From an optimization exercise on the open Yosys and OpenROAD flow, aimed at small area, a short achievable clock period and few clock cycles per item; shortcuts taken in it are not production practice.
Where RTL was checked, it was by simulation tests only, not by an equivalence proof against the original.
Some runs may be left out. An edit can pass the tests and still lose a function that they never use.
Function not checked in runs 2 to 4 and 11: the RTL went through the layout flow alone.

`flow/run.sh`:
```
#!/bin/bash
# synth_recipe.tcl (not shown) runs the flow's synth.tcl, then flattens the netlist and writes it again
# the make line also repeats each setting of config.mk as NAME=value (left out here)
make -C /OpenROAD-flow-scripts/flow DESIGN_CONFIG=/design/flow/config.mk WORK_HOME=/design/flow/orfs CLKGATE_MAP_FILE= SYNTH_SCRIPT=/design/flow/synth_recipe.tcl finish
```
`flow/config.mk`:
```
export PLATFORM = sky130hd
export DESIGN_NAME = multipli
export DESIGN_NICKNAME = multipli
export VERILOG_FILES = /design/flow/design.v
export SDC_FILE = /design/flow/constraint.sdc
export NUM_CORES = 4
export LEC_CHECK = 0
export CAP_MARGIN = 20
export CORE_MARGIN = 2
export CORE_UTILIZATION = 40
export SLEW_MARGIN = 20
```
`flow/design.v`:
```
module multipli
#(parameter int N = 32)
(
	input  logic                        CLOCK,
	input  logic                        RESET,     
	input  logic                        START,
	input  logic signed [N-1:0]         A,B,
	output logic signed [2*N-1:0]       S,
	output logic                        END_MULT
);
typedef enum logic [2:0] { idle, init, op, shift, notify } var_states;
var_states state;
logic signed [N+1:0]  ACCU;      
logic signed [N-1:0]  LO,M;      
logic                      X;		  
logic [$clog2(N+2)-1:0] COUNT;   
logic [2:0] q;                        
assign q = {LO[1:0], X};              
logic signed [N+1:0] Mext;
assign Mext = M; 
always_ff @(posedge CLOCK or negedge RESET) begin
    if (!RESET) begin
        state    <= idle;
        END_MULT <= 1'b0;
        ACCU     <= '0;
        LO       <= '0;
        M        <= '0;
        X        <= 1'b0;
        COUNT    <= '0;
    end else begin
        unique case (state)
            idle: begin
                END_MULT <= 1'b0;
                if (START) state <= init;
            end
            init: begin
                ACCU  <= '0;
                LO    <= $signed(A);      
                M     <= $signed(B);       
                X     <= 1'b0;
                COUNT <= '0;
                state <= op;
            end
            op: begin
                unique case (q)
                    3'b000, 3'b111: ACCU <= ACCU;                 
                    3'b001, 3'b010: ACCU <= ACCU + Mext;         
                    3'b011:         ACCU <= ACCU + (Mext <<< 1);  
                    3'b100:         ACCU <= ACCU - (Mext <<< 1);   
                    3'b101, 3'b110: ACCU <= ACCU - Mext;         
                    default:        ACCU <= ACCU;
                endcase
                COUNT <= COUNT + 2;
                state <= shift;
            end
            shift: begin
				{ACCU, LO, X} <= $signed({ACCU, LO, X}) >>> 2;                     
                if (COUNT >= N)
                    state <= notify;
                else
                    state <= op;
            end
            notify: begin
                END_MULT <= 1'b1;                   
                if (!START) state <= idle;
            end
            default: state <= idle;
        endcase
    end
end
assign S = {ACCU[N-1:0], LO};
endmodule
```
`flow/constraint.sdc`:
```
create_clock -name core_clock -period 5.0 [get_ports {CLOCK}]
set_input_delay 1.0000 -clock core_clock [delete_from_list [all_inputs] [get_ports {CLOCK}]]
set_output_delay 1.0000 -clock core_clock [all_outputs]
set_load 0.01 [all_outputs]
```
==> impl_metrics.py, run 1 <==
metrics = {
    "sta": {
        "layout_min_cycle_time_ns": 4.74,
        "max_freq_mhz": 211,
        "skew_ns": 0.0137,
        "tns_ns": 0,
        "fin_crit_sh_pct": 94.7,
        "setup_ws_ns": 0.265,
    },
    "grt": {
        "grt-ovfl-total": 0,
        "grt_usage_pct": 24.1,
        "grt_pass1_wl_um": 46600,
        "use_met2_pct": 37.9,
        "first_global_vias": 8615,
        "grt_max_degree": 45,
    },
    "routing": {
        "wl_met3_um": 1990,
        "vias": 8805,
        "vias_per_cell": 5.66,
        "m1WireLength_um": 13900,
    },
    "cells_and_area": {
        "syn2layout_area_growth_pct": 20.7,
        "final_common_cell": "clkdlybuf4s50_1",
        "dominant_cells": "multi-input combinational cells",
        "clkCellAreaFrac_pct": 3.12,
        "reg_top3": "ACCU (34), LO (32), M (32)",
        "diodes": 0,
        "regMostFlops": "ACCU",
    },
    "floorplan": {
        "rows": 56,
        "die_w_um": 158,
        "die-area_um2": 25000,
        "start_util_pct": 40.6,
    },
    "critical_path": {
        "critPathSlowestCell": "or4_4",
        "cp_num_cells": 18,
        "worst_r2r_path_depth": 18,
        "crit_required_ns": 5.25,
        "crit_type": "flip-flop to flip-flop",
        "worstPathCellList": "or3_1 -> or4_4 -> or3_4 -> nor4_4 -> nor3b_2 -> buf_4 -> nor2_1 -> xnor2_1 -> ha_1 -> a21o_1 -> a21o_1 -> a2111oi_2 -> a21oi_2 -> a221oi_2 -> o21ai_0 -> xnor2_1 -> a222oi_1 -> o21ai_0",
        "setup.worst_path.end_class": "flip-flop",
    },
    "yosys": {
        "synth_fp_nets": 1277,
        "syn-instance-count": 1141,
        "yosysTopAreaCell": "dfrtp_1",
        "synth-simple-area-share_pct": 16.3,
        "synthAdderAreaFrac_pct": 9.23,
    },
    "outcome": {
        "status": "timing/DRC/antenna clean",
    },
    "cts": {
        "clkSlewWorstSetupHoldPaths_ns": 0.09,
        "cts-resized-gates": 0,
    },
    "place": {
        "gp_congestion": 0.920,
    },
    "worst_hold_path": {
        "hold_path_class": "flip-flop to flip-flop",
    },
}
Testbench counts for the RTL of run 1, summed over its fixed seeds: cycles 59,184, items 1,600.
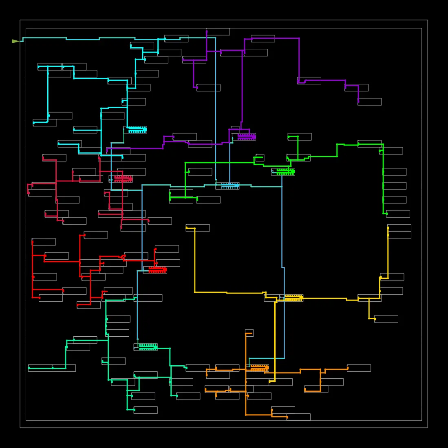
Figure 1: run 1, the clock tree on the layout.
root buf cell: clkbuf_16
CTS HTree Levels: 3
number of CTS-inserted buffers: 9
Seq cells: 108

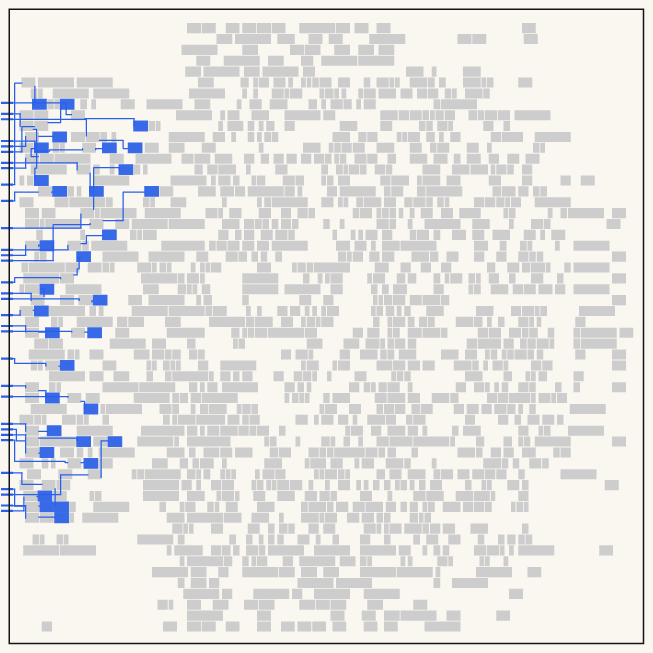
Figure 2: run 1, wires at chosen ports, followed through buffers.
Drawn at 4 px/um.
[blue] A | bits: 32 | direction: input | edge: west | end cells: 32 | wire: 567 um
I/O pins: 132
IO buf count: 131

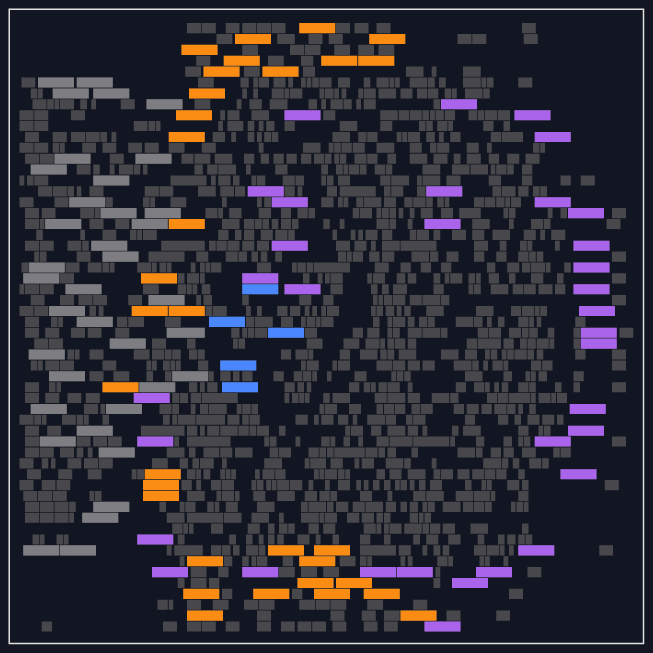
Figure 3: run 1, sequential cells grouped by signal name.
Drawn at 4 px/um. Other sequential cells in the stronger grey, the rest of the logic in the fainter grey.
[orange] M | placed flops: 32
[blue] COUNT | placed flops: 5
[purple] ACCU | placed flops: 34 | where: spread over the die
not coloured: 37
post-layout util: 49.1%

==> run 2: changes to the inputs <==
==> flow/design.v (replaced) <==
module multipli
#(parameter int N = 32)
(
	input  logic                        CLOCK,
	input  logic                        RESET,
	input  logic                        START,
	input  logic signed [N-1:0]         A,B,
	output logic signed [2*N-1:0]       S,
	output logic                        END_MULT
);
localparam int D  = 2;           
localparam int R  = 2*D;         
localparam int K  = N/R;         
localparam int CW = (K > 1) ? $clog2(K) : 1;
localparam int W  = N + R;       
logic [CW-1:0]  COUNT;
logic [N-1:0]   ACC, LO;
logic           go, first, last;
assign go    = START & ~END_MULT;
assign first = (COUNT == '0);
assign last  = (COUNT == CW'(K-1));
logic [N:0]     Ax;
logic [R:0]     abits;
assign Ax    = {A, 1'b0};
assign abits = Ax[R*COUNT +: R+1];
logic [W-1:0] pp [D];
logic [D-1:0] neg;
always_comb begin
    for (int i = 0; i < D; i++) begin
        logic [2:0] q;
        logic       s1, s2;
        logic [N:0] m;
        q      = abits[2*i +: 3];
        s1     = q[0] ^ q[1];
        s2     = (q == 3'b011) | (q == 3'b100);
        neg[i] = q[2] & ~(q[1] & q[0]);
        m      = ({N+1{s1}} & {B[N-1], B}) | ({N+1{s2}} & {B, 1'b0});
        m      = m ^ {N+1{neg[i]}};
        pp[i]  = W'($signed(m)) << (2*i);
    end
end
logic [W-1:0] accx, negs, T;
always_comb begin
    accx = first ? '0 : W'($signed(ACC));
    negs = '0;
    for (int i = 0; i < D; i++) negs[2*i] = neg[i];
    T = accx + negs;
    for (int i = 0; i < D; i++) T = T + pp[i];
end
always_ff @(posedge CLOCK or negedge RESET) begin
    if (!RESET) begin
        END_MULT <= 1'b0;
        COUNT    <= '0;
    end else begin
        if (go) begin
            COUNT    <= last ? '0 : COUNT + 1'b1;
            END_MULT <= last;
        end else if (!START) begin
            END_MULT <= 1'b0;
        end
    end
end
always_ff @(posedge CLOCK) begin
    if (!END_MULT) begin
        ACC <= T[W-1:R];
        LO  <= {T[R-1:0], LO[N-1:R]};
    end
end
assign S = {ACC, LO};
endmodule
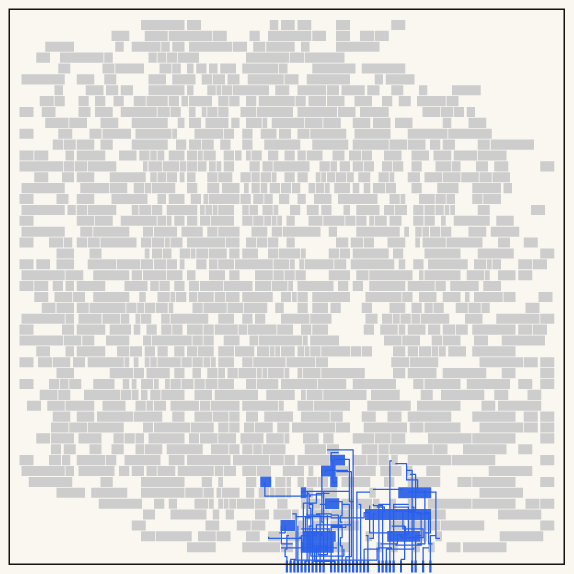
Figure 4: run 2, wires at chosen ports, followed through buffers.
Drawn at 4 px/um.
[blue] A | bits: 32 | direction: input | edge: south | end cells: 13 | wire: 886 um

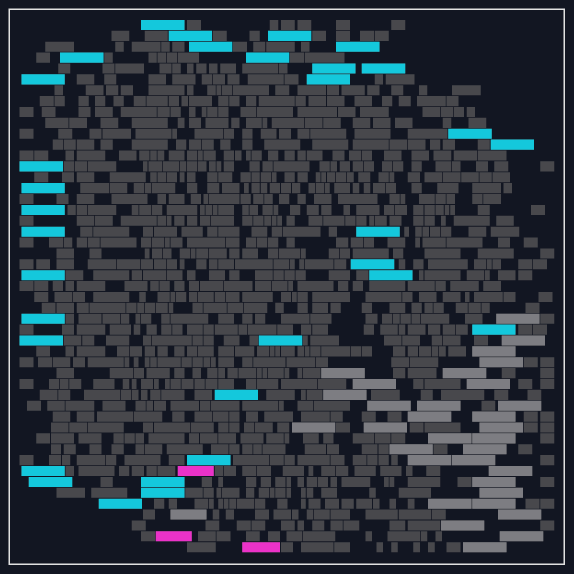
Figure 5: run 2, sequential cells grouped by signal name.
Drawn at 4 px/um. Other sequential cells in the stronger grey, the rest of the logic in the fainter grey.
[magenta] COUNT | placed flops: 3
[cyan] ACC | placed flops: 32 | where: spread over the die

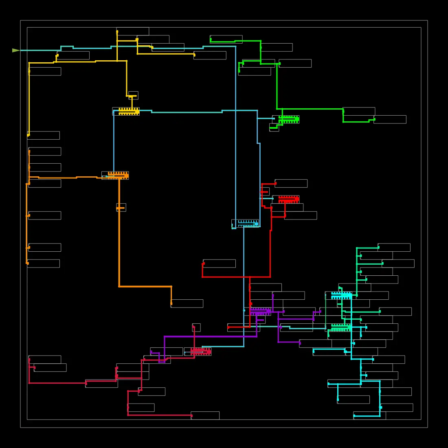
Figure 6: run 2, the clock tree on the layout.
Seq cells: 68
CTS sink count: 68

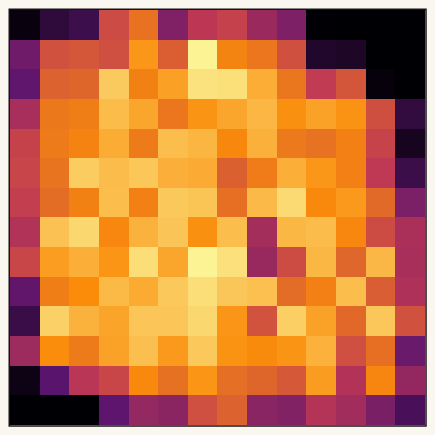
Figure 7: run 2, cell area per tile.
Drawn at 3 px/um. 14 x 14 tiles, from black (low) to pale yellow (high), 0 to 100% covered.
tiles over 75% full: 39%
nearly empty tiles: 5.6%
emptiest ninth of the die: north-east
mean over tiles: 62%
fullest tile: 98%

==> run 2 against run 1 <==
Net effect:
- the layout now fails its checks (negative setup slack)
- die area decreased by 24%
- setup slack worse by 0.62 ns
- global-route usage up 0.96 points
- critical endpoint is now ACC[26]$_DFFE_PN_
- cell count down 21%
- hold slack worse by 0.029 ns
- clock skew is 0.0053 ns lower
- largest cell class unchanged
- wire length decreased by 16%
==> impl_metrics.py, run 2 <==
metrics = {
    "sta": {
        "setup_ws_ns": -0.359,
        "layout_min_cycle_time_ns": 5.36,
        "max_freq_mhz": 187,
        "hold_viol_final": 0,
        "fin_crit_sh_pct": 107,
        "rsz0062_at_grt": "true",
        "tns_ns": -4.88,
        "final-setup-viol-count": 25,
        "skew_ns": 0.00839,
    },
    "cts": {
        "clk_latency_ns": 0.35,
        "cts_tree": "yes",
        "htreeDepth": 3,
        "numCtsBuffers": 9,
        "cts-resized-gates": 242,
        "clkSlewWorstSetupHoldPaths_ns": 0.06,
        "clockRootBuffer": "clkbuf_16",
    },
    "place": {
        "gp_congestion": 0.888,
        "dp_cells": 1168,
        "port_buffers": 131,
    },
    "yosys": {
        "yosysUniqueCellTypes": 57,
        "syn-instance-count": 688,
        "synth_fp_nets": 864,
        "avgSynthCellArea_um2": 10.5,
        "yosysTopAreaCell": "edfxtp_1",
        "ys.flop_type": "edfxtp_1",
        "synthAdderAreaFrac_pct": 22.5,
        "synth-simple-area-share_pct": 11.7,
    },
    "critical_path": {
        "worst_r2r_path_depth": 18,
        "critPathSlowestCell": "fa_1",
        "r2r_start": "COUNT[0]$_DFFE_PN0P_",
        "setup.worst_path.end_class": "flip-flop",
        "worstPathCellList": "buf_6 -> mux4_2 -> mux2i_2 -> inv_1 -> ha_2 -> mux2_4 -> buf_4 -> buf_12 -> a22oi_2 -> xnor2_4 -> fa_1 -> ha_4 -> ha_4 -> nand4_1 -> nor4_4 -> o211ai_1 -> a31oi_2 -> a221oi_2 -> xnor2_1",
        "crit_required_ns": 5.10,
        "cp_num_cells": 19,
        "crit_type": "input port to flip-flop",
    },
    "outcome": {
        "status": "finished with violations",
        "violations": "negative setup slack",
    },
    "grt": {
        "grt_pass1_wl_um": 38300,
        "grtUsageMet1_pct": 31.7,
        "grt-ovfl-total": 0,
        "first_global_vias": 7226,
        "use_met2_pct": 43.4,
        "grt_max_degree": 47,
        "grt_usage_pct": 25.1,
    },
    "routing": {
        "wl_met3_um": 1050,
        "vias": 6769,
        "top_layer": "met4",
        "vias_per_cell": 5.52,
        "m1WireLength_um": 10400,
    },
    "cells_and_area": {
        "reg_top3": "ACC (32), LO (32), COUNT (3)",
        "final_common_cell": "buf_4",
        "diodes": 0,
        "non_clock_inverter_count": 23,
        "clkCellAreaFrac_pct": 2.53,
        "fin_util_pct": 67.8,
        "dominant_cells": "multi-input combinational cells",
        "syn2layout_area_growth_pct": 67.4,
    },
    "floorplan": {
        "die_w_um": 138,
        "start_util_pct": 40.5,
        "pin_count": 132,
        "rows": 49,
        "die-area_um2": 19100,
    },
    "worst_hold_path": {
        "hold_path_class": "flip-flop to flip-flop",
    },
}
--- run 3 (changed files replaced; the others as in run 2) ---
==> flow/design.v <==
module multipli
#(parameter int N = 32)
(
	input  logic                        CLOCK,
	input  logic                        RESET,
	input  logic                        START,
	input  logic signed [N-1:0]         A,B,
	output logic signed [2*N-1:0]       S,
	output logic                        END_MULT
);
logic [2:0] COUNT;
logic [31:0] ACC, LO;
logic go, first, last;
assign go    = START & ~END_MULT;
assign first = (COUNT == 3'd0);
assign last  = (COUNT == 3'd7);
logic XB;
logic [4:0] ab;
assign ab = first ? {A[3:0], 1'b0} : {LO[3:0], XB};
logic [1:0] one, two, ng;
logic [32:0] m [2];
logic [32:0] Bl, Bh;
assign Bl = {B[31], B};
assign Bh = {B, 1'b0};
always_comb begin
    for (int i = 0; i < 2; i++) begin
        one[i] = ab[2*i] ^ ab[2*i+1];
        two[i] = (ab[2*i+2] & ~ab[2*i+1] & ~ab[2*i]) | (~ab[2*i+2] & ab[2*i+1] & ab[2*i]);
        ng[i]  = ab[2*i+2] & ~(ab[2*i+1] & ab[2*i]);
        m[i]   = (({33{one[i]}} & Bl) | ({33{two[i]}} & Bh)) ^ {33{ng[i]}};
    end
end
logic [31:0] ag;
assign ag = ACC & {32{~first}};
logic fs0;
logic fc0;
logic fs1;
logic fc1;
logic fs2;
logic fc2;
logic fs3;
logic fc3;
logic fs4;
logic fc4;
logic fs5;
logic fc5;
logic fs6;
logic fc6;
logic fs7;
logic fc7;
logic fs8;
logic fc8;
logic fs9;
logic fc9;
logic fs10;
logic fc10;
logic fs11;
logic fc11;
logic fs12;
logic fc12;
logic fs13;
logic fc13;
logic fs14;
logic fc14;
logic fs15;
logic fc15;
logic fs16;
logic fc16;
logic fs17;
logic fc17;
logic fs18;
logic fc18;
logic fs19;
logic fc19;
logic fs20;
logic fc20;
logic fs21;
logic fc21;
logic fs22;
logic fc22;
logic fs23;
logic fc23;
logic fs24;
logic fc24;
logic fs25;
logic fc25;
logic fs26;
logic fc26;
logic fs27;
logic fc27;
logic fs28;
logic fc28;
logic fs29;
logic fc29;
logic fs30;
logic fc30;
logic fs31;
logic fc31;
logic fs32;
logic fc32;
logic fs33;
logic fc33;
logic fs34;
logic fc34;
logic fs35;
logic fc35;
logic fs36;
logic fc36;
logic fs37;
logic fc37;
logic fs38;
logic fc38;
logic fs39;
logic fc39;
logic fs40;
logic fc40;
logic fs41;
logic fc41;
logic fs42;
logic fc42;
logic fs43;
logic fc43;
logic fs44;
logic fc44;
logic fs45;
logic fc45;
logic fs46;
logic fc46;
logic fs47;
logic fc47;
logic fs48;
logic fc48;
logic fs49;
logic fc49;
logic fs50;
logic fc50;
logic fs51;
logic fc51;
logic fs52;
logic fc52;
logic fs53;
logic fc53;
logic fs54;
logic fc54;
logic fs55;
logic fc55;
logic fs56;
logic fc56;
logic fs57;
logic fc57;
logic fs58;
logic fc58;
logic fs59;
logic fc59;
logic fs60;
logic fc60;
logic fs61;
logic fc61;
logic fs62;
logic fc62;
logic fs63;
logic fc63;
assign fs0 = ag[0] ^ ng[0] ^ m[0][0];
assign fc0 = (ag[0] & ng[0]) | (ag[0] & m[0][0]) | (ng[0] & m[0][0]);
assign fs1 = ag[1] ^ m[0][1] ^ fc0;
assign fc1 = (ag[1] & m[0][1]) | (ag[1] & fc0) | (m[0][1] & fc0);
assign fs2 = ag[2] ^ ng[1] ^ m[0][2];
assign fc2 = (ag[2] & ng[1]) | (ag[2] & m[0][2]) | (ng[1] & m[0][2]);
assign fs3 = m[1][0] ^ fs2 ^ fc1;
assign fc3 = (m[1][0] & fs2) | (m[1][0] & fc1) | (fs2 & fc1);
assign fs4 = ag[3] ^ m[0][3] ^ m[1][1];
assign fc4 = (ag[3] & m[0][3]) | (ag[3] & m[1][1]) | (m[0][3] & m[1][1]);
assign fs5 = fc2 ^ fs4 ^ fc3;
assign fc5 = (fc2 & fs4) | (fc2 & fc3) | (fs4 & fc3);
assign fs6 = ag[4] ^ m[0][4] ^ m[1][2];
assign fc6 = (ag[4] & m[0][4]) | (ag[4] & m[1][2]) | (m[0][4] & m[1][2]);
assign fs7 = fc4 ^ fs6 ^ fc5;
assign fc7 = (fc4 & fs6) | (fc4 & fc5) | (fs6 & fc5);
assign fs8 = ag[5] ^ m[0][5] ^ m[1][3];
assign fc8 = (ag[5] & m[0][5]) | (ag[5] & m[1][3]) | (m[0][5] & m[1][3]);
assign fs9 = fc6 ^ fs8 ^ fc7;
assign fc9 = (fc6 & fs8) | (fc6 & fc7) | (fs8 & fc7);
assign fs10 = ag[6] ^ m[0][6] ^ m[1][4];
assign fc10 = (ag[6] & m[0][6]) | (ag[6] & m[1][4]) | (m[0][6] & m[1][4]);
assign fs11 = fc8 ^ fs10 ^ fc9;
assign fc11 = (fc8 & fs10) | (fc8 & fc9) | (fs10 & fc9);
assign fs12 = ag[7] ^ m[0][7] ^ m[1][5];
assign fc12 = (ag[7] & m[0][7]) | (ag[7] & m[1][5]) | (m[0][7] & m[1][5]);
assign fs13 = fc10 ^ fs12 ^ fc11;
assign fc13 = (fc10 & fs12) | (fc10 & fc11) | (fs12 & fc11);
assign fs14 = ag[8] ^ m[0][8] ^ m[1][6];
assign fc14 = (ag[8] & m[0][8]) | (ag[8] & m[1][6]) | (m[0][8] & m[1][6]);
assign fs15 = fc12 ^ fs14 ^ fc13;
assign fc15 = (fc12 & fs14) | (fc12 & fc13) | (fs14 & fc13);
assign fs16 = ag[9] ^ m[0][9] ^ m[1][7];
assign fc16 = (ag[9] & m[0][9]) | (ag[9] & m[1][7]) | (m[0][9] & m[1][7]);
assign fs17 = fc14 ^ fs16 ^ fc15;
assign fc17 = (fc14 & fs16) | (fc14 & fc15) | (fs16 & fc15);
assign fs18 = ag[10] ^ m[0][10] ^ m[1][8];
assign fc18 = (ag[10] & m[0][10]) | (ag[10] & m[1][8]) | (m[0][10] & m[1][8]);
assign fs19 = fc16 ^ fs18 ^ fc17;
assign fc19 = (fc16 & fs18) | (fc16 & fc17) | (fs18 & fc17);
assign fs20 = ag[11] ^ m[0][11] ^ m[1][9];
assign fc20 = (ag[11] & m[0][11]) | (ag[11] & m[1][9]) | (m[0][11] & m[1][9]);
assign fs21 = fc18 ^ fs20 ^ fc19;
assign fc21 = (fc18 & fs20) | (fc18 & fc19) | (fs20 & fc19);
assign fs22 = ag[12] ^ m[0][12] ^ m[1][10];
assign fc22 = (ag[12] & m[0][12]) | (ag[12] & m[1][10]) | (m[0][12] & m[1][10]);
assign fs23 = fc20 ^ fs22 ^ fc21;
assign fc23 = (fc20 & fs22) | (fc20 & fc21) | (fs22 & fc21);
assign fs24 = ag[13] ^ m[0][13] ^ m[1][11];
assign fc24 = (ag[13] & m[0][13]) | (ag[13] & m[1][11]) | (m[0][13] & m[1][11]);
assign fs25 = fc22 ^ fs24 ^ fc23;
assign fc25 = (fc22 & fs24) | (fc22 & fc23) | (fs24 & fc23);
assign fs26 = ag[14] ^ m[0][14] ^ m[1][12];
assign fc26 = (ag[14] & m[0][14]) | (ag[14] & m[1][12]) | (m[0][14] & m[1][12]);
assign fs27 = fc24 ^ fs26 ^ fc25;
assign fc27 = (fc24 & fs26) | (fc24 & fc25) | (fs26 & fc25);
assign fs28 = ag[15] ^ m[0][15] ^ m[1][13];
assign fc28 = (ag[15] & m[0][15]) | (ag[15] & m[1][13]) | (m[0][15] & m[1][13]);
assign fs29 = fc26 ^ fs28 ^ fc27;
assign fc29 = (fc26 & fs28) | (fc26 & fc27) | (fs28 & fc27);
assign fs30 = ag[16] ^ m[0][16] ^ m[1][14];
assign fc30 = (ag[16] & m[0][16]) | (ag[16] & m[1][14]) | (m[0][16] & m[1][14]);
assign fs31 = fc28 ^ fs30 ^ fc29;
assign fc31 = (fc28 & fs30) | (fc28 & fc29) | (fs30 & fc29);
assign fs32 = ag[17] ^ m[0][17] ^ m[1][15];
assign fc32 = (ag[17] & m[0][17]) | (ag[17] & m[1][15]) | (m[0][17] & m[1][15]);
assign fs33 = fc30 ^ fs32 ^ fc31;
assign fc33 = (fc30 & fs32) | (fc30 & fc31) | (fs32 & fc31);
assign fs34 = ag[18] ^ m[0][18] ^ m[1][16];
assign fc34 = (ag[18] & m[0][18]) | (ag[18] & m[1][16]) | (m[0][18] & m[1][16]);
assign fs35 = fc32 ^ fs34 ^ fc33;
assign fc35 = (fc32 & fs34) | (fc32 & fc33) | (fs34 & fc33);
assign fs36 = ag[19] ^ m[0][19] ^ m[1][17];
assign fc36 = (ag[19] & m[0][19]) | (ag[19] & m[1][17]) | (m[0][19] & m[1][17]);
assign fs37 = fc34 ^ fs36 ^ fc35;
assign fc37 = (fc34 & fs36) | (fc34 & fc35) | (fs36 & fc35);
assign fs38 = ag[20] ^ m[0][20] ^ m[1][18];
assign fc38 = (ag[20] & m[0][20]) | (ag[20] & m[1][18]) | (m[0][20] & m[1][18]);
assign fs39 = fc36 ^ fs38 ^ fc37;
assign fc39 = (fc36 & fs38) | (fc36 & fc37) | (fs38 & fc37);
assign fs40 = ag[21] ^ m[0][21] ^ m[1][19];
assign fc40 = (ag[21] & m[0][21]) | (ag[21] & m[1][19]) | (m[0][21] & m[1][19]);
assign fs41 = fc38 ^ fs40 ^ fc39;
assign fc41 = (fc38 & fs40) | (fc38 & fc39) | (fs40 & fc39);
assign fs42 = ag[22] ^ m[0][22] ^ m[1][20];
assign fc42 = (ag[22] & m[0][22]) | (ag[22] & m[1][20]) | (m[0][22] & m[1][20]);
assign fs43 = fc40 ^ fs42 ^ fc41;
assign fc43 = (fc40 & fs42) | (fc40 & fc41) | (fs42 & fc41);
assign fs44 = ag[23] ^ m[0][23] ^ m[1][21];
assign fc44 = (ag[23] & m[0][23]) | (ag[23] & m[1][21]) | (m[0][23] & m[1][21]);
assign fs45 = fc42 ^ fs44 ^ fc43;
assign fc45 = (fc42 & fs44) | (fc42 & fc43) | (fs44 & fc43);
assign fs46 = ag[24] ^ m[0][24] ^ m[1][22];
assign fc46 = (ag[24] & m[0][24]) | (ag[24] & m[1][22]) | (m[0][24] & m[1][22]);
assign fs47 = fc44 ^ fs46 ^ fc45;
assign fc47 = (fc44 & fs46) | (fc44 & fc45) | (fs46 & fc45);
assign fs48 = ag[25] ^ m[0][25] ^ m[1][23];
assign fc48 = (ag[25] & m[0][25]) | (ag[25] & m[1][23]) | (m[0][25] & m[1][23]);
assign fs49 = fc46 ^ fs48 ^ fc47;
assign fc49 = (fc46 & fs48) | (fc46 & fc47) | (fs48 & fc47);
assign fs50 = ag[26] ^ m[0][26] ^ m[1][24];
assign fc50 = (ag[26] & m[0][26]) | (ag[26] & m[1][24]) | (m[0][26] & m[1][24]);
assign fs51 = fc48 ^ fs50 ^ fc49;
assign fc51 = (fc48 & fs50) | (fc48 & fc49) | (fs50 & fc49);
assign fs52 = ag[27] ^ m[0][27] ^ m[1][25];
assign fc52 = (ag[27] & m[0][27]) | (ag[27] & m[1][25]) | (m[0][27] & m[1][25]);
assign fs53 = fc50 ^ fs52 ^ fc51;
assign fc53 = (fc50 & fs52) | (fc50 & fc51) | (fs52 & fc51);
assign fs54 = ag[28] ^ m[0][28] ^ m[1][26];
assign fc54 = (ag[28] & m[0][28]) | (ag[28] & m[1][26]) | (m[0][28] & m[1][26]);
assign fs55 = fc52 ^ fs54 ^ fc53;
assign fc55 = (fc52 & fs54) | (fc52 & fc53) | (fs54 & fc53);
assign fs56 = ag[29] ^ m[0][29] ^ m[1][27];
assign fc56 = (ag[29] & m[0][29]) | (ag[29] & m[1][27]) | (m[0][29] & m[1][27]);
assign fs57 = fc54 ^ fs56 ^ fc55;
assign fc57 = (fc54 & fs56) | (fc54 & fc55) | (fs56 & fc55);
assign fs58 = ag[30] ^ m[0][30] ^ m[1][28];
assign fc58 = (ag[30] & m[0][30]) | (ag[30] & m[1][28]) | (m[0][30] & m[1][28]);
assign fs59 = fc56 ^ fs58 ^ fc57;
assign fc59 = (fc56 & fs58) | (fc56 & fc57) | (fs58 & fc57);
assign fs60 = 1'b1 ^ ~ag[31] ^ m[0][31];
assign fc60 = (1'b1 & ~ag[31]) | (1'b1 & m[0][31]) | (~ag[31] & m[0][31]);
assign fs61 = m[1][29] ^ fc58 ^ fs60;
assign fc61 = (m[1][29] & fc58) | (m[1][29] & fs60) | (fc58 & fs60);
assign fs62 = ~m[0][32] ^ m[1][30] ^ fc60;
assign fc62 = (~m[0][32] & m[1][30]) | (~m[0][32] & fc60) | (m[1][30] & fc60);
assign fs63 = 1'b1 ^ m[1][31] ^ fc62;
assign fc63 = (1'b1 & m[1][31]) | (1'b1 & fc62) | (m[1][31] & fc62);
logic [35:0] X, Y, T;
assign X[0] = fs0;
assign Y[0] = 1'b0;
assign X[1] = fs1;
assign Y[1] = 1'b0;
assign X[2] = fs3;
assign Y[2] = 1'b0;
assign X[3] = fs5;
assign Y[3] = 1'b0;
assign X[4] = fs7;
assign Y[4] = 1'b0;
assign X[5] = fs9;
assign Y[5] = 1'b0;
assign X[6] = fs11;
assign Y[6] = 1'b0;
assign X[7] = fs13;
assign Y[7] = 1'b0;
assign X[8] = fs15;
assign Y[8] = 1'b0;
assign X[9] = fs17;
assign Y[9] = 1'b0;
assign X[10] = fs19;
assign Y[10] = 1'b0;
assign X[11] = fs21;
assign Y[11] = 1'b0;
assign X[12] = fs23;
assign Y[12] = 1'b0;
assign X[13] = fs25;
assign Y[13] = 1'b0;
assign X[14] = fs27;
assign Y[14] = 1'b0;
assign X[15] = fs29;
assign Y[15] = 1'b0;
assign X[16] = fs31;
assign Y[16] = 1'b0;
assign X[17] = fs33;
assign Y[17] = 1'b0;
assign X[18] = fs35;
assign Y[18] = 1'b0;
assign X[19] = fs37;
assign Y[19] = 1'b0;
assign X[20] = fs39;
assign Y[20] = 1'b0;
assign X[21] = fs41;
assign Y[21] = 1'b0;
assign X[22] = fs43;
assign Y[22] = 1'b0;
assign X[23] = fs45;
assign Y[23] = 1'b0;
assign X[24] = fs47;
assign Y[24] = 1'b0;
assign X[25] = fs49;
assign Y[25] = 1'b0;
assign X[26] = fs51;
assign Y[26] = 1'b0;
assign X[27] = fs53;
assign Y[27] = 1'b0;
assign X[28] = fs55;
assign Y[28] = 1'b0;
assign X[29] = fs57;
assign Y[29] = 1'b0;
assign X[30] = fs59;
assign Y[30] = 1'b0;
assign X[31] = fc59;
assign Y[31] = fs61;
assign X[32] = fc61;
assign Y[32] = fs62;
assign X[33] = fs63;
assign Y[33] = 1'b0;
assign X[34] = ~m[1][32];
assign Y[34] = fc63;
assign X[35] = 1'b1;
assign Y[35] = 1'b0;
assign T = X + Y;
always_ff @(posedge CLOCK or negedge RESET) begin
    if (!RESET) begin
        END_MULT <= 1'b0;
        COUNT    <= '0;
    end else begin
        if (go) begin
            COUNT    <= last ? '0 : COUNT + 1'b1;
            END_MULT <= last;
        end else if (!START) begin
            END_MULT <= 1'b0;
        end
    end
end
always_ff @(posedge CLOCK) begin
    if (!END_MULT) begin
        ACC <= T[35:4];
        LO  <= {T[3:0], first ? A[31:4] : LO[31:4]};
        XB  <= first ? A[3] : LO[3];
    end
end
assign S = {ACC, LO};
endmodule
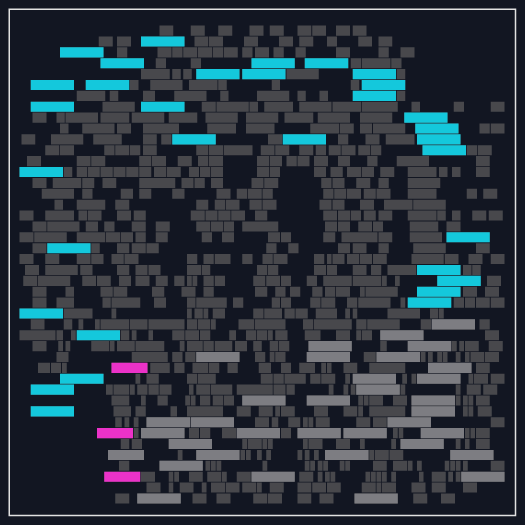
Figure 8: run 3, sequential cells grouped by signal name.
Drawn at 4 px/um. Other sequential cells in the stronger grey, the rest of the logic in the fainter grey.
[cyan] ACC | placed flops: 32
[magenta] COUNT | placed flops: 3
not coloured: 34

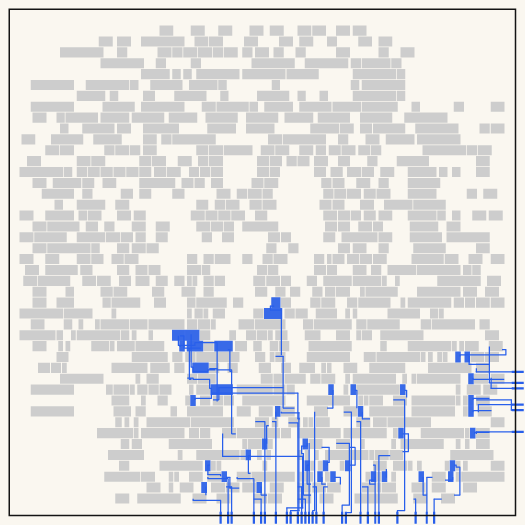
Figure 9: run 3, wires at chosen ports, followed through buffers.
Drawn at 4 px/um.
[blue] A | bits: 32 | direction: input | edge: 26 south, 6 east | end cells: 39 | wire: 851 um

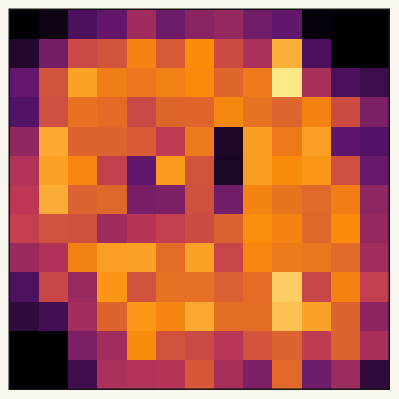
Figure 10: run 3, cell area per tile.
Drawn at 3 px/um. 13 x 13 tiles, from black (low) to pale yellow (high), 0 to 100% covered.
tiles over 75% full: 12%
mean over tiles: 52%
fullest tile: 96%

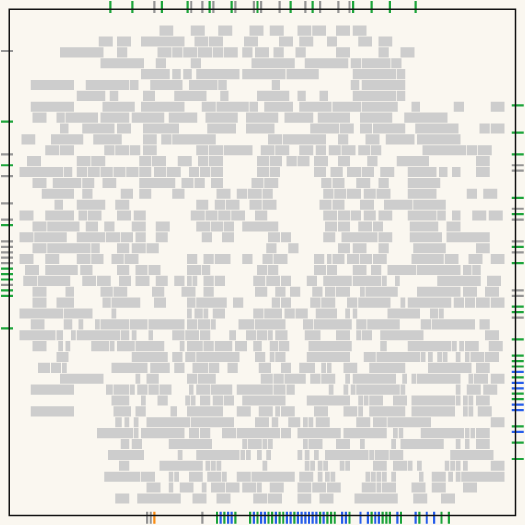
Figure 11: run 3, I/O pins on the die edge.
Drawn at 4 px/um. Pins as bars across the die edge, other pins in grey.
[orange] RESET | pins: 1 | direction: input | edge: south
[green] S | pins: 64 | direction: output | edge: 23 south, 19 east, 13 north, 9 west
[blue] A | pins: 32 | direction: input | edge: 26 south, 6 east

==> run 3 against run 2 <==
Net effect:
- the layout still fails its checks (negative setup slack)
- die area is 17% lower
- cell count fell by 26%
==> impl_metrics.py, run 3 <==
metrics = {
    "sta": {
        "skew_ns": 0.0129,
        "layout_min_cycle_time_ns": 13.29,
        "rsz0062_at_grt": "true",
        "tns_ns": -131.52,
        "fin_crit_sh_pct": 266,
        "max_freq_mhz": 75.2,
        "final-setup-viol-count": 28,
        "hold_viol_final": 0,
        "setup_ws_ns": -8.29,
    },
    "cells_and_area": {
        "syn2layout_area_growth_pct": 41.1,
        "nFlopsAndLatches": 69,
        "diodes": 0,
        "dominant_cells": "multi-input combinational cells",
        "fin_util_pct": 58.0,
        "clkCellAreaFrac_pct": 3.31,
        "final_common_cell": "clkdlybuf4s50_1",
        "non_clock_inverter_count": 21,
        "reg_top3": "ACC (32), LO (32), COUNT (3)",
        "fillers": 1277,
    },
    "critical_path": {
        "critPathSlowestCell": "fa_1",
        "cp_num_cells": 46,
        "setup.worst_path.end_class": "flip-flop",
        "worst_r2r_path_depth": 47,
        "r2r_start": "COUNT[0]$_DFFE_PN0P_",
        "crit_type": "input port to flip-flop",
        "crit_required_ns": 5.22,
    },
    "yosys": {
        "ys.flop_type": "edfxtp_1",
        "synth-simple-area-share_pct": 11.9,
        "syn-instance-count": 541,
        "synth_top_cells_by_count": "nand2_1, a221oi_1, edfxtp_1, fa_1, a221o_1",
        "yosysTopAreaCell": "edfxtp_1",
        "yosysUniqueCellTypes": 39,
        "synthAdderAreaFrac_pct": 22.9,
        "synth_fp_nets": 680,
    },
    "routing": {
        "m1WireLength_um": 7180,
        "vias_per_cell": 5.70,
        "wl_met3_um": 770,
        "top_layer": "met4",
        "vias": 5138,
    },
    "worst_hold_path": {
        "hold_path_class": "flip-flop to flip-flop",
    },
    "grt": {
        "use_met2_pct": 35.7,
        "grt-ovfl-total": 0,
        "grt_usage_pct": 21.4,
        "grt_pass1_wl_um": 27100,
        "grtUsageMet1_pct": 28.5,
        "grt_max_degree": 46,
        "met3_usage_pct": 3.14,
        "first_global_vias": 5186,
    },
    "floorplan": {
        "pin_count": 132,
        "start_util_pct": 41.1,
        "rows": 44,
        "die-area_um2": 15900,
    },
    "place": {
        "gp_congestion": 0.785,
        "dp_cells": 881,
    },
    "outcome": {
        "status": "finished with violations",
        "violations": "negative setup slack",
    },
    "cts": {
        "cts_tree": "yes",
        "clk_latency_ns": 0.35,
        "clkSlewWorstSetupHoldPaths_ns": 0.07,
        "numCtsBuffers": 9,
        "htreeDepth": 3,
        "cts-resized-gates": 18,
        "cts_sinks": 69,
        "clockRootBuffer": "clkbuf_16",
    },
}
==> run 4: a larger rewrite; changed files in full <==
==> flow/design.v <==
module multipli
#(parameter int N = 32)
(
	input  logic                        CLOCK,
	input  logic                        RESET,
	input  logic                        START,
	input  logic signed [N-1:0]         A,B,
	output logic signed [2*N-1:0]       S,
	output logic                        END_MULT
);
logic [1:0] COUNT;
logic [31:0] ACC, LO;
logic go, first, last;
assign go    = START & ~END_MULT;
assign first = (COUNT == 2'd0);
assign last  = (COUNT == 2'd3);
logic XB;
logic [8:0] ab;
assign ab = first ? {A[7:0], 1'b0} : {LO[7:0], XB};
logic [3:0] one, two, ng;
logic [32:0] m [4];
logic [32:0] Bl, Bh;
assign Bl = {B[31], B};
assign Bh = {B, 1'b0};
always_comb begin
    for (int i = 0; i < 4; i++) begin
        one[i] = ab[2*i] ^ ab[2*i+1];
        two[i] = (ab[2*i+2] & ~ab[2*i+1] & ~ab[2*i]) | (~ab[2*i+2] & ab[2*i+1] & ab[2*i]);
        ng[i]  = ab[2*i+2] & ~(ab[2*i+1] & ab[2*i]);
        m[i]   = (({33{one[i]}} & Bl) | ({33{two[i]}} & Bh)) ^ {33{ng[i]}};
    end
end
logic [31:0] ag;
assign ag = ACC & {32{~first}};
logic fs0;
logic fc0;
logic fs1;
logic fc1;
logic fs2;
logic fc2;
logic fs3;
logic fc3;
logic fs4;
logic fc4;
logic fs5;
logic fc5;
logic fs6;
logic fc6;
logic fs7;
logic fc7;
logic fs8;
logic fc8;
logic fs9;
logic fc9;
logic fs10;
logic fc10;
logic fs11;
logic fc11;
logic fs12;
logic fc12;
logic fs13;
logic fc13;
logic fs14;
logic fc14;
logic fs15;
logic fc15;
logic fs16;
logic fc16;
logic fs17;
logic fc17;
logic fs18;
logic fc18;
logic fs19;
logic fc19;
logic fs20;
logic fc20;
logic fs21;
logic fc21;
logic fs22;
logic fc22;
logic fs23;
logic fc23;
logic fs24;
logic fc24;
logic fs25;
logic fc25;
logic fs26;
logic fc26;
logic fs27;
logic fc27;
logic fs28;
logic fc28;
logic fs29;
logic fc29;
logic fs30;
logic fc30;
logic fs31;
logic fc31;
logic fs32;
logic fc32;
logic fs33;
logic fc33;
logic fs34;
logic fc34;
logic fs35;
logic fc35;
logic fs36;
logic fc36;
logic fs37;
logic fc37;
logic fs38;
logic fc38;
logic fs39;
logic fc39;
logic fs40;
logic fc40;
logic fs41;
logic fc41;
logic fs42;
logic fc42;
logic fs43;
logic fc43;
logic fs44;
logic fc44;
logic fs45;
logic fc45;
logic fs46;
logic fc46;
logic fs47;
logic fc47;
logic fs48;
logic fc48;
logic fs49;
logic fc49;
logic fs50;
logic fc50;
logic fs51;
logic fc51;
logic fs52;
logic fc52;
logic fs53;
logic fc53;
logic fs54;
logic fc54;
logic fs55;
logic fc55;
logic fs56;
logic fc56;
logic fs57;
logic fc57;
logic fs58;
logic fc58;
logic fs59;
logic fc59;
logic fs60;
logic fc60;
logic fs61;
logic fc61;
logic fs62;
logic fc62;
logic fs63;
logic fc63;
logic fs64;
logic fc64;
logic fs65;
logic fc65;
logic fs66;
logic fc66;
logic fs67;
logic fc67;
logic fs68;
logic fc68;
logic fs69;
logic fc69;
logic fs70;
logic fc70;
logic fs71;
logic fc71;
logic fs72;
logic fc72;
logic fs73;
logic fc73;
logic fs74;
logic fc74;
logic fs75;
logic fc75;
logic fs76;
logic fc76;
logic fs77;
logic fc77;
logic fs78;
logic fc78;
logic fs79;
logic fc79;
logic fs80;
logic fc80;
logic fs81;
logic fc81;
logic fs82;
logic fc82;
logic fs83;
logic fc83;
logic fs84;
logic fc84;
logic fs85;
logic fc85;
logic fs86;
logic fc86;
logic fs87;
logic fc87;
logic fs88;
logic fc88;
logic fs89;
logic fc89;
logic fs90;
logic fc90;
logic fs91;
logic fc91;
logic fs92;
logic fc92;
logic fs93;
logic fc93;
logic fs94;
logic fc94;
logic fs95;
logic fc95;
logic fs96;
logic fc96;
logic fs97;
logic fc97;
logic fs98;
logic fc98;
logic fs99;
logic fc99;
logic fs100;
logic fc100;
logic fs101;
logic fc101;
logic fs102;
logic fc102;
logic fs103;
logic fc103;
logic fs104;
logic fc104;
logic fs105;
logic fc105;
logic fs106;
logic fc106;
logic fs107;
logic fc107;
logic fs108;
logic fc108;
logic fs109;
logic fc109;
logic fs110;
logic fc110;
logic fs111;
logic fc111;
logic fs112;
logic fc112;
logic fs113;
logic fc113;
logic fs114;
logic fc114;
logic fs115;
logic fc115;
logic fs116;
logic fc116;
logic fs117;
logic fc117;
logic fs118;
logic fc118;
logic fs119;
logic fc119;
logic fs120;
logic fc120;
logic fs121;
logic fc121;
logic fs122;
logic fc122;
logic fs123;
logic fc123;
logic fs124;
logic fc124;
logic fs125;
logic fc125;
logic fs126;
logic fc126;
logic fs127;
logic fc127;
assign fs0 = ag[0] ^ ng[0] ^ m[0][0];
assign fc0 = (ag[0] & ng[0]) | (ag[0] & m[0][0]) | (ng[0] & m[0][0]);
assign fs1 = ag[1] ^ m[0][1] ^ fc0;
assign fc1 = (ag[1] & m[0][1]) | (ag[1] & fc0) | (m[0][1] & fc0);
assign fs2 = ag[2] ^ ng[1] ^ m[0][2];
assign fc2 = (ag[2] & ng[1]) | (ag[2] & m[0][2]) | (ng[1] & m[0][2]);
assign fs3 = m[1][0] ^ fs2 ^ fc1;
assign fc3 = (m[1][0] & fs2) | (m[1][0] & fc1) | (fs2 & fc1);
assign fs4 = ag[3] ^ m[0][3] ^ m[1][1];
assign fc4 = (ag[3] & m[0][3]) | (ag[3] & m[1][1]) | (m[0][3] & m[1][1]);
assign fs5 = fc2 ^ fs4 ^ fc3;
assign fc5 = (fc2 & fs4) | (fc2 & fc3) | (fs4 & fc3);
assign fs6 = ag[4] ^ ng[2] ^ m[0][4];
assign fc6 = (ag[4] & ng[2]) | (ag[4] & m[0][4]) | (ng[2] & m[0][4]);
assign fs7 = m[1][2] ^ m[2][0] ^ fc4;
assign fc7 = (m[1][2] & m[2][0]) | (m[1][2] & fc4) | (m[2][0] & fc4);
assign fs8 = fs6 ^ fs7 ^ fc5;
assign fc8 = (fs6 & fs7) | (fs6 & fc5) | (fs7 & fc5);
assign fs9 = ag[5] ^ m[0][5] ^ m[1][3];
assign fc9 = (ag[5] & m[0][5]) | (ag[5] & m[1][3]) | (m[0][5] & m[1][3]);
assign fs10 = m[2][1] ^ fc6 ^ fs9;
assign fc10 = (m[2][1] & fc6) | (m[2][1] & fs9) | (fc6 & fs9);
assign fs11 = fc7 ^ fs10 ^ fc8;
assign fc11 = (fc7 & fs10) | (fc7 & fc8) | (fs10 & fc8);
assign fs12 = ag[6] ^ ng[3] ^ m[0][6];
assign fc12 = (ag[6] & ng[3]) | (ag[6] & m[0][6]) | (ng[3] & m[0][6]);
assign fs13 = m[1][4] ^ m[2][2] ^ m[3][0];
assign fc13 = (m[1][4] & m[2][2]) | (m[1][4] & m[3][0]) | (m[2][2] & m[3][0]);
assign fs14 = fc9 ^ fs12 ^ fs13;
assign fc14 = (fc9 & fs12) | (fc9 & fs13) | (fs12 & fs13);
assign fs15 = fc10 ^ fs14 ^ fc11;
assign fc15 = (fc10 & fs14) | (fc10 & fc11) | (fs14 & fc11);
assign fs16 = ag[7] ^ m[0][7] ^ m[1][5];
assign fc16 = (ag[7] & m[0][7]) | (ag[7] & m[1][5]) | (m[0][7] & m[1][5]);
assign fs17 = m[2][3] ^ m[3][1] ^ fc12;
assign fc17 = (m[2][3] & m[3][1]) | (m[2][3] & fc12) | (m[3][1] & fc12);
assign fs18 = fc13 ^ fs16 ^ fc14;
assign fc18 = (fc13 & fs16) | (fc13 & fc14) | (fs16 & fc14);
assign fs19 = fs17 ^ fs18 ^ fc15;
assign fc19 = (fs17 & fs18) | (fs17 & fc15) | (fs18 & fc15);
assign fs20 = ag[8] ^ m[0][8] ^ m[1][6];
assign fc20 = (ag[8] & m[0][8]) | (ag[8] & m[1][6]) | (m[0][8] & m[1][6]);
assign fs21 = m[2][4] ^ m[3][2] ^ fc16;
assign fc21 = (m[2][4] & m[3][2]) | (m[2][4] & fc16) | (m[3][2] & fc16);
assign fs22 = fs20 ^ fc17 ^ fs21;
assign fc22 = (fs20 & fc17) | (fs20 & fs21) | (fc17 & fs21);
assign fs23 = fc18 ^ fs22 ^ fc19;
assign fc23 = (fc18 & fs22) | (fc18 & fc19) | (fs22 & fc19);
assign fs24 = ag[9] ^ m[0][9] ^ m[1][7];
assign fc24 = (ag[9] & m[0][9]) | (ag[9] & m[1][7]) | (m[0][9] & m[1][7]);
assign fs25 = m[2][5] ^ m[3][3] ^ fc20;
assign fc25 = (m[2][5] & m[3][3]) | (m[2][5] & fc20) | (m[3][3] & fc20);
assign fs26 = fs24 ^ fc21 ^ fs25;
assign fc26 = (fs24 & fc21) | (fs24 & fs25) | (fc21 & fs25);
assign fs27 = fc22 ^ fs26 ^ fc23;
assign fc27 = (fc22 & fs26) | (fc22 & fc23) | (fs26 & fc23);
assign fs28 = ag[10] ^ m[0][10] ^ m[1][8];
assign fc28 = (ag[10] & m[0][10]) | (ag[10] & m[1][8]) | (m[0][10] & m[1][8]);
assign fs29 = m[2][6] ^ m[3][4] ^ fc24;
assign fc29 = (m[2][6] & m[3][4]) | (m[2][6] & fc24) | (m[3][4] & fc24);
assign fs30 = fs28 ^ fc25 ^ fs29;
assign fc30 = (fs28 & fc25) | (fs28 & fs29) | (fc25 & fs29);
assign fs31 = fc26 ^ fs30 ^ fc27;
assign fc31 = (fc26 & fs30) | (fc26 & fc27) | (fs30 & fc27);
assign fs32 = ag[11] ^ m[0][11] ^ m[1][9];
assign fc32 = (ag[11] & m[0][11]) | (ag[11] & m[1][9]) | (m[0][11] & m[1][9]);
assign fs33 = m[2][7] ^ m[3][5] ^ fc28;
assign fc33 = (m[2][7] & m[3][5]) | (m[2][7] & fc28) | (m[3][5] & fc28);
assign fs34 = fs32 ^ fc29 ^ fs33;
assign fc34 = (fs32 & fc29) | (fs32 & fs33) | (fc29 & fs33);
assign fs35 = fc30 ^ fs34 ^ fc31;
assign fc35 = (fc30 & fs34) | (fc30 & fc31) | (fs34 & fc31);
assign fs36 = ag[12] ^ m[0][12] ^ m[1][10];
assign fc36 = (ag[12] & m[0][12]) | (ag[12] & m[1][10]) | (m[0][12] & m[1][10]);
assign fs37 = m[2][8] ^ m[3][6] ^ fc32;
assign fc37 = (m[2][8] & m[3][6]) | (m[2][8] & fc32) | (m[3][6] & fc32);
assign fs38 = fs36 ^ fc33 ^ fs37;
assign fc38 = (fs36 & fc33) | (fs36 & fs37) | (fc33 & fs37);
assign fs39 = fc34 ^ fs38 ^ fc35;
assign fc39 = (fc34 & fs38) | (fc34 & fc35) | (fs38 & fc35);
assign fs40 = ag[13] ^ m[0][13] ^ m[1][11];
assign fc40 = (ag[13] & m[0][13]) | (ag[13] & m[1][11]) | (m[0][13] & m[1][11]);
assign fs41 = m[2][9] ^ m[3][7] ^ fc36;
assign fc41 = (m[2][9] & m[3][7]) | (m[2][9] & fc36) | (m[3][7] & fc36);
assign fs42 = fs40 ^ fc37 ^ fs41;
assign fc42 = (fs40 & fc37) | (fs40 & fs41) | (fc37 & fs41);
assign fs43 = fc38 ^ fs42 ^ fc39;
assign fc43 = (fc38 & fs42) | (fc38 & fc39) | (fs42 & fc39);
assign fs44 = ag[14] ^ m[0][14] ^ m[1][12];
assign fc44 = (ag[14] & m[0][14]) | (ag[14] & m[1][12]) | (m[0][14] & m[1][12]);
assign fs45 = m[2][10] ^ m[3][8] ^ fc40;
assign fc45 = (m[2][10] & m[3][8]) | (m[2][10] & fc40) | (m[3][8] & fc40);
assign fs46 = fs44 ^ fc41 ^ fs45;
assign fc46 = (fs44 & fc41) | (fs44 & fs45) | (fc41 & fs45);
assign fs47 = fc42 ^ fs46 ^ fc43;
assign fc47 = (fc42 & fs46) | (fc42 & fc43) | (fs46 & fc43);
assign fs48 = ag[15] ^ m[0][15] ^ m[1][13];
assign fc48 = (ag[15] & m[0][15]) | (ag[15] & m[1][13]) | (m[0][15] & m[1][13]);
assign fs49 = m[2][11] ^ m[3][9] ^ fc44;
assign fc49 = (m[2][11] & m[3][9]) | (m[2][11] & fc44) | (m[3][9] & fc44);
assign fs50 = fs48 ^ fc45 ^ fs49;
assign fc50 = (fs48 & fc45) | (fs48 & fs49) | (fc45 & fs49);
assign fs51 = fc46 ^ fs50 ^ fc47;
assign fc51 = (fc46 & fs50) | (fc46 & fc47) | (fs50 & fc47);
assign fs52 = ag[16] ^ m[0][16] ^ m[1][14];
assign fc52 = (ag[16] & m[0][16]) | (ag[16] & m[1][14]) | (m[0][16] & m[1][14]);
assign fs53 = m[2][12] ^ m[3][10] ^ fc48;
assign fc53 = (m[2][12] & m[3][10]) | (m[2][12] & fc48) | (m[3][10] & fc48);
assign fs54 = fs52 ^ fc49 ^ fs53;
assign fc54 = (fs52 & fc49) | (fs52 & fs53) | (fc49 & fs53);
assign fs55 = fc50 ^ fs54 ^ fc51;
assign fc55 = (fc50 & fs54) | (fc50 & fc51) | (fs54 & fc51);
assign fs56 = ag[17] ^ m[0][17] ^ m[1][15];
assign fc56 = (ag[17] & m[0][17]) | (ag[17] & m[1][15]) | (m[0][17] & m[1][15]);
assign fs57 = m[2][13] ^ m[3][11] ^ fc52;
assign fc57 = (m[2][13] & m[3][11]) | (m[2][13] & fc52) | (m[3][11] & fc52);
assign fs58 = fs56 ^ fc53 ^ fs57;
assign fc58 = (fs56 & fc53) | (fs56 & fs57) | (fc53 & fs57);
assign fs59 = fc54 ^ fs58 ^ fc55;
assign fc59 = (fc54 & fs58) | (fc54 & fc55) | (fs58 & fc55);
assign fs60 = ag[18] ^ m[0][18] ^ m[1][16];
assign fc60 = (ag[18] & m[0][18]) | (ag[18] & m[1][16]) | (m[0][18] & m[1][16]);
assign fs61 = m[2][14] ^ m[3][12] ^ fc56;
assign fc61 = (m[2][14] & m[3][12]) | (m[2][14] & fc56) | (m[3][12] & fc56);
assign fs62 = fs60 ^ fc57 ^ fs61;
assign fc62 = (fs60 & fc57) | (fs60 & fs61) | (fc57 & fs61);
assign fs63 = fc58 ^ fs62 ^ fc59;
assign fc63 = (fc58 & fs62) | (fc58 & fc59) | (fs62 & fc59);
assign fs64 = ag[19] ^ m[0][19] ^ m[1][17];
assign fc64 = (ag[19] & m[0][19]) | (ag[19] & m[1][17]) | (m[0][19] & m[1][17]);
assign fs65 = m[2][15] ^ m[3][13] ^ fc60;
assign fc65 = (m[2][15] & m[3][13]) | (m[2][15] & fc60) | (m[3][13] & fc60);
assign fs66 = fs64 ^ fc61 ^ fs65;
assign fc66 = (fs64 & fc61) | (fs64 & fs65) | (fc61 & fs65);
assign fs67 = fc62 ^ fs66 ^ fc63;
assign fc67 = (fc62 & fs66) | (fc62 & fc63) | (fs66 & fc63);
assign fs68 = ag[20] ^ m[0][20] ^ m[1][18];
assign fc68 = (ag[20] & m[0][20]) | (ag[20] & m[1][18]) | (m[0][20] & m[1][18]);
assign fs69 = m[2][16] ^ m[3][14] ^ fc64;
assign fc69 = (m[2][16] & m[3][14]) | (m[2][16] & fc64) | (m[3][14] & fc64);
assign fs70 = fs68 ^ fc65 ^ fs69;
assign fc70 = (fs68 & fc65) | (fs68 & fs69) | (fc65 & fs69);
assign fs71 = fc66 ^ fs70 ^ fc67;
assign fc71 = (fc66 & fs70) | (fc66 & fc67) | (fs70 & fc67);
assign fs72 = ag[21] ^ m[0][21] ^ m[1][19];
assign fc72 = (ag[21] & m[0][21]) | (ag[21] & m[1][19]) | (m[0][21] & m[1][19]);
assign fs73 = m[2][17] ^ m[3][15] ^ fc68;
assign fc73 = (m[2][17] & m[3][15]) | (m[2][17] & fc68) | (m[3][15] & fc68);
assign fs74 = fs72 ^ fc69 ^ fs73;
assign fc74 = (fs72 & fc69) | (fs72 & fs73) | (fc69 & fs73);
assign fs75 = fc70 ^ fs74 ^ fc71;
assign fc75 = (fc70 & fs74) | (fc70 & fc71) | (fs74 & fc71);
assign fs76 = ag[22] ^ m[0][22] ^ m[1][20];
assign fc76 = (ag[22] & m[0][22]) | (ag[22] & m[1][20]) | (m[0][22] & m[1][20]);
assign fs77 = m[2][18] ^ m[3][16] ^ fc72;
assign fc77 = (m[2][18] & m[3][16]) | (m[2][18] & fc72) | (m[3][16] & fc72);
assign fs78 = fs76 ^ fc73 ^ fs77;
assign fc78 = (fs76 & fc73) | (fs76 & fs77) | (fc73 & fs77);
assign fs79 = fc74 ^ fs78 ^ fc75;
assign fc79 = (fc74 & fs78) | (fc74 & fc75) | (fs78 & fc75);
assign fs80 = ag[23] ^ m[0][23] ^ m[1][21];
assign fc80 = (ag[23] & m[0][23]) | (ag[23] & m[1][21]) | (m[0][23] & m[1][21]);
assign fs81 = m[2][19] ^ m[3][17] ^ fc76;
assign fc81 = (m[2][19] & m[3][17]) | (m[2][19] & fc76) | (m[3][17] & fc76);
assign fs82 = fs80 ^ fc77 ^ fs81;
assign fc82 = (fs80 & fc77) | (fs80 & fs81) | (fc77 & fs81);
assign fs83 = fc78 ^ fs82 ^ fc79;
assign fc83 = (fc78 & fs82) | (fc78 & fc79) | (fs82 & fc79);
assign fs84 = ag[24] ^ m[0][24] ^ m[1][22];
assign fc84 = (ag[24] & m[0][24]) | (ag[24] & m[1][22]) | (m[0][24] & m[1][22]);
assign fs85 = m[2][20] ^ m[3][18] ^ fc80;
assign fc85 = (m[2][20] & m[3][18]) | (m[2][20] & fc80) | (m[3][18] & fc80);
assign fs86 = fs84 ^ fc81 ^ fs85;
assign fc86 = (fs84 & fc81) | (fs84 & fs85) | (fc81 & fs85);
assign fs87 = fc82 ^ fs86 ^ fc83;
assign fc87 = (fc82 & fs86) | (fc82 & fc83) | (fs86 & fc83);
assign fs88 = ag[25] ^ m[0][25] ^ m[1][23];
assign fc88 = (ag[25] & m[0][25]) | (ag[25] & m[1][23]) | (m[0][25] & m[1][23]);
assign fs89 = m[2][21] ^ m[3][19] ^ fc84;
assign fc89 = (m[2][21] & m[3][19]) | (m[2][21] & fc84) | (m[3][19] & fc84);
assign fs90 = fs88 ^ fc85 ^ fs89;
assign fc90 = (fs88 & fc85) | (fs88 & fs89) | (fc85 & fs89);
assign fs91 = fc86 ^ fs90 ^ fc87;
assign fc91 = (fc86 & fs90) | (fc86 & fc87) | (fs90 & fc87);
assign fs92 = ag[26] ^ m[0][26] ^ m[1][24];
assign fc92 = (ag[26] & m[0][26]) | (ag[26] & m[1][24]) | (m[0][26] & m[1][24]);
assign fs93 = m[2][22] ^ m[3][20] ^ fc88;
assign fc93 = (m[2][22] & m[3][20]) | (m[2][22] & fc88) | (m[3][20] & fc88);
assign fs94 = fs92 ^ fc89 ^ fs93;
assign fc94 = (fs92 & fc89) | (fs92 & fs93) | (fc89 & fs93);
assign fs95 = fc90 ^ fs94 ^ fc91;
assign fc95 = (fc90 & fs94) | (fc90 & fc91) | (fs94 & fc91);
assign fs96 = ag[27] ^ m[0][27] ^ m[1][25];
assign fc96 = (ag[27] & m[0][27]) | (ag[27] & m[1][25]) | (m[0][27] & m[1][25]);
assign fs97 = m[2][23] ^ m[3][21] ^ fc92;
assign fc97 = (m[2][23] & m[3][21]) | (m[2][23] & fc92) | (m[3][21] & fc92);
assign fs98 = fs96 ^ fc93 ^ fs97;
assign fc98 = (fs96 & fc93) | (fs96 & fs97) | (fc93 & fs97);
assign fs99 = fc94 ^ fs98 ^ fc95;
assign fc99 = (fc94 & fs98) | (fc94 & fc95) | (fs98 & fc95);
assign fs100 = ag[28] ^ m[0][28] ^ m[1][26];
assign fc100 = (ag[28] & m[0][28]) | (ag[28] & m[1][26]) | (m[0][28] & m[1][26]);
assign fs101 = m[2][24] ^ m[3][22] ^ fc96;
assign fc101 = (m[2][24] & m[3][22]) | (m[2][24] & fc96) | (m[3][22] & fc96);
assign fs102 = fs100 ^ fc97 ^ fs101;
assign fc102 = (fs100 & fc97) | (fs100 & fs101) | (fc97 & fs101);
assign fs103 = fc98 ^ fs102 ^ fc99;
assign fc103 = (fc98 & fs102) | (fc98 & fc99) | (fs102 & fc99);
assign fs104 = ag[29] ^ m[0][29] ^ m[1][27];
assign fc104 = (ag[29] & m[0][29]) | (ag[29] & m[1][27]) | (m[0][29] & m[1][27]);
assign fs105 = m[2][25] ^ m[3][23] ^ fc100;
assign fc105 = (m[2][25] & m[3][23]) | (m[2][25] & fc100) | (m[3][23] & fc100);
assign fs106 = fs104 ^ fc101 ^ fs105;
assign fc106 = (fs104 & fc101) | (fs104 & fs105) | (fc101 & fs105);
assign fs107 = fc102 ^ fs106 ^ fc103;
assign fc107 = (fc102 & fs106) | (fc102 & fc103) | (fs106 & fc103);
assign fs108 = ag[30] ^ m[0][30] ^ m[1][28];
assign fc108 = (ag[30] & m[0][30]) | (ag[30] & m[1][28]) | (m[0][30] & m[1][28]);
assign fs109 = m[2][26] ^ m[3][24] ^ fc104;
assign fc109 = (m[2][26] & m[3][24]) | (m[2][26] & fc104) | (m[3][24] & fc104);
assign fs110 = fs108 ^ fc105 ^ fs109;
assign fc110 = (fs108 & fc105) | (fs108 & fs109) | (fc105 & fs109);
assign fs111 = fc106 ^ fs110 ^ fc107;
assign fc111 = (fc106 & fs110) | (fc106 & fc107) | (fs110 & fc107);
assign fs112 = 1'b1 ^ ~ag[31] ^ m[0][31];
assign fc112 = (1'b1 & ~ag[31]) | (1'b1 & m[0][31]) | (~ag[31] & m[0][31]);
assign fs113 = m[1][29] ^ m[2][27] ^ m[3][25];
assign fc113 = (m[1][29] & m[2][27]) | (m[1][29] & m[3][25]) | (m[2][27] & m[3][25]);
assign fs114 = fc108 ^ fs112 ^ fs113;
assign fc114 = (fc108 & fs112) | (fc108 & fs113) | (fs112 & fs113);
assign fs115 = fc109 ^ fs114 ^ fc110;
assign fc115 = (fc109 & fs114) | (fc109 & fc110) | (fs114 & fc110);
assign fs116 = ~m[0][32] ^ m[1][30] ^ m[2][28];
assign fc116 = (~m[0][32] & m[1][30]) | (~m[0][32] & m[2][28]) | (m[1][30] & m[2][28]);
assign fs117 = m[3][26] ^ fc112 ^ fc113;
assign fc117 = (m[3][26] & fc112) | (m[3][26] & fc113) | (fc112 & fc113);
assign fs118 = fs116 ^ fc114 ^ fs117;
assign fc118 = (fs116 & fc114) | (fs116 & fs117) | (fc114 & fs117);
assign fs119 = 1'b1 ^ m[1][31] ^ m[2][29];
assign fc119 = (1'b1 & m[1][31]) | (1'b1 & m[2][29]) | (m[1][31] & m[2][29]);
assign fs120 = m[3][27] ^ fc116 ^ fs119;
assign fc120 = (m[3][27] & fc116) | (m[3][27] & fs119) | (fc116 & fs119);
assign fs121 = fc117 ^ fs120 ^ fc118;
assign fc121 = (fc117 & fs120) | (fc117 & fc118) | (fs120 & fc118);
assign fs122 = ~m[1][32] ^ m[2][30] ^ m[3][28];
assign fc122 = (~m[1][32] & m[2][30]) | (~m[1][32] & m[3][28]) | (m[2][30] & m[3][28]);
assign fs123 = fc119 ^ fs122 ^ fc120;
assign fc123 = (fc119 & fs122) | (fc119 & fc120) | (fs122 & fc120);
assign fs124 = 1'b1 ^ m[2][31] ^ m[3][29];
assign fc124 = (1'b1 & m[2][31]) | (1'b1 & m[3][29]) | (m[2][31] & m[3][29]);
assign fs125 = fc122 ^ fs124 ^ fc123;
assign fc125 = (fc122 & fs124) | (fc122 & fc123) | (fs124 & fc123);
assign fs126 = ~m[2][32] ^ m[3][30] ^ fc124;
assign fc126 = (~m[2][32] & m[3][30]) | (~m[2][32] & fc124) | (m[3][30] & fc124);
assign fs127 = 1'b1 ^ m[3][31] ^ fc126;
assign fc127 = (1'b1 & m[3][31]) | (1'b1 & fc126) | (m[3][31] & fc126);
logic [39:0] X, Y, T;
assign X[0] = fs0;
assign Y[0] = 1'b0;
assign X[1] = fs1;
assign Y[1] = 1'b0;
assign X[2] = fs3;
assign Y[2] = 1'b0;
assign X[3] = fs5;
assign Y[3] = 1'b0;
assign X[4] = fs8;
assign Y[4] = 1'b0;
assign X[5] = fs11;
assign Y[5] = 1'b0;
assign X[6] = fs15;
assign Y[6] = 1'b0;
assign X[7] = fs19;
assign Y[7] = 1'b0;
assign X[8] = fs23;
assign Y[8] = 1'b0;
assign X[9] = fs27;
assign Y[9] = 1'b0;
assign X[10] = fs31;
assign Y[10] = 1'b0;
assign X[11] = fs35;
assign Y[11] = 1'b0;
assign X[12] = fs39;
assign Y[12] = 1'b0;
assign X[13] = fs43;
assign Y[13] = 1'b0;
assign X[14] = fs47;
assign Y[14] = 1'b0;
assign X[15] = fs51;
assign Y[15] = 1'b0;
assign X[16] = fs55;
assign Y[16] = 1'b0;
assign X[17] = fs59;
assign Y[17] = 1'b0;
assign X[18] = fs63;
assign Y[18] = 1'b0;
assign X[19] = fs67;
assign Y[19] = 1'b0;
assign X[20] = fs71;
assign Y[20] = 1'b0;
assign X[21] = fs75;
assign Y[21] = 1'b0;
assign X[22] = fs79;
assign Y[22] = 1'b0;
assign X[23] = fs83;
assign Y[23] = 1'b0;
assign X[24] = fs87;
assign Y[24] = 1'b0;
assign X[25] = fs91;
assign Y[25] = 1'b0;
assign X[26] = fs95;
assign Y[26] = 1'b0;
assign X[27] = fs99;
assign Y[27] = 1'b0;
assign X[28] = fs103;
assign Y[28] = 1'b0;
assign X[29] = fs107;
assign Y[29] = 1'b0;
assign X[30] = fs111;
assign Y[30] = 1'b0;
assign X[31] = fc111;
assign Y[31] = fs115;
assign X[32] = fc115;
assign Y[32] = fs118;
assign X[33] = fs121;
assign Y[33] = 1'b0;
assign X[34] = fc121;
assign Y[34] = fs123;
assign X[35] = fs125;
assign Y[35] = 1'b0;
assign X[36] = fc125;
assign Y[36] = fs126;
assign X[37] = fs127;
assign Y[37] = 1'b0;
assign X[38] = ~m[3][32];
assign Y[38] = fc127;
assign X[39] = 1'b1;
assign Y[39] = 1'b0;
assign T = X + Y;
always_ff @(posedge CLOCK or negedge RESET) begin
    if (!RESET) begin
        END_MULT <= 1'b0;
        COUNT    <= '0;
    end else begin
        if (go) begin
            COUNT    <= last ? '0 : COUNT + 1'b1;
            END_MULT <= last;
        end else if (!START) begin
            END_MULT <= 1'b0;
        end
    end
end
always_ff @(posedge CLOCK) begin
    if (!END_MULT) begin
        ACC <= T[39:8];
        LO  <= {T[7:0], first ? A[31:8] : LO[31:8]};
        XB  <= first ? A[7] : LO[7];
    end
end
assign S = {ACC, LO};
endmodule
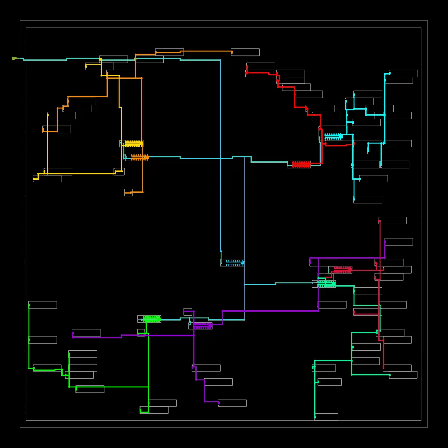
Figure 12: run 4, the clock tree on the layout.

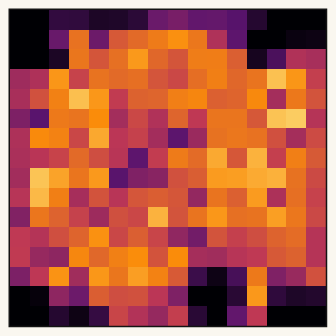
Figure 13: run 4, cell area per tile.
Drawn at 2 px/um. 16 x 16 tiles, from black (low) to pale yellow (high), 0 to 100% covered.
mean over tiles: 49%
fullest tile: 89%
densest ninth of the die: east
nearly empty tiles: 8.2%
tiles over 75% full: 12%

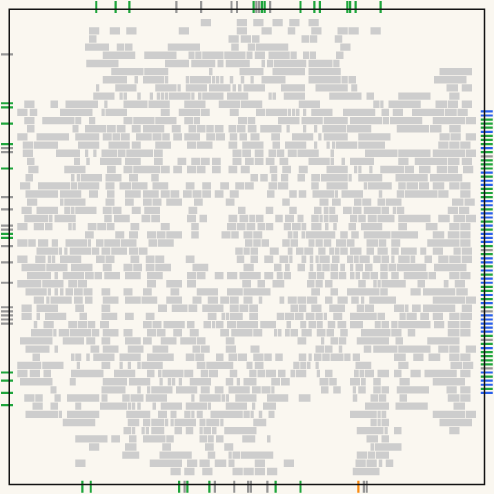
Figure 14: run 4, I/O pins on the die edge.
Drawn at 3 px/um. Pins as bars across the die edge, other pins in grey.
[green] S | pins: 64 | direction: output | edge: 33 east, 13 north, 11 west, 7 south
[orange] RESET | pins: 1 | direction: input | edge: south
[blue] A | pins: 32 | direction: input | edge: east
all pins by edge: 70 east, 26 west, 20 north, 16 south

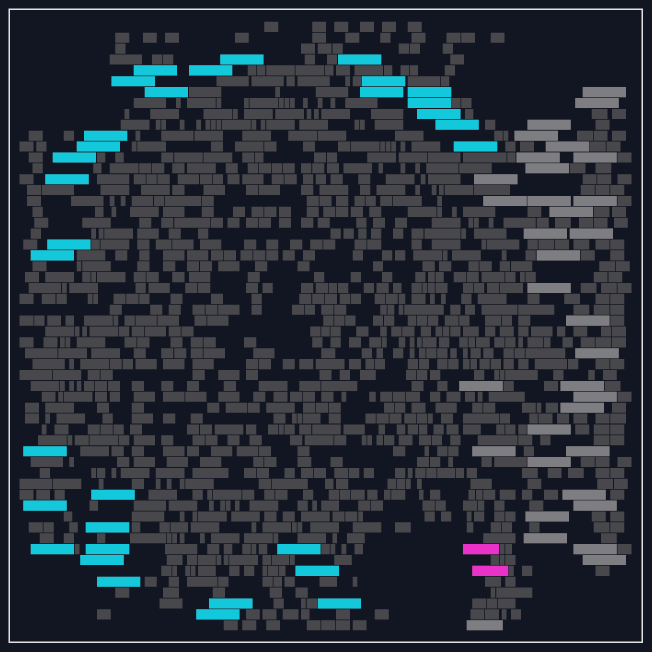
Figure 15: run 4, sequential cells grouped by signal name.
Drawn at 4 px/um. Other sequential cells in the stronger grey, the rest of the logic in the fainter grey.
[magenta] COUNT | placed flops: 2
[cyan] ACC | placed flops: 32

==> run 4 against run 3 <==
Net effect:
- the layout still fails its checks (negative setup slack)
- global-route usage is 2.1 points higher
- utilization is 3.6 points lower
- via count is 59% higher
- synthesized cell count is 61% higher
- largest cell class unchanged
- die area is 57% higher
- cell count is 57% higher
- non-clock buffer count is 82 higher
- flip-flop and latch count is 1 lower
==> impl_metrics.py, run 4 <==
metrics = {
    "sta": {
        "final-setup-viol-count": 31,
        "skew_ns": 0.0171,
        "setup_ws_ns": -8.22,
        "rsz0062_at_grt": "true",
        "max_freq_mhz": 75.7,
        "fin_crit_sh_pct": 264,
        "hold_viol_final": 0,
    },
    "critical_path": {
        "critPathSlowestCell": "fa_1",
        "cp_num_cells": 45,
        "worst_r2r_path_depth": 46,
        "crit_type": "input port to flip-flop",
        "setup.worst_path.end_class": "flip-flop",
    },
    "floorplan": {
        "start_util_pct": 40.6,
        "pin_count": 132,
    },
    "cts": {
        "clkSlewWorstSetupHoldPaths_ns": 0.08,
        "cts_tree": "yes",
        "clk_latency_ns": 0.36,
        "numCtsBuffers": 9,
    },
    "grt": {
        "grt-ovfl-total": 0,
        "grt_usage_pct": 23.5,
        "grt_max_degree": 66,
        "grtUsageMet1_pct": 31.3,
        "met3_usage_pct": 3.70,
    },
    "cells_and_area": {
        "reg_top3": "ACC (32), LO (32), COUNT (2)",
        "final_common_cell": "buf_4",
        "fillers": 2083,
        "nFlopsAndLatches": 68,
        "diodes": 0,
        "non_clock_inverter_count": 123,
        "clkCellAreaFrac_pct": 2.43,
    },
    "routing": {
        "vias_per_cell": 5.75,
        "wl_met3_um": 1650,
        "top_layer": "met4",
    },
    "yosys": {
        "synth_top_cells_by_count": "a221oi_1, fa_1, inv_1, clkbuf_1, edfxtp_1",
        "synth_fp_nets": 1077,
        "yosysTopAreaCell": "fa_1",
        "yosysUniqueCellTypes": 59,
    },
    "outcome": {
        "status": "finished with violations",
        "violations": "negative setup slack",
    },
    "place": {
        "port_buffers": 131,
        "dp_cells": 1389,
    },
}
==> run 5: too many edits to list; what changed since run 4 <==
flow/design.v: 650 -> 1378 lines; modules unchanged: 0
  multipli: edited, 650 -> 1378 lines
==> flow/flow/run.sh (new file) <==
#!/bin/bash
# Layout flow: the standard flow (standard.sh), with the port buffers
# that global placement inserts made from sky130_fd_sc_hd__buf_1 instead of
# the default pick; the resizer upsizes them where timing or slew needs it.
set -e
export BUFFER_PORTS_ARGS="-buffer_cell sky130_fd_sc_hd__buf_1"
bash standard.sh > standard.log 2>&1
==> flow/standard.sh (new file) <==
#!/bin/bash
# synth_recipe.tcl (not shown) runs the flow's synth.tcl, then flattens the netlist and writes it again
# the make line also repeats each setting of config.mk as NAME=value (left out here)
make -C /OpenROAD-flow-scripts/flow DESIGN_CONFIG=/design/flow/config.mk WORK_HOME=/design/flow/orfs CLKGATE_MAP_FILE= SYNTH_SCRIPT=/design/flow/synth_recipe.tcl "${@:-finish}"
removed: flow/run.sh
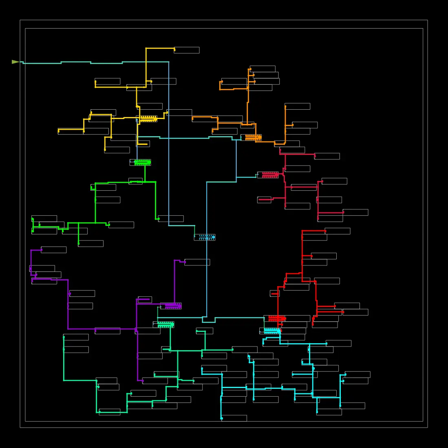
Figure 16: run 5, the clock tree on the layout.
Seq cells: 107
CTS sink count: 107

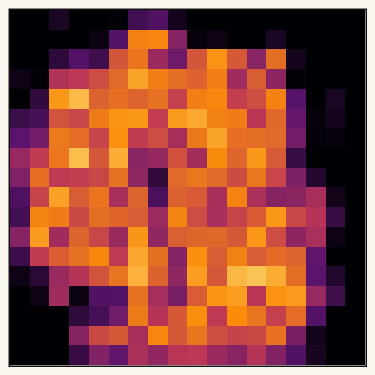
Figure 17: run 5, cell area per tile.
Drawn at 2 px/um. 18 x 18 tiles, from black (low) to pale yellow (high), 0 to 100% covered.
nearly empty tiles: 21%
tiles over 75% full: 9.3%
mean over tiles: 39%
post-layout util: 43.4%
core box area: 29700 um^2
Starting Density: 40.6%

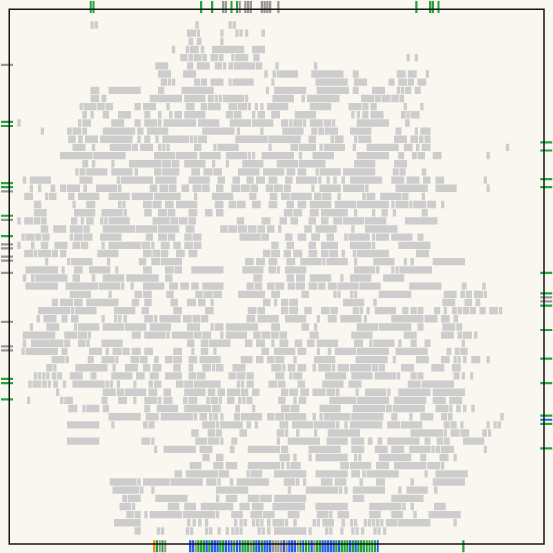
Figure 18: run 5, I/O pins on the die edge.
Drawn at 3 px/um. Pins as bars across the die edge, other pins in grey.
[blue] A | pins: 32 | direction: input | edge: 31 south, 1 east
[orange] RESET | pins: 1 | direction: input | edge: south
[green] S | pins: 64 | direction: output | edge: 32 south, 13 east, 10 north, 9 west
all pins by edge: 75 south, 21 north, 20 west, 16 east

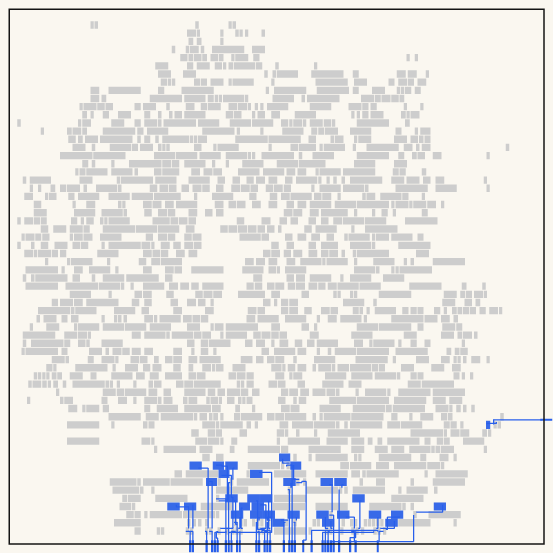
Figure 19: run 5, wires at chosen ports, followed through buffers.
Drawn at 3 px/um.
[blue] A | bits: 32 | direction: input | edge: 31 south, 1 east | end cells: 32 | wire: 640 um

==> run 5 against run 4 <==
Net effect:
- utilization fell by 11 points
- largest cell class unchanged
- critical path depth fell by 34
- now clean on timing, DRC and antenna
- flip-flop and latch count rose by 39
- first-iteration DRC count fell by 19%
- cell count rose by 12%
- wire length rose by 2.4%
- critical path type is now flip-flop to output port
- fmax rose to 2.9 times the previous value
- final area rose by 1.8%
- hold slack got worse by 0.14 ns
==> impl_metrics.py, run 5 <==
metrics = {
    "critical_path": {
        "setup.worst_path.end_class": "output port",
        "crit_type": "flip-flop to output port",
        "crit_arrival_ns": 3.55,
        "worstSetupEndpoint": "S[62]",
        "r2r_start": "COUNT[0]$_DFFE_PN0P_",
        "cp_num_cells": 11,
        "crit_required_ns": 4.00,
        "worstPathCellList": "inv_1 -> fa_1 -> nand2b_1 -> a211oi_2 -> o2111ai_1 -> a21oi_2 -> o211ai_1 -> nand3_1 -> a31o_2 -> xor2_1 -> buf_1",
        "critPathSlowestCell": "a21oi_2",
        "crit_path_max_incr_delay_ns": 0.54,
        "worst_r2r_path_depth": 13,
        "reg2reg_slack_ns": 0.80,
        "timing.rr.end": "YL[4]$_DFFE_PN_",
    },
    "routing": {
        "vias_per_cell": 5.11,
        "m1WireLength_um": 13000,
        "wl_met3_um": 1210,
        "drt_wl_total_um": 28600,
        "top_layer": "met4",
        "vias": 8119,
    },
    "yosys": {
        "synth_top_cells_by_count": "inv_1, fa_1, a22oi_1, edfxtp_1, xnor2_1",
        "synth_top_area_share_pct": 25.6,
        "synth_fp_nets": 1427,
        "ys_top_cells_by_area": "edfxtp_1, fa_1, ha_1, a22oi_1, xnor2_1",
        "avgSynthCellArea_um2": 10.5,
        "syn-instance-count": 1152,
        "synth-simple-area-share_pct": 6.59,
        "synthMuxAreaShare_pct": 3.01,
        "yosysTopAreaCell": "edfxtp_1",
        "ys.flop_type": "edfxtp_1",
        "synthAdderAreaFrac_pct": 29.5,
        "yosysUniqueCellTypes": 54,
        "synth_top_family_by_area": "adder cells",
    },
    "grt": {
        "grt_max_degree": 62,
        "antenna_found_initial": 3,
        "grt-ovfl-total": 0,
        "use_met2_pct": 31.0,
        "first_global_vias": 8320,
        "grt_usage_pct": 18.7,
        "met3_usage_pct": 2.61,
        "grt_pass1_wl_um": 45900,
        "grtUsageMet1_pct": 25.8,
    },
    "floorplan": {
        "pin_count": 132,
        "die-area_um2": 31600,
        "die_w_um": 178,
        "rows": 63,
    },
    "cts": {
        "clk_latency_ns": 0.37,
        "htreeDepth": 3,
        "cts-resized-gates": 0,
        "clockRootBuffer": "clkbuf_16",
        "clkSlewWorstSetupHoldPaths_ns": 0.09,
        "cts_tree": "yes",
        "numCtsBuffers": 9,
    },
    "cells_and_area": {
        "nMultiInputCombCells": 742,
        "final_common_cell": "inv_1",
        "clkCellAreaFrac_pct": 2.55,
        "final_cell_mix": "inv_1, buf_1, fa_1",
        "non_clock_inverter_count": 182,
        "dominant_cells": "multi-input combinational cells",
        "diodes": 3,
        "syn2layout_area_growth_pct": 6.93,
        "clock_buffers": 9,
        "fillers": 2890,
        "reg_top3": "AX (31), AY (31), LO (24)",
    },
    "sta": {
        "tns_ns": 0,
        "final-setup-viol-count": 0,
        "slew_headroom_pct": 43.1,
        "hold_viol_final": 0,
        "layout_min_cycle_time_ns": 4.55,
        "rsz0062_at_grt": "false",
        "max_freq_mhz": 220,
        "skew_ns": 0.0164,
        "setup_ws_ns": 0.453,
        "fin_crit_sh_pct": 90.9,
        "slew_violations": 0,
    },
    "place": {
        "port_buffers": 131,
        "gp_congestion": 0.847,
        "dp_cells": 1571,
        "dp_slack_ns": 0.563,
    },
    "worst_hold_path": {
        "hold_path_class": "input port to asynchronous set/reset pin",
    },
    "outcome": {
        "status": "timing/DRC/antenna clean",
    },
}
Testbench counts for the RTL of run 5, summed over its fixed seeds: cycles 7,992, items 1,600.
==> run 6: changes to the inputs <==
==> flow/run.sh (new file) <==
#!/bin/bash
# synth_recipe.tcl (not shown) runs the flow's synth.tcl, then flattens the netlist and writes it again
# the make line also repeats each setting of config.mk as NAME=value (left out here)
make -C /OpenROAD-flow-scripts/flow DESIGN_CONFIG=/design/flow/config.mk WORK_HOME=/design/flow/orfs CLKGATE_MAP_FILE= SYNTH_SCRIPT=/design/flow/synth_recipe.tcl finish
removed: flow/flow/run.sh
removed: flow/standard.sh
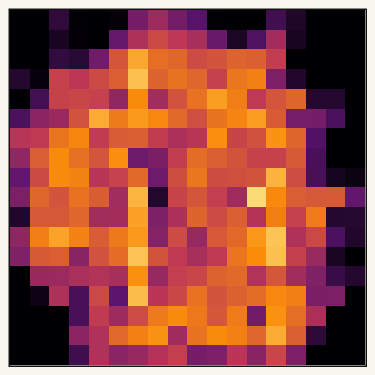
Figure 20: run 6, cell area per tile.
Drawn at 2 px/um. 18 x 18 tiles, from black (low) to pale yellow (high), 0 to 100% covered.
nearly empty tiles: 17%
mean over tiles: 42%
emptiest ninth of the die: north-east
fullest tile: 92%

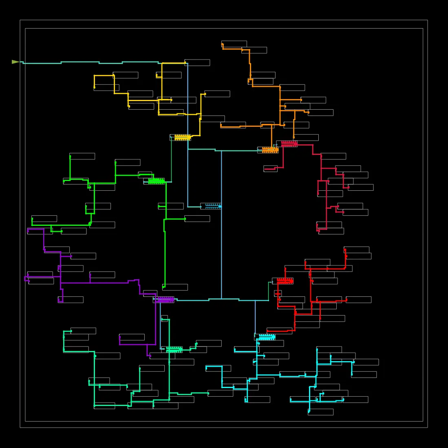
Figure 21: run 6, the clock tree on the layout.

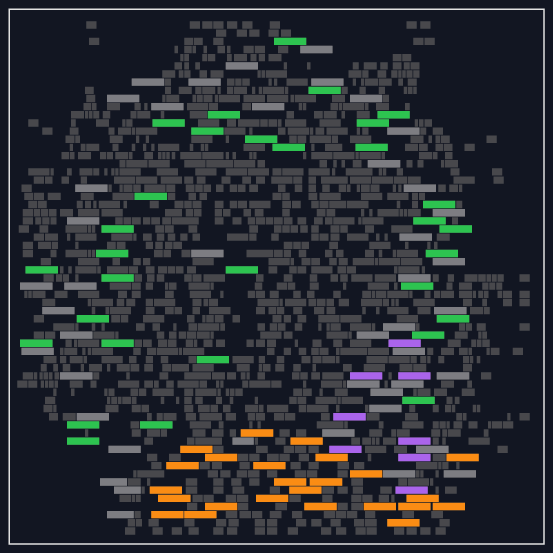
Figure 22: run 6, sequential cells grouped by signal name.
Drawn at 3 px/um. Other sequential cells in the stronger grey, the rest of the logic in the fainter grey.
[green] AY | placed flops: 31
[orange] LO | placed flops: 24
[purple] XL | placed flops: 8 | where: south-east
Seq. cell area: 3190 um^2
post-layout util: 46.6%
Seq/total area: 23.0%

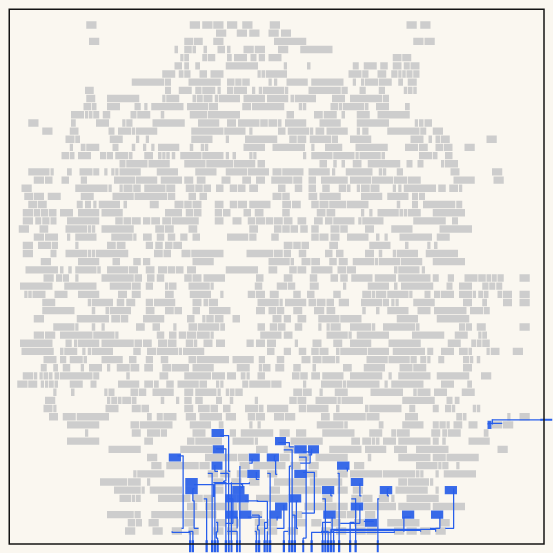
Figure 23: run 6, wires at chosen ports, followed through buffers.
Drawn at 3 px/um.
[blue] A | bits: 32 | direction: input | edge: 31 south, 1 east | end cells: 32 | wire: 837 um

==> run 6 against run 5 <==
Net effect:
- via count decreased by 0.27%
- synthesized cell count is the same
- final area grew 7.2%
- critical path type unchanged
==> impl_metrics.py, run 6 <==
metrics = {
    "yosys": {
        "synth_fp_nets": 1427,
        "avgSynthCellArea_um2": 10.5,
        "synth_top_family_by_area": "adder cells",
        "synth_top_cells_by_count": "inv_1, fa_1, a22oi_1, edfxtp_1, xnor2_1",
        "synth_top_area_share_pct": 25.6,
        "syn-instance-count": 1152,
        "synthMuxAreaShare_pct": 3.01,
        "yosysUniqueCellTypes": 54,
        "ys_top_cells_by_area": "edfxtp_1, fa_1, ha_1, a22oi_1, xnor2_1",
    },
    "sta": {
        "rsz0062_at_grt": "false",
        "setup_ws_ns": 0.214,
        "tns_ns": 0,
        "hold_viol_final": 0,
        "max_freq_mhz": 209,
        "slew_headroom_pct": 44.6,
        "skew_ns": 0.0134,
    },
    "grt": {
        "use_met2_pct": 33.3,
        "grt_usage_pct": 19.4,
        "antenna_found_initial": 1,
        "first_global_vias": 8529,
        "grt-ovfl-total": 0,
    },
    "cells_and_area": {
        "nFlopsAndLatches": 107,
        "diodes": 1,
        "fillers": 2752,
        "reg_top3": "AX (31), AY (31), LO (24)",
        "final_common_cell": "inv_1",
        "dominant_cells": "multi-input combinational cells",
        "final_cell_mix": "inv_1, clkdlybuf4s50_1, fa_1",
        "non_clock_inverter_count": 182,
        "syn2layout_area_growth_pct": 14.7,
    },
    "critical_path": {
        "reg2reg_slack_ns": 0.70,
        "worstSetupEndpoint": "S[60]",
        "crit_arrival_ns": 3.79,
        "timing.rr.end": "YL[7]$_DFFE_PN_",
        "cp_num_cells": 13,
        "crit_type": "flip-flop to output port",
        "setup.worst_path.end_class": "output port",
        "r2r_start": "COUNT[0]$_DFFE_PN0P_",
        "critPathSlowestCell": "clkdlybuf4s50_1",
        "worstPathCellList": "inv_1 -> fa_1 -> nand2b_1 -> a211oi_2 -> o2111ai_1 -> a21oi_2 -> buf_4 -> o211ai_1 -> buf_4 -> a31oi_1 -> nor2_1 -> xnor2_1 -> clkdlybuf4s50_1",
        "crit_path_max_incr_delay_ns": 0.55,
        "worst_r2r_path_depth": 13,
    },
    "place": {
        "port_buffers": 131,
        "dp_slack_ns": 0.175,
        "gp_congestion": 0.830,
        "dp_cells": 1575,
    },
    "floorplan": {
        "rows": 63,
        "pin_count": 132,
    },
    "cts": {
        "cts_tree": "yes",
        "htreeDepth": 3,
        "clockRootBuffer": "clkbuf_16",
        "cts-resized-gates": 0,
        "cts_sinks": 107,
        "clk_latency_ns": 0.37,
    },
    "outcome": {
        "status": "timing/DRC/antenna clean",
    },
    "routing": {
        "vias_per_cell": 5.08,
        "vias": 8097,
    },
    "worst_hold_path": {
        "hold_path_class": "flip-flop to flip-flop",
    },
}
==> run 7: too many edits to list; what changed since run 6 <==
flow/design.v: 1378 -> 1178 lines; modules unchanged: 0
  multipli: edited, 1378 -> 1178 lines
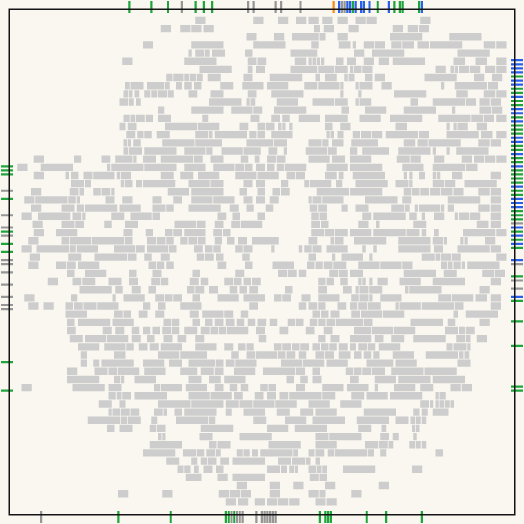
Figure 24: run 7, I/O pins on the die edge.
Drawn at 3 px/um. Pins as bars across the die edge, other pins in grey.
[orange] RESET | pins: 1 | direction: input | edge: north
[blue] A | pins: 32 | direction: input | edge: 23 east, 9 north
[green] S | pins: 64 | direction: output | edge: 31 east, 12 north, 12 south, 9 west

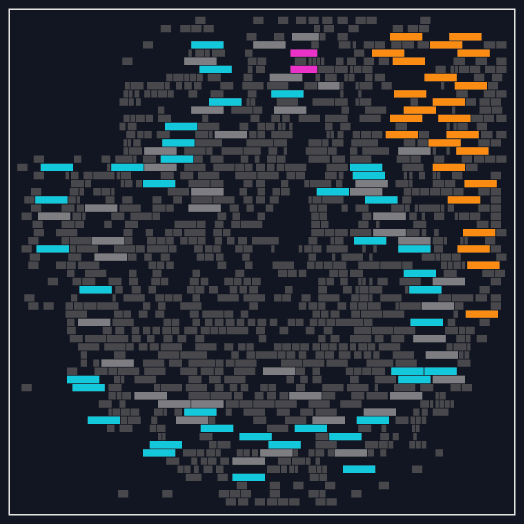
Figure 25: run 7, sequential cells grouped by signal name.
Drawn at 3 px/um. Other sequential cells in the stronger grey, the rest of the logic in the fainter grey.
[magenta] COUNT | placed flops: 2
[orange] LO | placed flops: 24
[cyan] X | placed flops: 39 | where: spread over the die
not coloured: 41
Seq. cell area: 3160 um^2
post-layout util: 46.9%

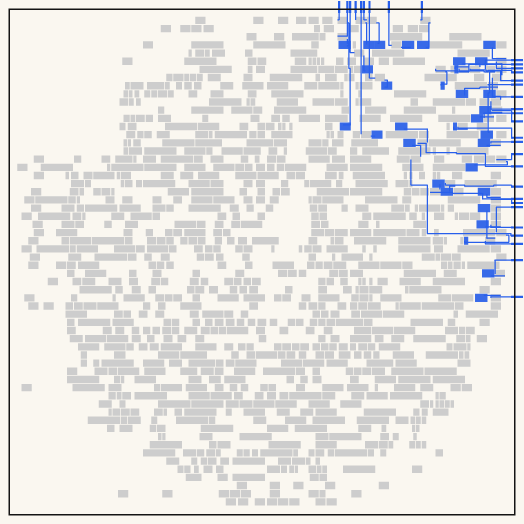
Figure 26: run 7, wires at chosen ports, followed through buffers.
Drawn at 3 px/um.
[blue] A | bits: 32 | direction: input | edge: 23 east, 9 north | end cells: 32 | wire: 771 um

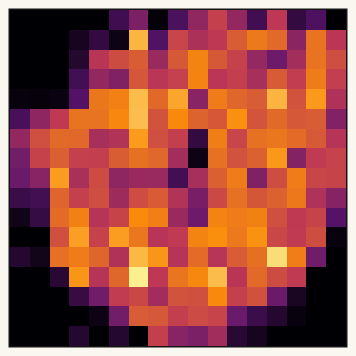
Figure 27: run 7, cell area per tile.
Drawn at 2 px/um. 17 x 17 tiles, from black (low) to pale yellow (high), 0 to 100% covered.
fullest tile: 97%
emptiest ninth of the die: north-west
tiles over 75% full: 6.9%
Starting Density: 40.4%
core box area: 26700 um^2

==> run 7 against run 6 <==
Net effect:
- area after synthesis decreased by 11%
- fmax up 1.7%
- sequential share of layout area rose by 2.3 points
- setup slack improved by 0.081 ns
- cell count down 16%
- synthesized cell count fell by 17%
- utilization is 0.28 points higher
- critical path type unchanged
==> impl_metrics.py, run 7 <==
metrics = {
    "cts": {
        "numCtsBuffers": 9,
        "clk_latency_ns": 0.37,
        "htreeDepth": 3,
        "cts-resized-gates": 0,
        "cts_sinks": 106,
    },
    "yosys": {
        "synth_top_area_share_pct": 28.5,
        "synth_top_cells_by_count": "xnor2_1, a22oi_1, edfxtp_1, fa_1, ha_1",
        "avgSynthCellArea_um2": 11.3,
        "synth_top_family_by_area": "adder cells",
        "synthMuxAreaShare_pct": 3.16,
        "syn-instance-count": 956,
        "yosysUniqueCellTypes": 61,
        "synthAdderAreaFrac_pct": 27.3,
    },
    "cells_and_area": {
        "syn2layout_area_growth_pct": 16.0,
        "clkCellAreaFrac_pct": 2.51,
        "fillers": 2432,
        "nFlopsAndLatches": 106,
        "reg_top3": "X (39), Y (39), LO (24)",
        "dominant_cells": "multi-input combinational cells",
        "nMultiInputCombCells": 685,
        "diodes": 0,
        "final_cell_mix": "xnor2_1, clkdlybuf4s50_1, a22oi_1",
        "clock_buffers": 9,
        "non_clock_inverter_count": 47,
    },
    "grt": {
        "antenna_found_initial": 1,
        "grtUsageMet1_pct": 27.6,
        "use_met2_pct": 32.5,
        "grt_pass1_wl_um": 43400,
        "grt-ovfl-total": 0,
        "met3_usage_pct": 2.99,
        "grt_usage_pct": 19.7,
    },
    "critical_path": {
        "setup.worst_path.end_class": "output port",
        "crit_type": "flip-flop to output port",
        "timing.rr.end": "Y[19]$_DFFE_PN_",
        "crit_path_max_incr_delay_ns": 0.58,
        "critPathSlowestCell": "clkdlybuf4s50_1",
        "worst_r2r_path_depth": 12,
        "cp_num_cells": 10,
        "reg2reg_slack_ns": 0.54,
        "crit_required_ns": 4.00,
        "crit_arrival_ns": 3.70,
        "worstSetupEndpoint": "S[50]",
        "worstPathCellList": "ha_1 -> a21oi_1 -> o21ai_0 -> a31oi_1 -> nand2_1 -> a211oi_2 -> o21bai_1 -> a21oi_1 -> xnor2_1 -> clkdlybuf4s50_1",
        "r2r_start": "X[14]$_DFFE_PN_",
    },
    "sta": {
        "final-setup-viol-count": 0,
        "rsz0062_at_grt": "false",
        "tns_ns": 0,
        "slew_headroom_pct": 50.3,
        "skew_ns": 0.0169,
        "slew_violations": 0,
    },
    "floorplan": {
        "pin_count": 132,
        "rows": 60,
        "die_w_um": 168,
    },
    "place": {
        "dp_cells": 1330,
        "gp_congestion": 0.787,
        "dp_slack_ns": 0.470,
        "port_buffers": 131,
    },
    "routing": {
        "vias_per_cell": 5.46,
        "m1WireLength_um": 12000,
        "drt_wl_total_um": 26900,
        "top_layer": "met4",
    },
    "worst_hold_path": {
        "hold_path_class": "flip-flop to flip-flop",
    },
    "outcome": {
        "status": "timing/DRC/antenna clean",
    },
}
Testbench counts for the RTL of run 7, summed over its fixed seeds: cycles 7,992, items 1,600.
==> run 8: changes to the inputs <==
==> flow/flow/run.sh (new file) <==
#!/bin/bash
# Layout flow: the standard flow (standard.sh), with the port buffers
# that global placement inserts made from sky130_fd_sc_hd__buf_1 instead of
# the default pick; the resizer upsizes them where timing or slew needs it.
set -e
export BUFFER_PORTS_ARGS="-buffer_cell sky130_fd_sc_hd__buf_1"
bash standard.sh > standard.log 2>&1
==> flow/standard.sh (new file) <==
#!/bin/bash
# synth_recipe.tcl (not shown) runs the flow's synth.tcl, then flattens the netlist and writes it again
# the make line also repeats each setting of config.mk as NAME=value (left out here)
make -C /OpenROAD-flow-scripts/flow DESIGN_CONFIG=/design/flow/config.mk WORK_HOME=/design/flow/orfs CLKGATE_MAP_FILE= SYNTH_SCRIPT=/design/flow/synth_recipe.tcl "${@:-finish}"
--- a/flow/config.mk
+++ b/flow/config.mk
@@ -8,4 +8,5 @@
 export CAP_MARGIN = 20
 export CORE_MARGIN = 2
 export CORE_UTILIZATION = 40
+export SETUP_SLACK_MARGIN = 0.4
 export SLEW_MARGIN = 20
removed: flow/run.sh
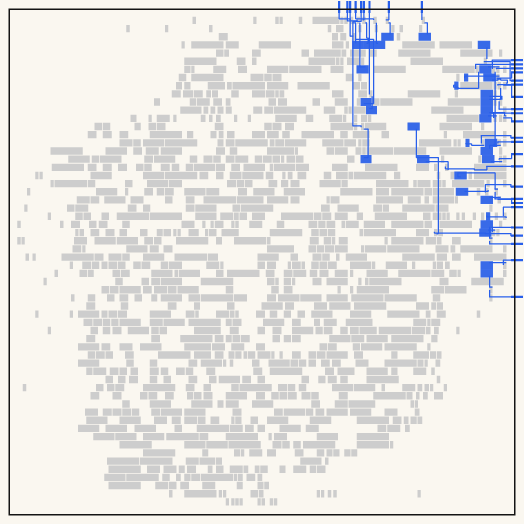
Figure 28: run 8, wires at chosen ports, followed through buffers.
Drawn at 3 px/um.
[blue] A | bits: 32 | direction: input | edge: 23 east, 9 north | end cells: 32 | wire: 650 um

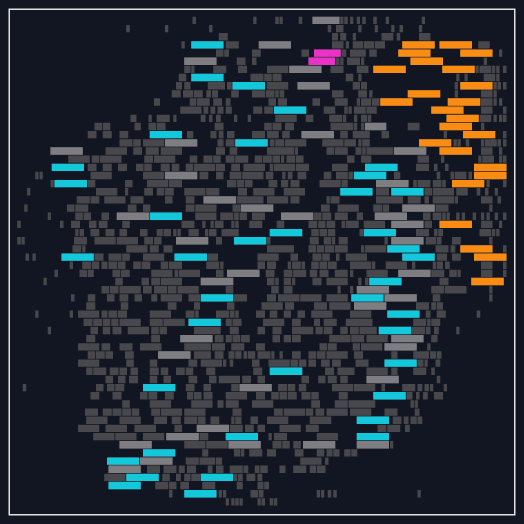
Figure 29: run 8, sequential cells grouped by signal name.
Drawn at 3 px/um. Other sequential cells in the stronger grey, the rest of the logic in the fainter grey.
[orange] LO | placed flops: 24 | where: north-east
[magenta] COUNT | placed flops: 2
[cyan] X | placed flops: 39

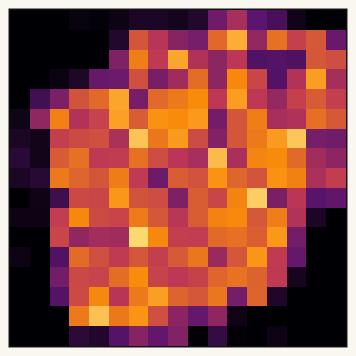
Figure 30: run 8, cell area per tile.
Drawn at 2 px/um. 17 x 17 tiles, from black (low) to pale yellow (high), 0 to 100% covered.
fullest tile: 92%
densest ninth of the die: centre
tiles over 75% full: 8.3%
post-layout util: 43.6%

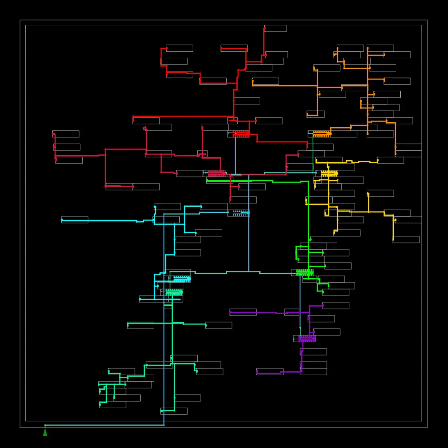
Figure 31: run 8, the clock tree on the layout.
CTS sink count: 106
Seq cells: 106

==> run 8 against run 7 <==
Net effect:
- flip-flop and latch count unchanged
- critical path depth increased by 3
- register-to-register slack improved by 0.06 ns
- final area decreased by 6.9%
- fmax increased by 7.0%
- non-clock buffer count increased by 1
- area after synthesis unchanged
- die area unchanged
- wire length increased by 3.8%
- hold slack got worse by 0.18 ns
- highest routed layer unchanged
==> impl_metrics.py, run 8 <==
metrics = {
    "outcome": {
        "status": "timing/DRC/antenna clean",
    },
    "sta": {
        "slew_headroom_pct": 46.3,
        "slew_violations": 0,
        "layout_min_cycle_time_ns": 4.40,
        "rsz0062_at_grt": "false",
        "final-setup-viol-count": 0,
        "fin_crit_sh_pct": 87.9,
        "hold_viol_final": 0,
        "setup_ws_ns": 0.604,
        "skew_ns": 0.0213,
        "tns_ns": 0,
    },
    "cells_and_area": {
        "diodes": 1,
        "reg_top3": "X (39), Y (39), LO (24)",
        "syn2layout_area_growth_pct": 8.07,
        "seq-cell-share_pct": 27.2,
        "register_area_um2": 3160,
        "final_cell_mix": "xnor2_1, buf_1, a22oi_1",
        "fillers": 2493,
        "dominant_cells": "multi-input combinational cells",
        "clock_buffers": 9,
    },
    "floorplan": {
        "pin_count": 132,
        "die_w_um": 168,
        "start_util_pct": 40.4,
        "die-area_um2": 28200,
        "nWellTaps": 341,
        "rows": 60,
        "core_region_area_um2": 26700,
    },
    "grt": {
        "grt_max_degree": 56,
        "grt_usage_pct": 20.0,
        "grt_pass1_wl_um": 43900,
        "grt-ovfl-total": 0,
        "grtUsageMet1_pct": 26.7,
        "first_global_vias": 7701,
        "use_met2_pct": 33.5,
        "met3_usage_pct": 3.69,
    },
    "routing": {
        "vias_per_cell": 5.61,
        "top_layer": "met4",
        "vias": 7560,
        "drt_wl_total_um": 28000,
        "wl_met2_um": 13400,
        "m1WireLength_um": 12000,
    },
    "yosys": {
        "yosysTopAreaCell": "edfxtp_1",
        "syn-instance-count": 956,
        "yosysUniqueCellTypes": 61,
        "avgSynthCellArea_um2": 11.3,
        "synthMuxAreaShare_pct": 3.16,
        "synthXorXnorAreaFrac_pct": 12.9,
        "ys_top_cells_by_area": "edfxtp_1, fa_1, xnor2_1, ha_1, a22oi_1",
        "synth-simple-area-share_pct": 5.67,
        "synth_top_cells_by_count": "xnor2_1, a22oi_1, edfxtp_1, fa_1, ha_1",
        "synth_top_family_by_area": "adder cells",
    },
    "cts": {
        "clockRootBuffer": "clkbuf_16",
        "htreeDepth": 3,
        "cts-resized-gates": 0,
        "cts_tree": "yes",
        "clkSlewWorstSetupHoldPaths_ns": 0.10,
    },
    "place": {
        "gp_congestion": 0.834,
        "port_buffers": 131,
        "dp_slack_ns": 0.225,
    },
    "critical_path": {
        "worstPathCellList": "inv_1 -> ha_2 -> buf_4 -> mux2i_1 -> buf_4 -> inv_1 -> ha_1 -> nor2_4 -> inv_1 -> fa_1 -> inv_1 -> fa_1 -> fa_1",
        "r2r_start": "COUNT[0]$_DFFE_PN0P_",
        "worstSetupEndpoint": "Y[7]$_DFFE_PN_",
        "reg2reg_slack_ns": 0.60,
        "worst_r2r_path_depth": 13,
        "crit_arrival_ns": 4.50,
        "setup.worst_path.end_class": "flip-flop",
        "critPathSlowestCell": "nor2_4",
        "crit_required_ns": 5.10,
    },
    "worst_hold_path": {
        "hold_path_class": "input port to asynchronous set/reset pin",
    },
}
==> run 9: changes to the inputs <==
--- a/flow/config.mk
+++ b/flow/config.mk
@@ -8,5 +8,4 @@
 export CAP_MARGIN = 20
 export CORE_MARGIN = 2
 export CORE_UTILIZATION = 40
-export SETUP_SLACK_MARGIN = 0.4
 export SLEW_MARGIN = 20
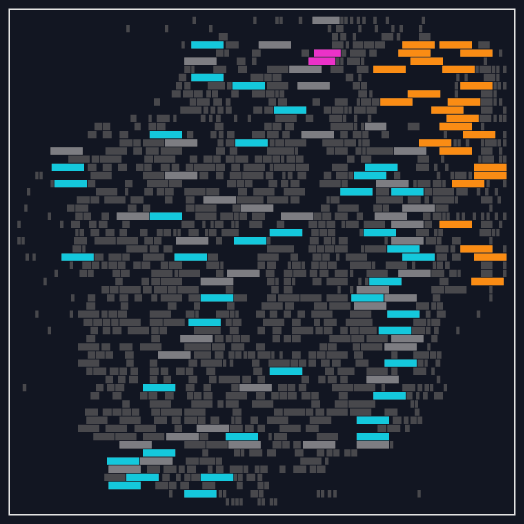
Figure 32: run 9, sequential cells grouped by signal name.
Drawn at 3 px/um. Other sequential cells in the stronger grey, the rest of the logic in the fainter grey.
[orange] LO | placed flops: 24 | where: north-east
[cyan] X | placed flops: 39
[magenta] COUNT | placed flops: 2
not coloured: 41
post-layout util: 43.6%
Seq/total area: 27.2%

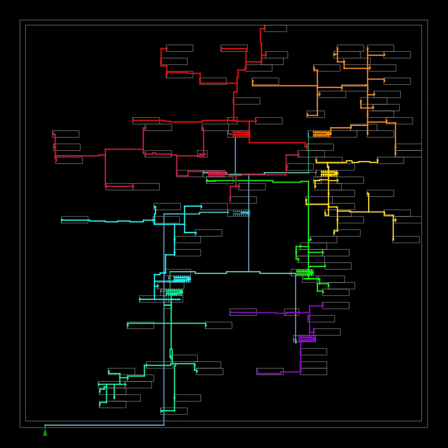
Figure 33: run 9, the clock tree on the layout.

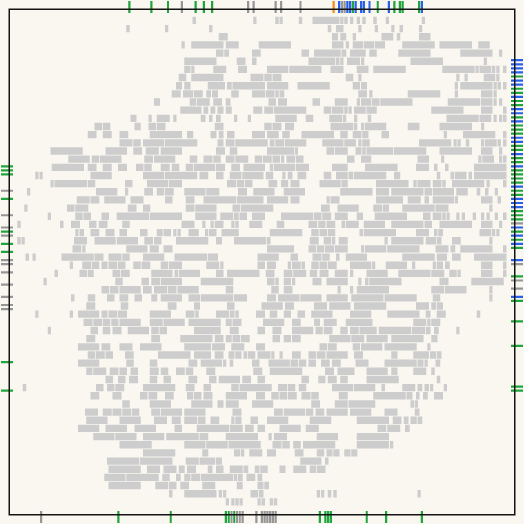
Figure 34: run 9, I/O pins on the die edge.
Drawn at 3 px/um. Pins as bars across the die edge, other pins in grey.
[blue] A | pins: 32 | direction: input | edge: 23 east, 9 north
[orange] RESET | pins: 1 | direction: input | edge: north
[green] S | pins: 64 | direction: output | edge: 31 east, 12 north, 12 south, 9 west

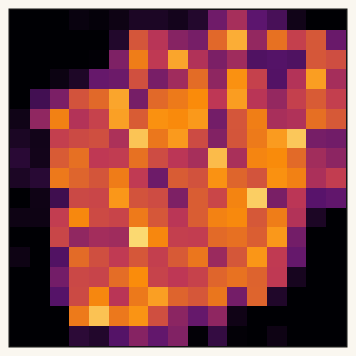
Figure 35: run 9, cell area per tile.
Drawn at 2 px/um. 17 x 17 tiles, from black (low) to pale yellow (high), 0 to 100% covered.
densest ninth of the die: centre
fullest tile: 92%
tiles over 75% full: 8.7%

==> run 9 against run 8 <==
Net effect:
- fmax is 0.79% lower
- cell count stayed put
- first-iteration DRC count is 5.7% lower
- critical endpoint unchanged
- largest cell class unchanged
- highest routed layer unchanged
==> impl_metrics.py, run 9 <==
metrics = {
    "outcome": {
        "status": "timing/DRC/antenna clean",
    },
    "cts": {
        "cts_sinks": 106,
        "numCtsBuffers": 9,
        "clk_latency_ns": 0.37,
        "clkSlewWorstSetupHoldPaths_ns": 0.09,
        "htreeDepth": 3,
        "clockRootBuffer": "clkbuf_16",
    },
    "sta": {
        "layout_min_cycle_time_ns": 4.43,
        "slew_violations": 0,
        "tns_ns": 0,
        "setup_ws_ns": 0.569,
        "skew_ns": 0.0204,
        "rsz0062_at_grt": "false",
        "slew_headroom_pct": 37.2,
    },
    "grt": {
        "grt_max_degree": 56,
        "grtUsageMet1_pct": 26.7,
        "grt_usage_pct": 20.0,
        "first_global_vias": 7701,
    },
    "critical_path": {
        "worstSetupEndpoint": "Y[7]$_DFFE_PN_",
        "critPathSlowestCell": "nor2_4",
        "worstPathCellList": "inv_1 -> ha_2 -> buf_4 -> mux2i_1 -> buf_4 -> inv_1 -> ha_1 -> nor2_4 -> inv_1 -> fa_1 -> inv_1 -> fa_1 -> fa_1",
        "setup.worst_path.end_class": "flip-flop",
        "reg2reg_slack_ns": 0.57,
        "cp_num_cells": 13,
        "crit_path_max_incr_delay_ns": 0.58,
        "crit_type": "flip-flop to flip-flop",
    },
    "cells_and_area": {
        "clkCellAreaFrac_pct": 2.70,
        "final_cell_mix": "xnor2_1, buf_1, a22oi_1",
        "final_common_cell": "xnor2_1",
        "nFlopsAndLatches": 106,
        "syn2layout_area_growth_pct": 7.96,
        "diodes": 1,
        "dominant_cells": "multi-input combinational cells",
        "nMultiInputCombCells": 685,
    },
    "yosys": {
        "synth_top_area_share_pct": 28.5,
        "synth_top_family_by_area": "adder cells",
        "synthXorXnorAreaFrac_pct": 12.9,
        "synth_top_cells_by_count": "xnor2_1, a22oi_1, edfxtp_1, fa_1, ha_1",
        "avgSynthCellArea_um2": 11.3,
        "ys_top_cells_by_area": "edfxtp_1, fa_1, xnor2_1, ha_1, a22oi_1",
        "synth-simple-area-share_pct": 5.67,
    },
    "routing": {
        "wl_met3_um": 1810,
        "wl_met2_um": 13400,
        "top_layer": "met4",
        "m1WireLength_um": 12200,
        "vias": 7536,
        "drt_wl_total_um": 27900,
    },
    "floorplan": {
        "rows": 60,
        "nWellTaps": 341,
        "pin_count": 132,
        "start_util_pct": 40.4,
        "core_region_area_um2": 26700,
    },
    "worst_hold_path": {
        "hold_path_class": "input port to asynchronous set/reset pin",
    },
    "place": {
        "gp_congestion": 0.834,
        "dp_slack_ns": 0.225,
    },
}
==> run 10: changes to the inputs <==
--- a/flow/config.mk
+++ b/flow/config.mk
@@ -7,5 +7,6 @@
 export LEC_CHECK = 0
 export CAP_MARGIN = 20
 export CORE_MARGIN = 2
-export CORE_UTILIZATION = 40
+export CORE_UTILIZATION = 60
+export PLACE_DENSITY = 0.75
 export SLEW_MARGIN = 20
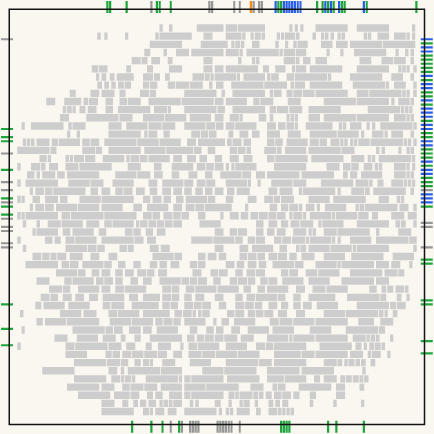
Figure 36: run 10, I/O pins on the die edge.
Drawn at 3 px/um. Pins as bars across the die edge, other pins in grey.
[green] S | pins: 64 | direction: output | edge: 27 east, 16 north, 11 south, 10 west
[orange] RESET | pins: 1 | direction: input | edge: north
[blue] A | pins: 32 | direction: input | edge: 20 east, 12 north
all pins by edge: 51 east, 37 north, 24 south, 20 west

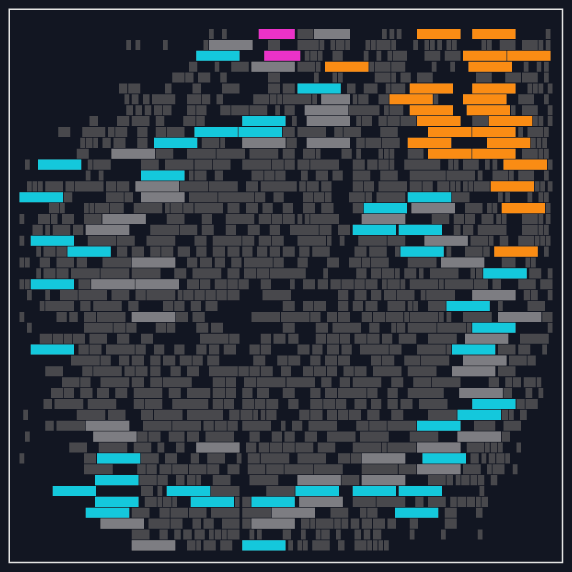
Figure 37: run 10, sequential cells grouped by signal name.
Drawn at 4 px/um. Other sequential cells in the stronger grey, the rest of the logic in the fainter grey.
[cyan] X | placed flops: 39 | where: spread over the die
[magenta] COUNT | placed flops: 2
[orange] LO | placed flops: 24 | where: north-east
Seq/total area: 27.6%
post-layout util: 65.7%

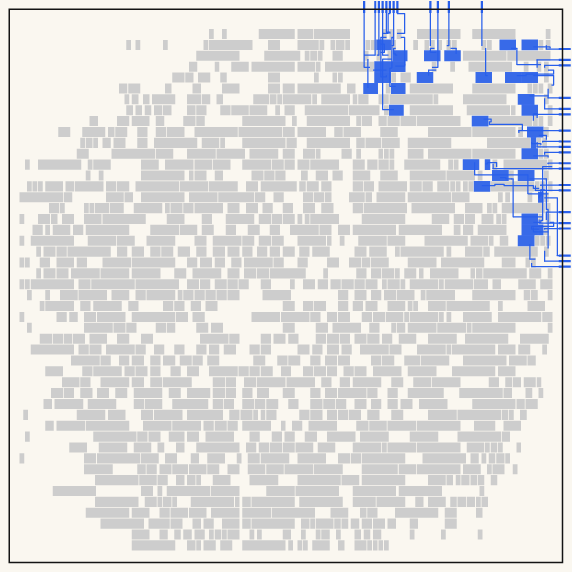
Figure 38: run 10, wires at chosen ports, followed through buffers.
Drawn at 4 px/um.
[blue] A | bits: 32 | direction: input | edge: 20 east, 12 north | end cells: 32 | wire: 557 um

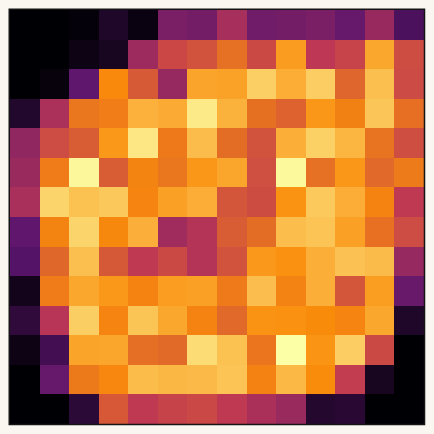
Figure 39: run 10, cell area per tile.
Drawn at 3 px/um. 14 x 14 tiles, from black (low) to pale yellow (high), 0 to 100% covered.
nearly empty tiles: 6.6%
tiles over 75% full: 36%
fullest tile: 100%
emptiest ninth of the die: north-west
mean over tiles: 59%

==> run 10 against run 9 <==
Net effect:
- still clean
- fmax is 2.0% lower
- cell count shrank 8.9%
- first-iteration DRC count fell by 4.4%
- die area is 33% lower
- wire length decreased by 10%
- final area shrank 1.5%
- clock skew is 0.0014 ns lower
- hold slack improved by 0.018 ns
- critical endpoint is now Y[20]$_DFFE_PN_
==> impl_metrics.py, run 10 <==
metrics = {
    "critical_path": {
        "crit_path_max_incr_delay_ns": 0.80,
        "r2r_start": "COUNT[0]$_DFFE_PN0P_",
        "worst_r2r_path_depth": 11,
        "reg2reg_slack_ns": 0.48,
        "worstSetupEndpoint": "Y[20]$_DFFE_PN_",
        "cp_num_cells": 11,
        "worstPathCellList": "inv_1 -> ha_2 -> mux2i_1 -> nand2_1 -> o21ai_2 -> buf_4 -> a22oi_1 -> xnor2_1 -> ha_1 -> fa_1 -> fa_1",
        "setup.worst_path.end_class": "flip-flop",
        "crit_required_ns": 5.10,
        "timing.rr.end": "Y[20]$_DFFE_PN_",
    },
    "yosys": {
        "synth_top_cells_by_count": "xnor2_1, a22oi_1, edfxtp_1, fa_1, ha_1",
        "syn-instance-count": 956,
        "avgSynthCellArea_um2": 11.3,
        "synth_fp_nets": 1199,
        "synth-simple-area-share_pct": 5.67,
        "synthAdderAreaFrac_pct": 27.3,
        "synthMuxAreaShare_pct": 3.16,
        "synth_top_family_by_area": "adder cells",
        "synth_top_area_share_pct": 28.5,
        "yosysUniqueCellTypes": 61,
        "synthXorXnorAreaFrac_pct": 12.9,
    },
    "cells_and_area": {
        "dominant_cells": "multi-input combinational cells",
        "register_area_um2": 3160,
        "clock_buffers": 9,
        "final_common_cell": "xnor2_1",
        "fillers": 1391,
        "syn2layout_area_growth_pct": 6.31,
        "clkCellAreaFrac_pct": 2.70,
        "diodes": 0,
        "nFlopsAndLatches": 106,
        "nMultiInputCombCells": 685,
        "non_clock_inverter_count": 47,
        "final_cell_mix": "xnor2_1, buf_1, a22oi_1",
    },
    "grt": {
        "antenna_found_initial": 1,
        "grtUsageMet1_pct": 39.4,
        "grt_usage_pct": 27.5,
        "grt-ovfl-total": 0,
        "use_met2_pct": 44.5,
        "grt_max_degree": 63,
    },
    "routing": {
        "vias_per_cell": 6.01,
        "m1WireLength_um": 10900,
        "wl_met2_um": 12000,
        "vias": 7382,
        "wl_met3_um": 1700,
    },
    "cts": {
        "cts_sinks": 106,
        "htreeDepth": 3,
        "clkSlewWorstSetupHoldPaths_ns": 0.08,
        "numCtsBuffers": 9,
        "cts_tree": "yes",
        "clockRootBuffer": "clkbuf_16",
    },
    "sta": {
        "slew_violations": 0,
        "slew_headroom_pct": 32.5,
        "tns_ns": 0,
        "rsz0062_at_grt": "false",
        "hold_viol_final": 0,
        "layout_min_cycle_time_ns": 4.52,
        "setup_ws_ns": 0.481,
    },
    "floorplan": {
        "core_region_area_um2": 17400,
        "rows": 48,
        "die-area_um2": 19000,
        "nWellTaps": 225,
        "pin_count": 132,
    },
    "outcome": {
        "status": "timing/DRC/antenna clean",
    },
    "place": {
        "dp_slack_ns": 0.511,
    },
}
==> run 11: changes to the inputs <==
--- a/flow/design.v
+++ b/flow/design.v
@@ -13,23 +13,32 @@
 logic [23:0] LO;
 logic XB;
 logic go, first, last;
+logic [1:0] NF;     
 assign go    = START & ~END_MULT;
-assign first = (COUNT == 2'd0);
+assign first = ~NF[0];
 assign last  = (COUNT == 2'd3);
-logic [8:0] ab;
-assign ab = first ? {A[7:0], 1'b0} : {LO[7:0], XB};
-logic [3:0] one, two, ng;
+logic [8:0] ab [2];
+always_comb
+    for (int k = 0; k < 2; k++)
+        ab[k] = NF[k] ? {LO[7:0], XB} : {A[7:0], 1'b0};
+logic [3:0] one [2], two [2], ng [2];
 logic [32:0] m [4];
 logic [32:0] Bl, Bh;
 assign Bl = {B[31], B};
 assign Bh = {B, 1'b0};
 always_comb begin
-    for (int i = 0; i < 4; i++) begin
-        one[i] = ab[2*i] ^ ab[2*i+1];
-        two[i] = (ab[2*i+2] & ~ab[2*i+1] & ~ab[2*i]) | (~ab[2*i+2] & ab[2*i+1] & ab[2*i]);
-        ng[i]  = ab[2*i+2] & ~(ab[2*i+1] & ab[2*i]);
-        m[i]   = (({33{one[i]}} & Bl) | ({33{two[i]}} & Bh)) ^ {33{ng[i]}};
-    end
+    for (int k = 0; k < 2; k++)
+        for (int i = 0; i < 4; i++) begin
+            one[k][i] = ab[k][2*i] ^ ab[k][2*i+1];
+            two[k][i] = (ab[k][2*i+2] & ~ab[k][2*i+1] & ~ab[k][2*i]) | (~ab[k][2*i+2] & ab[k][2*i+1] & ab[k][2*i]);
+            ng[k][i]  = ab[k][2*i+2] & ~(ab[k][2*i+1] & ab[k][2*i]);
+        end
+    for (int i = 0; i < 4; i++)
+        for (int j = 0; j < 33; j++) begin
+            int k;
+            k = j * 2 / 33;
+            m[i][j] = ((one[k][i] & Bl[j]) | (two[k][i] & Bh[j])) ^ ng[k][i];
+        end
 end
 logic fa_p0, fa_g0;
 assign fa_p0 = X[0] ^ Y[0];
@@ -813,12 +822,12 @@
 logic fc93;
 logic hs34;
 logic hc34;
-assign hs0 = ng[2] ^ m[0][4];
-assign hc0 = ng[2] & m[0][4];
+assign hs0 = ng[0][2] ^ m[0][4];
+assign hc0 = ng[0][2] & m[0][4];
 assign hs1 = m[0][5] ^ m[1][3];
 assign hc1 = m[0][5] & m[1][3];
-assign fs0 = ng[3] ^ m[0][6] ^ m[1][4];
-assign fc0 = (ng[3] & m[0][6]) | (ng[3] & m[1][4]) | (m[0][6] & m[1][4]);
+assign fs0 = ng[0][3] ^ m[0][6] ^ m[1][4];
+assign fc0 = (ng[0][3] & m[0][6]) | (ng[0][3] & m[1][4]) | (m[0][6] & m[1][4]);
 assign hs2 = m[2][2] ^ m[3][0];
 assign hc2 = m[2][2] & m[3][0];
 assign fs1 = m[0][7] ^ m[1][5] ^ m[2][3];
@@ -927,8 +936,8 @@
 assign hc28 = m[3][26] & ~ag[32];
 assign fs27 = 1'b1 ^ m[1][31] ^ m[2][29];
 assign fc27 = (1'b1 & m[1][31]) | (1'b1 & m[2][29]) | (m[1][31] & m[2][29]);
-assign hs29 = ng[1] ^ m[0][2];
-assign hc29 = ng[1] & m[0][2];
+assign hs29 = ng[0][1] ^ m[0][2];
+assign hc29 = ng[0][1] & m[0][2];
 assign hs30 = m[0][3] ^ m[1][1];
 assign hc30 = m[0][3] & m[1][1];
 assign fs28 = m[1][2] ^ m[2][0] ^ hs0;
@@ -995,8 +1004,8 @@
 assign fc58 = (~m[1][32] & m[2][30]) | (~m[1][32] & m[3][28]) | (m[2][30] & m[3][28]);
 assign hs31 = 1'b1 ^ m[2][31];
 assign hc31 = 1'b1 & m[2][31];
-assign hs32 = ng[0] ^ m[0][0];
-assign hc32 = ng[0] & m[0][0];
+assign hs32 = ng[0][0] ^ m[0][0];
+assign hc32 = ng[0][0] & m[0][0];
 assign hs33 = m[0][1] ^ ag[1];
 assign hc33 = m[0][1] & ag[1];
 assign fs59 = m[1][0] ^ hs29 ^ ag[2];
@@ -1075,10 +1084,12 @@
     if (!RESET) begin
         END_MULT <= 1'b0;
         COUNT    <= '0;
+        NF       <= '0;
     end else begin
         if (go) begin
             COUNT    <= last ? '0 : COUNT + 1'b1;
             END_MULT <= last;
+            NF       <= {2{~last}};
         end else if (!START) begin
             END_MULT <= 1'b0;
         end
@@ -1172,7 +1183,7 @@
     end
 end
 always_ff @(posedge CLOCK) begin
-    XB <= first ? A[7] : LO[7];
+    XB <= NF[0] ? LO[7] : A[7];
 end
 assign S = {F[39:0], LO};
 endmodule
--- a/flow/config.mk
+++ b/flow/config.mk
@@ -7,6 +7,5 @@
 export LEC_CHECK = 0
 export CAP_MARGIN = 20
 export CORE_MARGIN = 2
-export CORE_UTILIZATION = 60
-export PLACE_DENSITY = 0.75
+export CORE_UTILIZATION = 40
 export SLEW_MARGIN = 20
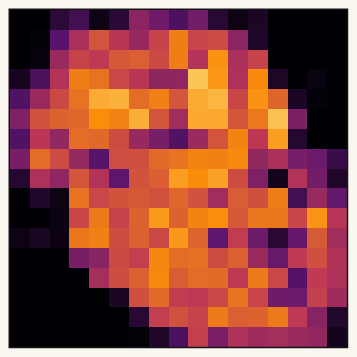
Figure 40: run 11, cell area per tile.
Drawn at 2 px/um. 17 x 17 tiles, from black (low) to pale yellow (high), 0 to 100% covered.
densest ninth of the die: centre
emptiest ninth of the die: south-west
nearly empty tiles: 19%
tiles over 75% full: 6.9%
fullest tile: 87%
mean over tiles: 40%
post-layout util: 43.5%
core box area: 26700 um^2
Starting Density: 40.4%

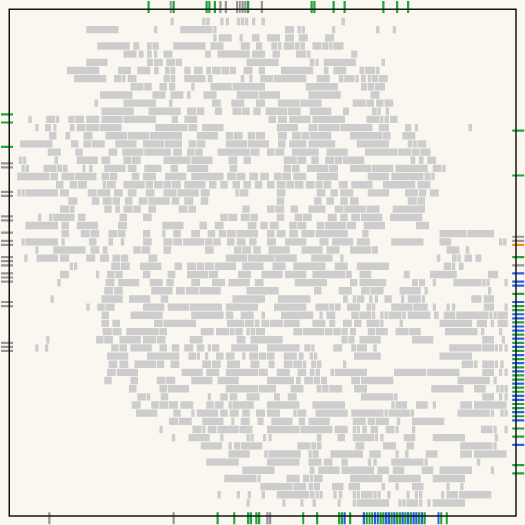
Figure 41: run 11, I/O pins on the die edge.
Drawn at 3 px/um. Pins as bars across the die edge, other pins in grey.
[green] S | pins: 64 | direction: output | edge: 25 south, 23 east, 13 north, 3 west
[orange] RESET | pins: 1 | direction: input | edge: east
[blue] A | pins: 32 | direction: input | edge: 19 east, 13 south
all pins by edge: 46 east, 42 south, 23 west, 21 north
Die Span Y: 168 um
chip width: 168 um

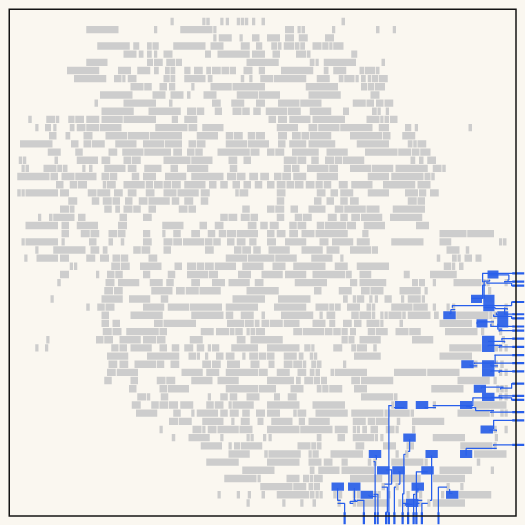
Figure 42: run 11, wires at chosen ports, followed through buffers.
Drawn at 3 px/um.
[blue] A | bits: 32 | direction: input | edge: 19 east, 13 south | end cells: 32 | wire: 516 um

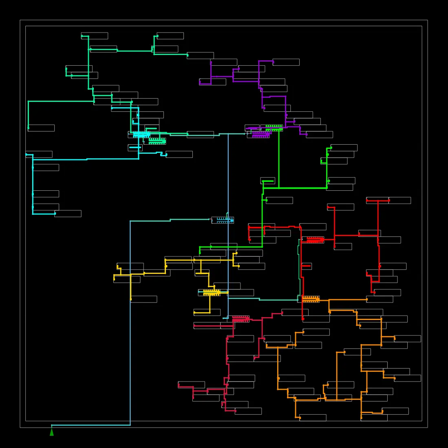
Figure 43: run 11, the clock tree on the layout.
Seq cells: 107
CTS sink count: 107

==> run 11 against run 10 <==
Net effect:
- via count up 0.64%
- hold slack better by 0.014 ns
- setup slack better by 0.12 ns
- final area up 1.7%
- count of clock-buffer cells in the layout unchanged
- register-to-register slack better by 0.16 ns
- flip-flop and latch count up 1
==> impl_metrics.py, run 11 <==
metrics = {
    "routing": {
        "firstDrtPassIters": 5,
        "wl_met2_um": 12600,
        "drt-initial-drc-count": 664,
        "vias": 7429,
        "m1WireLength_um": 12800,
        "drtAntennaViolNets": 0,
        "top_layer": "met5",
        "drt_wl_total_um": 27200,
        "drcViolationCount": 0,
        "wl_met3_um": 1320,
        "vias_per_cell": 5.52,
    },
    "place": {
        "port_buffers": 131,
        "dpl.hpwl_um": 20300,
        "dp_slack_ns": 0.554,
        "gp_congestion": 0.820,
        "dp_cells": 1329,
        "place_area_um2": 11300,
    },
    "cells_and_area": {
        "drive_above_1_share_pct": 7.87,
        "multiInputGateArea_um2": 6870,
        "clock_buffers": 9,
        "diodes": 0,
        "clkCellAreaFrac_pct": 2.87,
        "final_cell_mix": "xnor2_1, buf_1, a22oi_1",
        "syn2layout_area_growth_pct": 7.66,
        "final_common_cell": "xnor2_1",
        "dominant_cells": "multi-input combinational cells",
        "seq-cell-share_pct": 27.4,
        "register_area_um2": 3180,
        "reg_top3": "X (39), Y (39), LO (24)",
        "stdcell_area_um2": 11600,
        "non_clock_inverter_count": 42,
        "fillers": 2546,
        "nMultiInputCombCells": 692,
    },
    "yosys": {
        "synth_top_area_share_pct": 28.3,
        "synthAdderAreaFrac_pct": 27.2,
        "avgSynthCellArea_um2": 11.2,
        "synthXorXnorAreaFrac_pct": 12.7,
        "synth-simple-area-share_pct": 5.38,
        "ys_top_cells_by_area": "edfxtp_1, fa_1, xnor2_1, ha_1, a22oi_1",
        "yosysUniqueCellTypes": 59,
        "synthMuxAreaShare_pct": 3.91,
        "synth_top_cells_by_count": "xnor2_1, a22oi_1, edfxtp_1, fa_1, ha_1",
        "ys.flop_type": "edfxtp_1",
        "synth_top_family_by_area": "adder cells",
        "yosysTopAreaCell": "edfxtp_1",
        "synth_fp_nets": 1206,
        "syn-instance-count": 963,
    },
    "worst_hold_path": {
        "hold_path_class": "input port to asynchronous set/reset pin",
    },
    "grt": {
        "grt_max_degree": 63,
        "grt_usage_pct": 19.6,
        "grtUsageMet1_pct": 28.1,
        "met3_usage_pct": 2.87,
        "use_met2_pct": 31.5,
        "first_global_vias": 7350,
        "antenna_found_initial": 1,
        "grt_pass1_wl_um": 43000,
        "grt-ovfl-total": 0,
    },
    "sta": {
        "layout_min_cycle_time_ns": 4.40,
        "slew_violations": 0,
        "tns_ns": 0,
        "skew_ns": 0.0221,
        "setup_ws_ns": 0.596,
        "hold_viol_final": 0,
        "slew_headroom_pct": 43.0,
        "max_freq_mhz": 227,
        "final-setup-viol-count": 0,
        "fin_crit_sh_pct": 88.1,
        "rsz0062_at_grt": "false",
    },
    "critical_path": {
        "worstSetupEndpoint": "S[56]",
        "cp_num_cells": 10,
        "crit_type": "flip-flop to output port",
        "setup.worst_path.end_class": "output port",
        "r2r_start": "X[1]$_DFFE_PN_",
        "critPathSlowestCell": "a21oi_2",
        "critPathLaunchType": "flip-flop",
        "worstPathCellList": "ha_1 -> and4_1 -> and4_1 -> o21ai_1 -> a21oi_2 -> o211ai_1 -> nor2b_1 -> fa_1 -> xnor2_1 -> buf_1",
        "crit_required_ns": 4.00,
        "crit_path_max_incr_delay_ns": 0.43,
        "crit_start": "X[12]$_DFFE_PN_",
        "worst_r2r_path_depth": 13,
        "crit_arrival_ns": 3.40,
        "reg2reg_slack_ns": 0.64,
        "crit_path_frequent_cell": "and4_1",
        "timing.rr.end": "Y[17]$_DFFE_PN_",
    },
    "cts": {
        "clkSlewWorstSetupHoldPaths_ns": 0.09,
        "clk_latency_ns": 0.38,
        "htreeDepth": 3,
        "cts-resized-gates": 0,
        "holdBufCountCts": 0,
        "numCtsBuffers": 9,
        "cts_tree": "yes",
        "clockRootBuffer": "clkbuf_16",
    },
    "floorplan": {
        "pin_count": 132,
        "nWellTaps": 341,
        "rows": 60,
        "die-area_um2": 28400,
    },
    "outcome": {
        "status": "timing/DRC/antenna clean",
    },
}

-- re-timing with driven ports --
In the flow no input, the clock included, has a driving cell. The finished layouts below were timed again as built, in two steps. Step 1 assumes that a clkbuf_16 drives the clock port and a buf_2 every other input. Step 2 times the ports against the registers' clock, not the clock port: input delays grow and output delays shrink by t, the midpoint of the rising clock arrivals with the driver on. a / b / c = ideal ports / drivers / drivers and shift; a / b = the first two.
run | shift t [ns] | setup slack, ns | worst setup path at the end
run 1 | 0.418 | 0.265 / 0.265 / 0.265 | register to register
run 2 | 0.395 | -0.359 / -0.342 / -0.737 | input to register
run 3 | 0.383 | -8.293 / -8.284 / -8.667 | input to register
run 4 | 0.405 | -8.218 / -8.215 / -8.605 | input to register
run 5 | 0.412 | 0.453 / 0.406 / 0.577 | input to register
run 6 | 0.413 | 0.214 / 0.167 / 0.147 | input to register
run 7 | 0.405 | 0.295 / 0.247 / 0.441 | input to register
run 8 | 0.410 | 0.604 / 0.604 / 0.574 | input to register
run 9 | 0.410 | 0.569 / 0.569 / 0.520 | input to register
run 10 | 0.400 | 0.481 / 0.481 / 0.466 | input to register
run 11 | 0.412 | 0.596 / 0.549 / 0.507 | input to register
For run 4, which loses most, drivers alone change the setup slack by +0.003 ns; drivers and shift together by -0.387 ns.
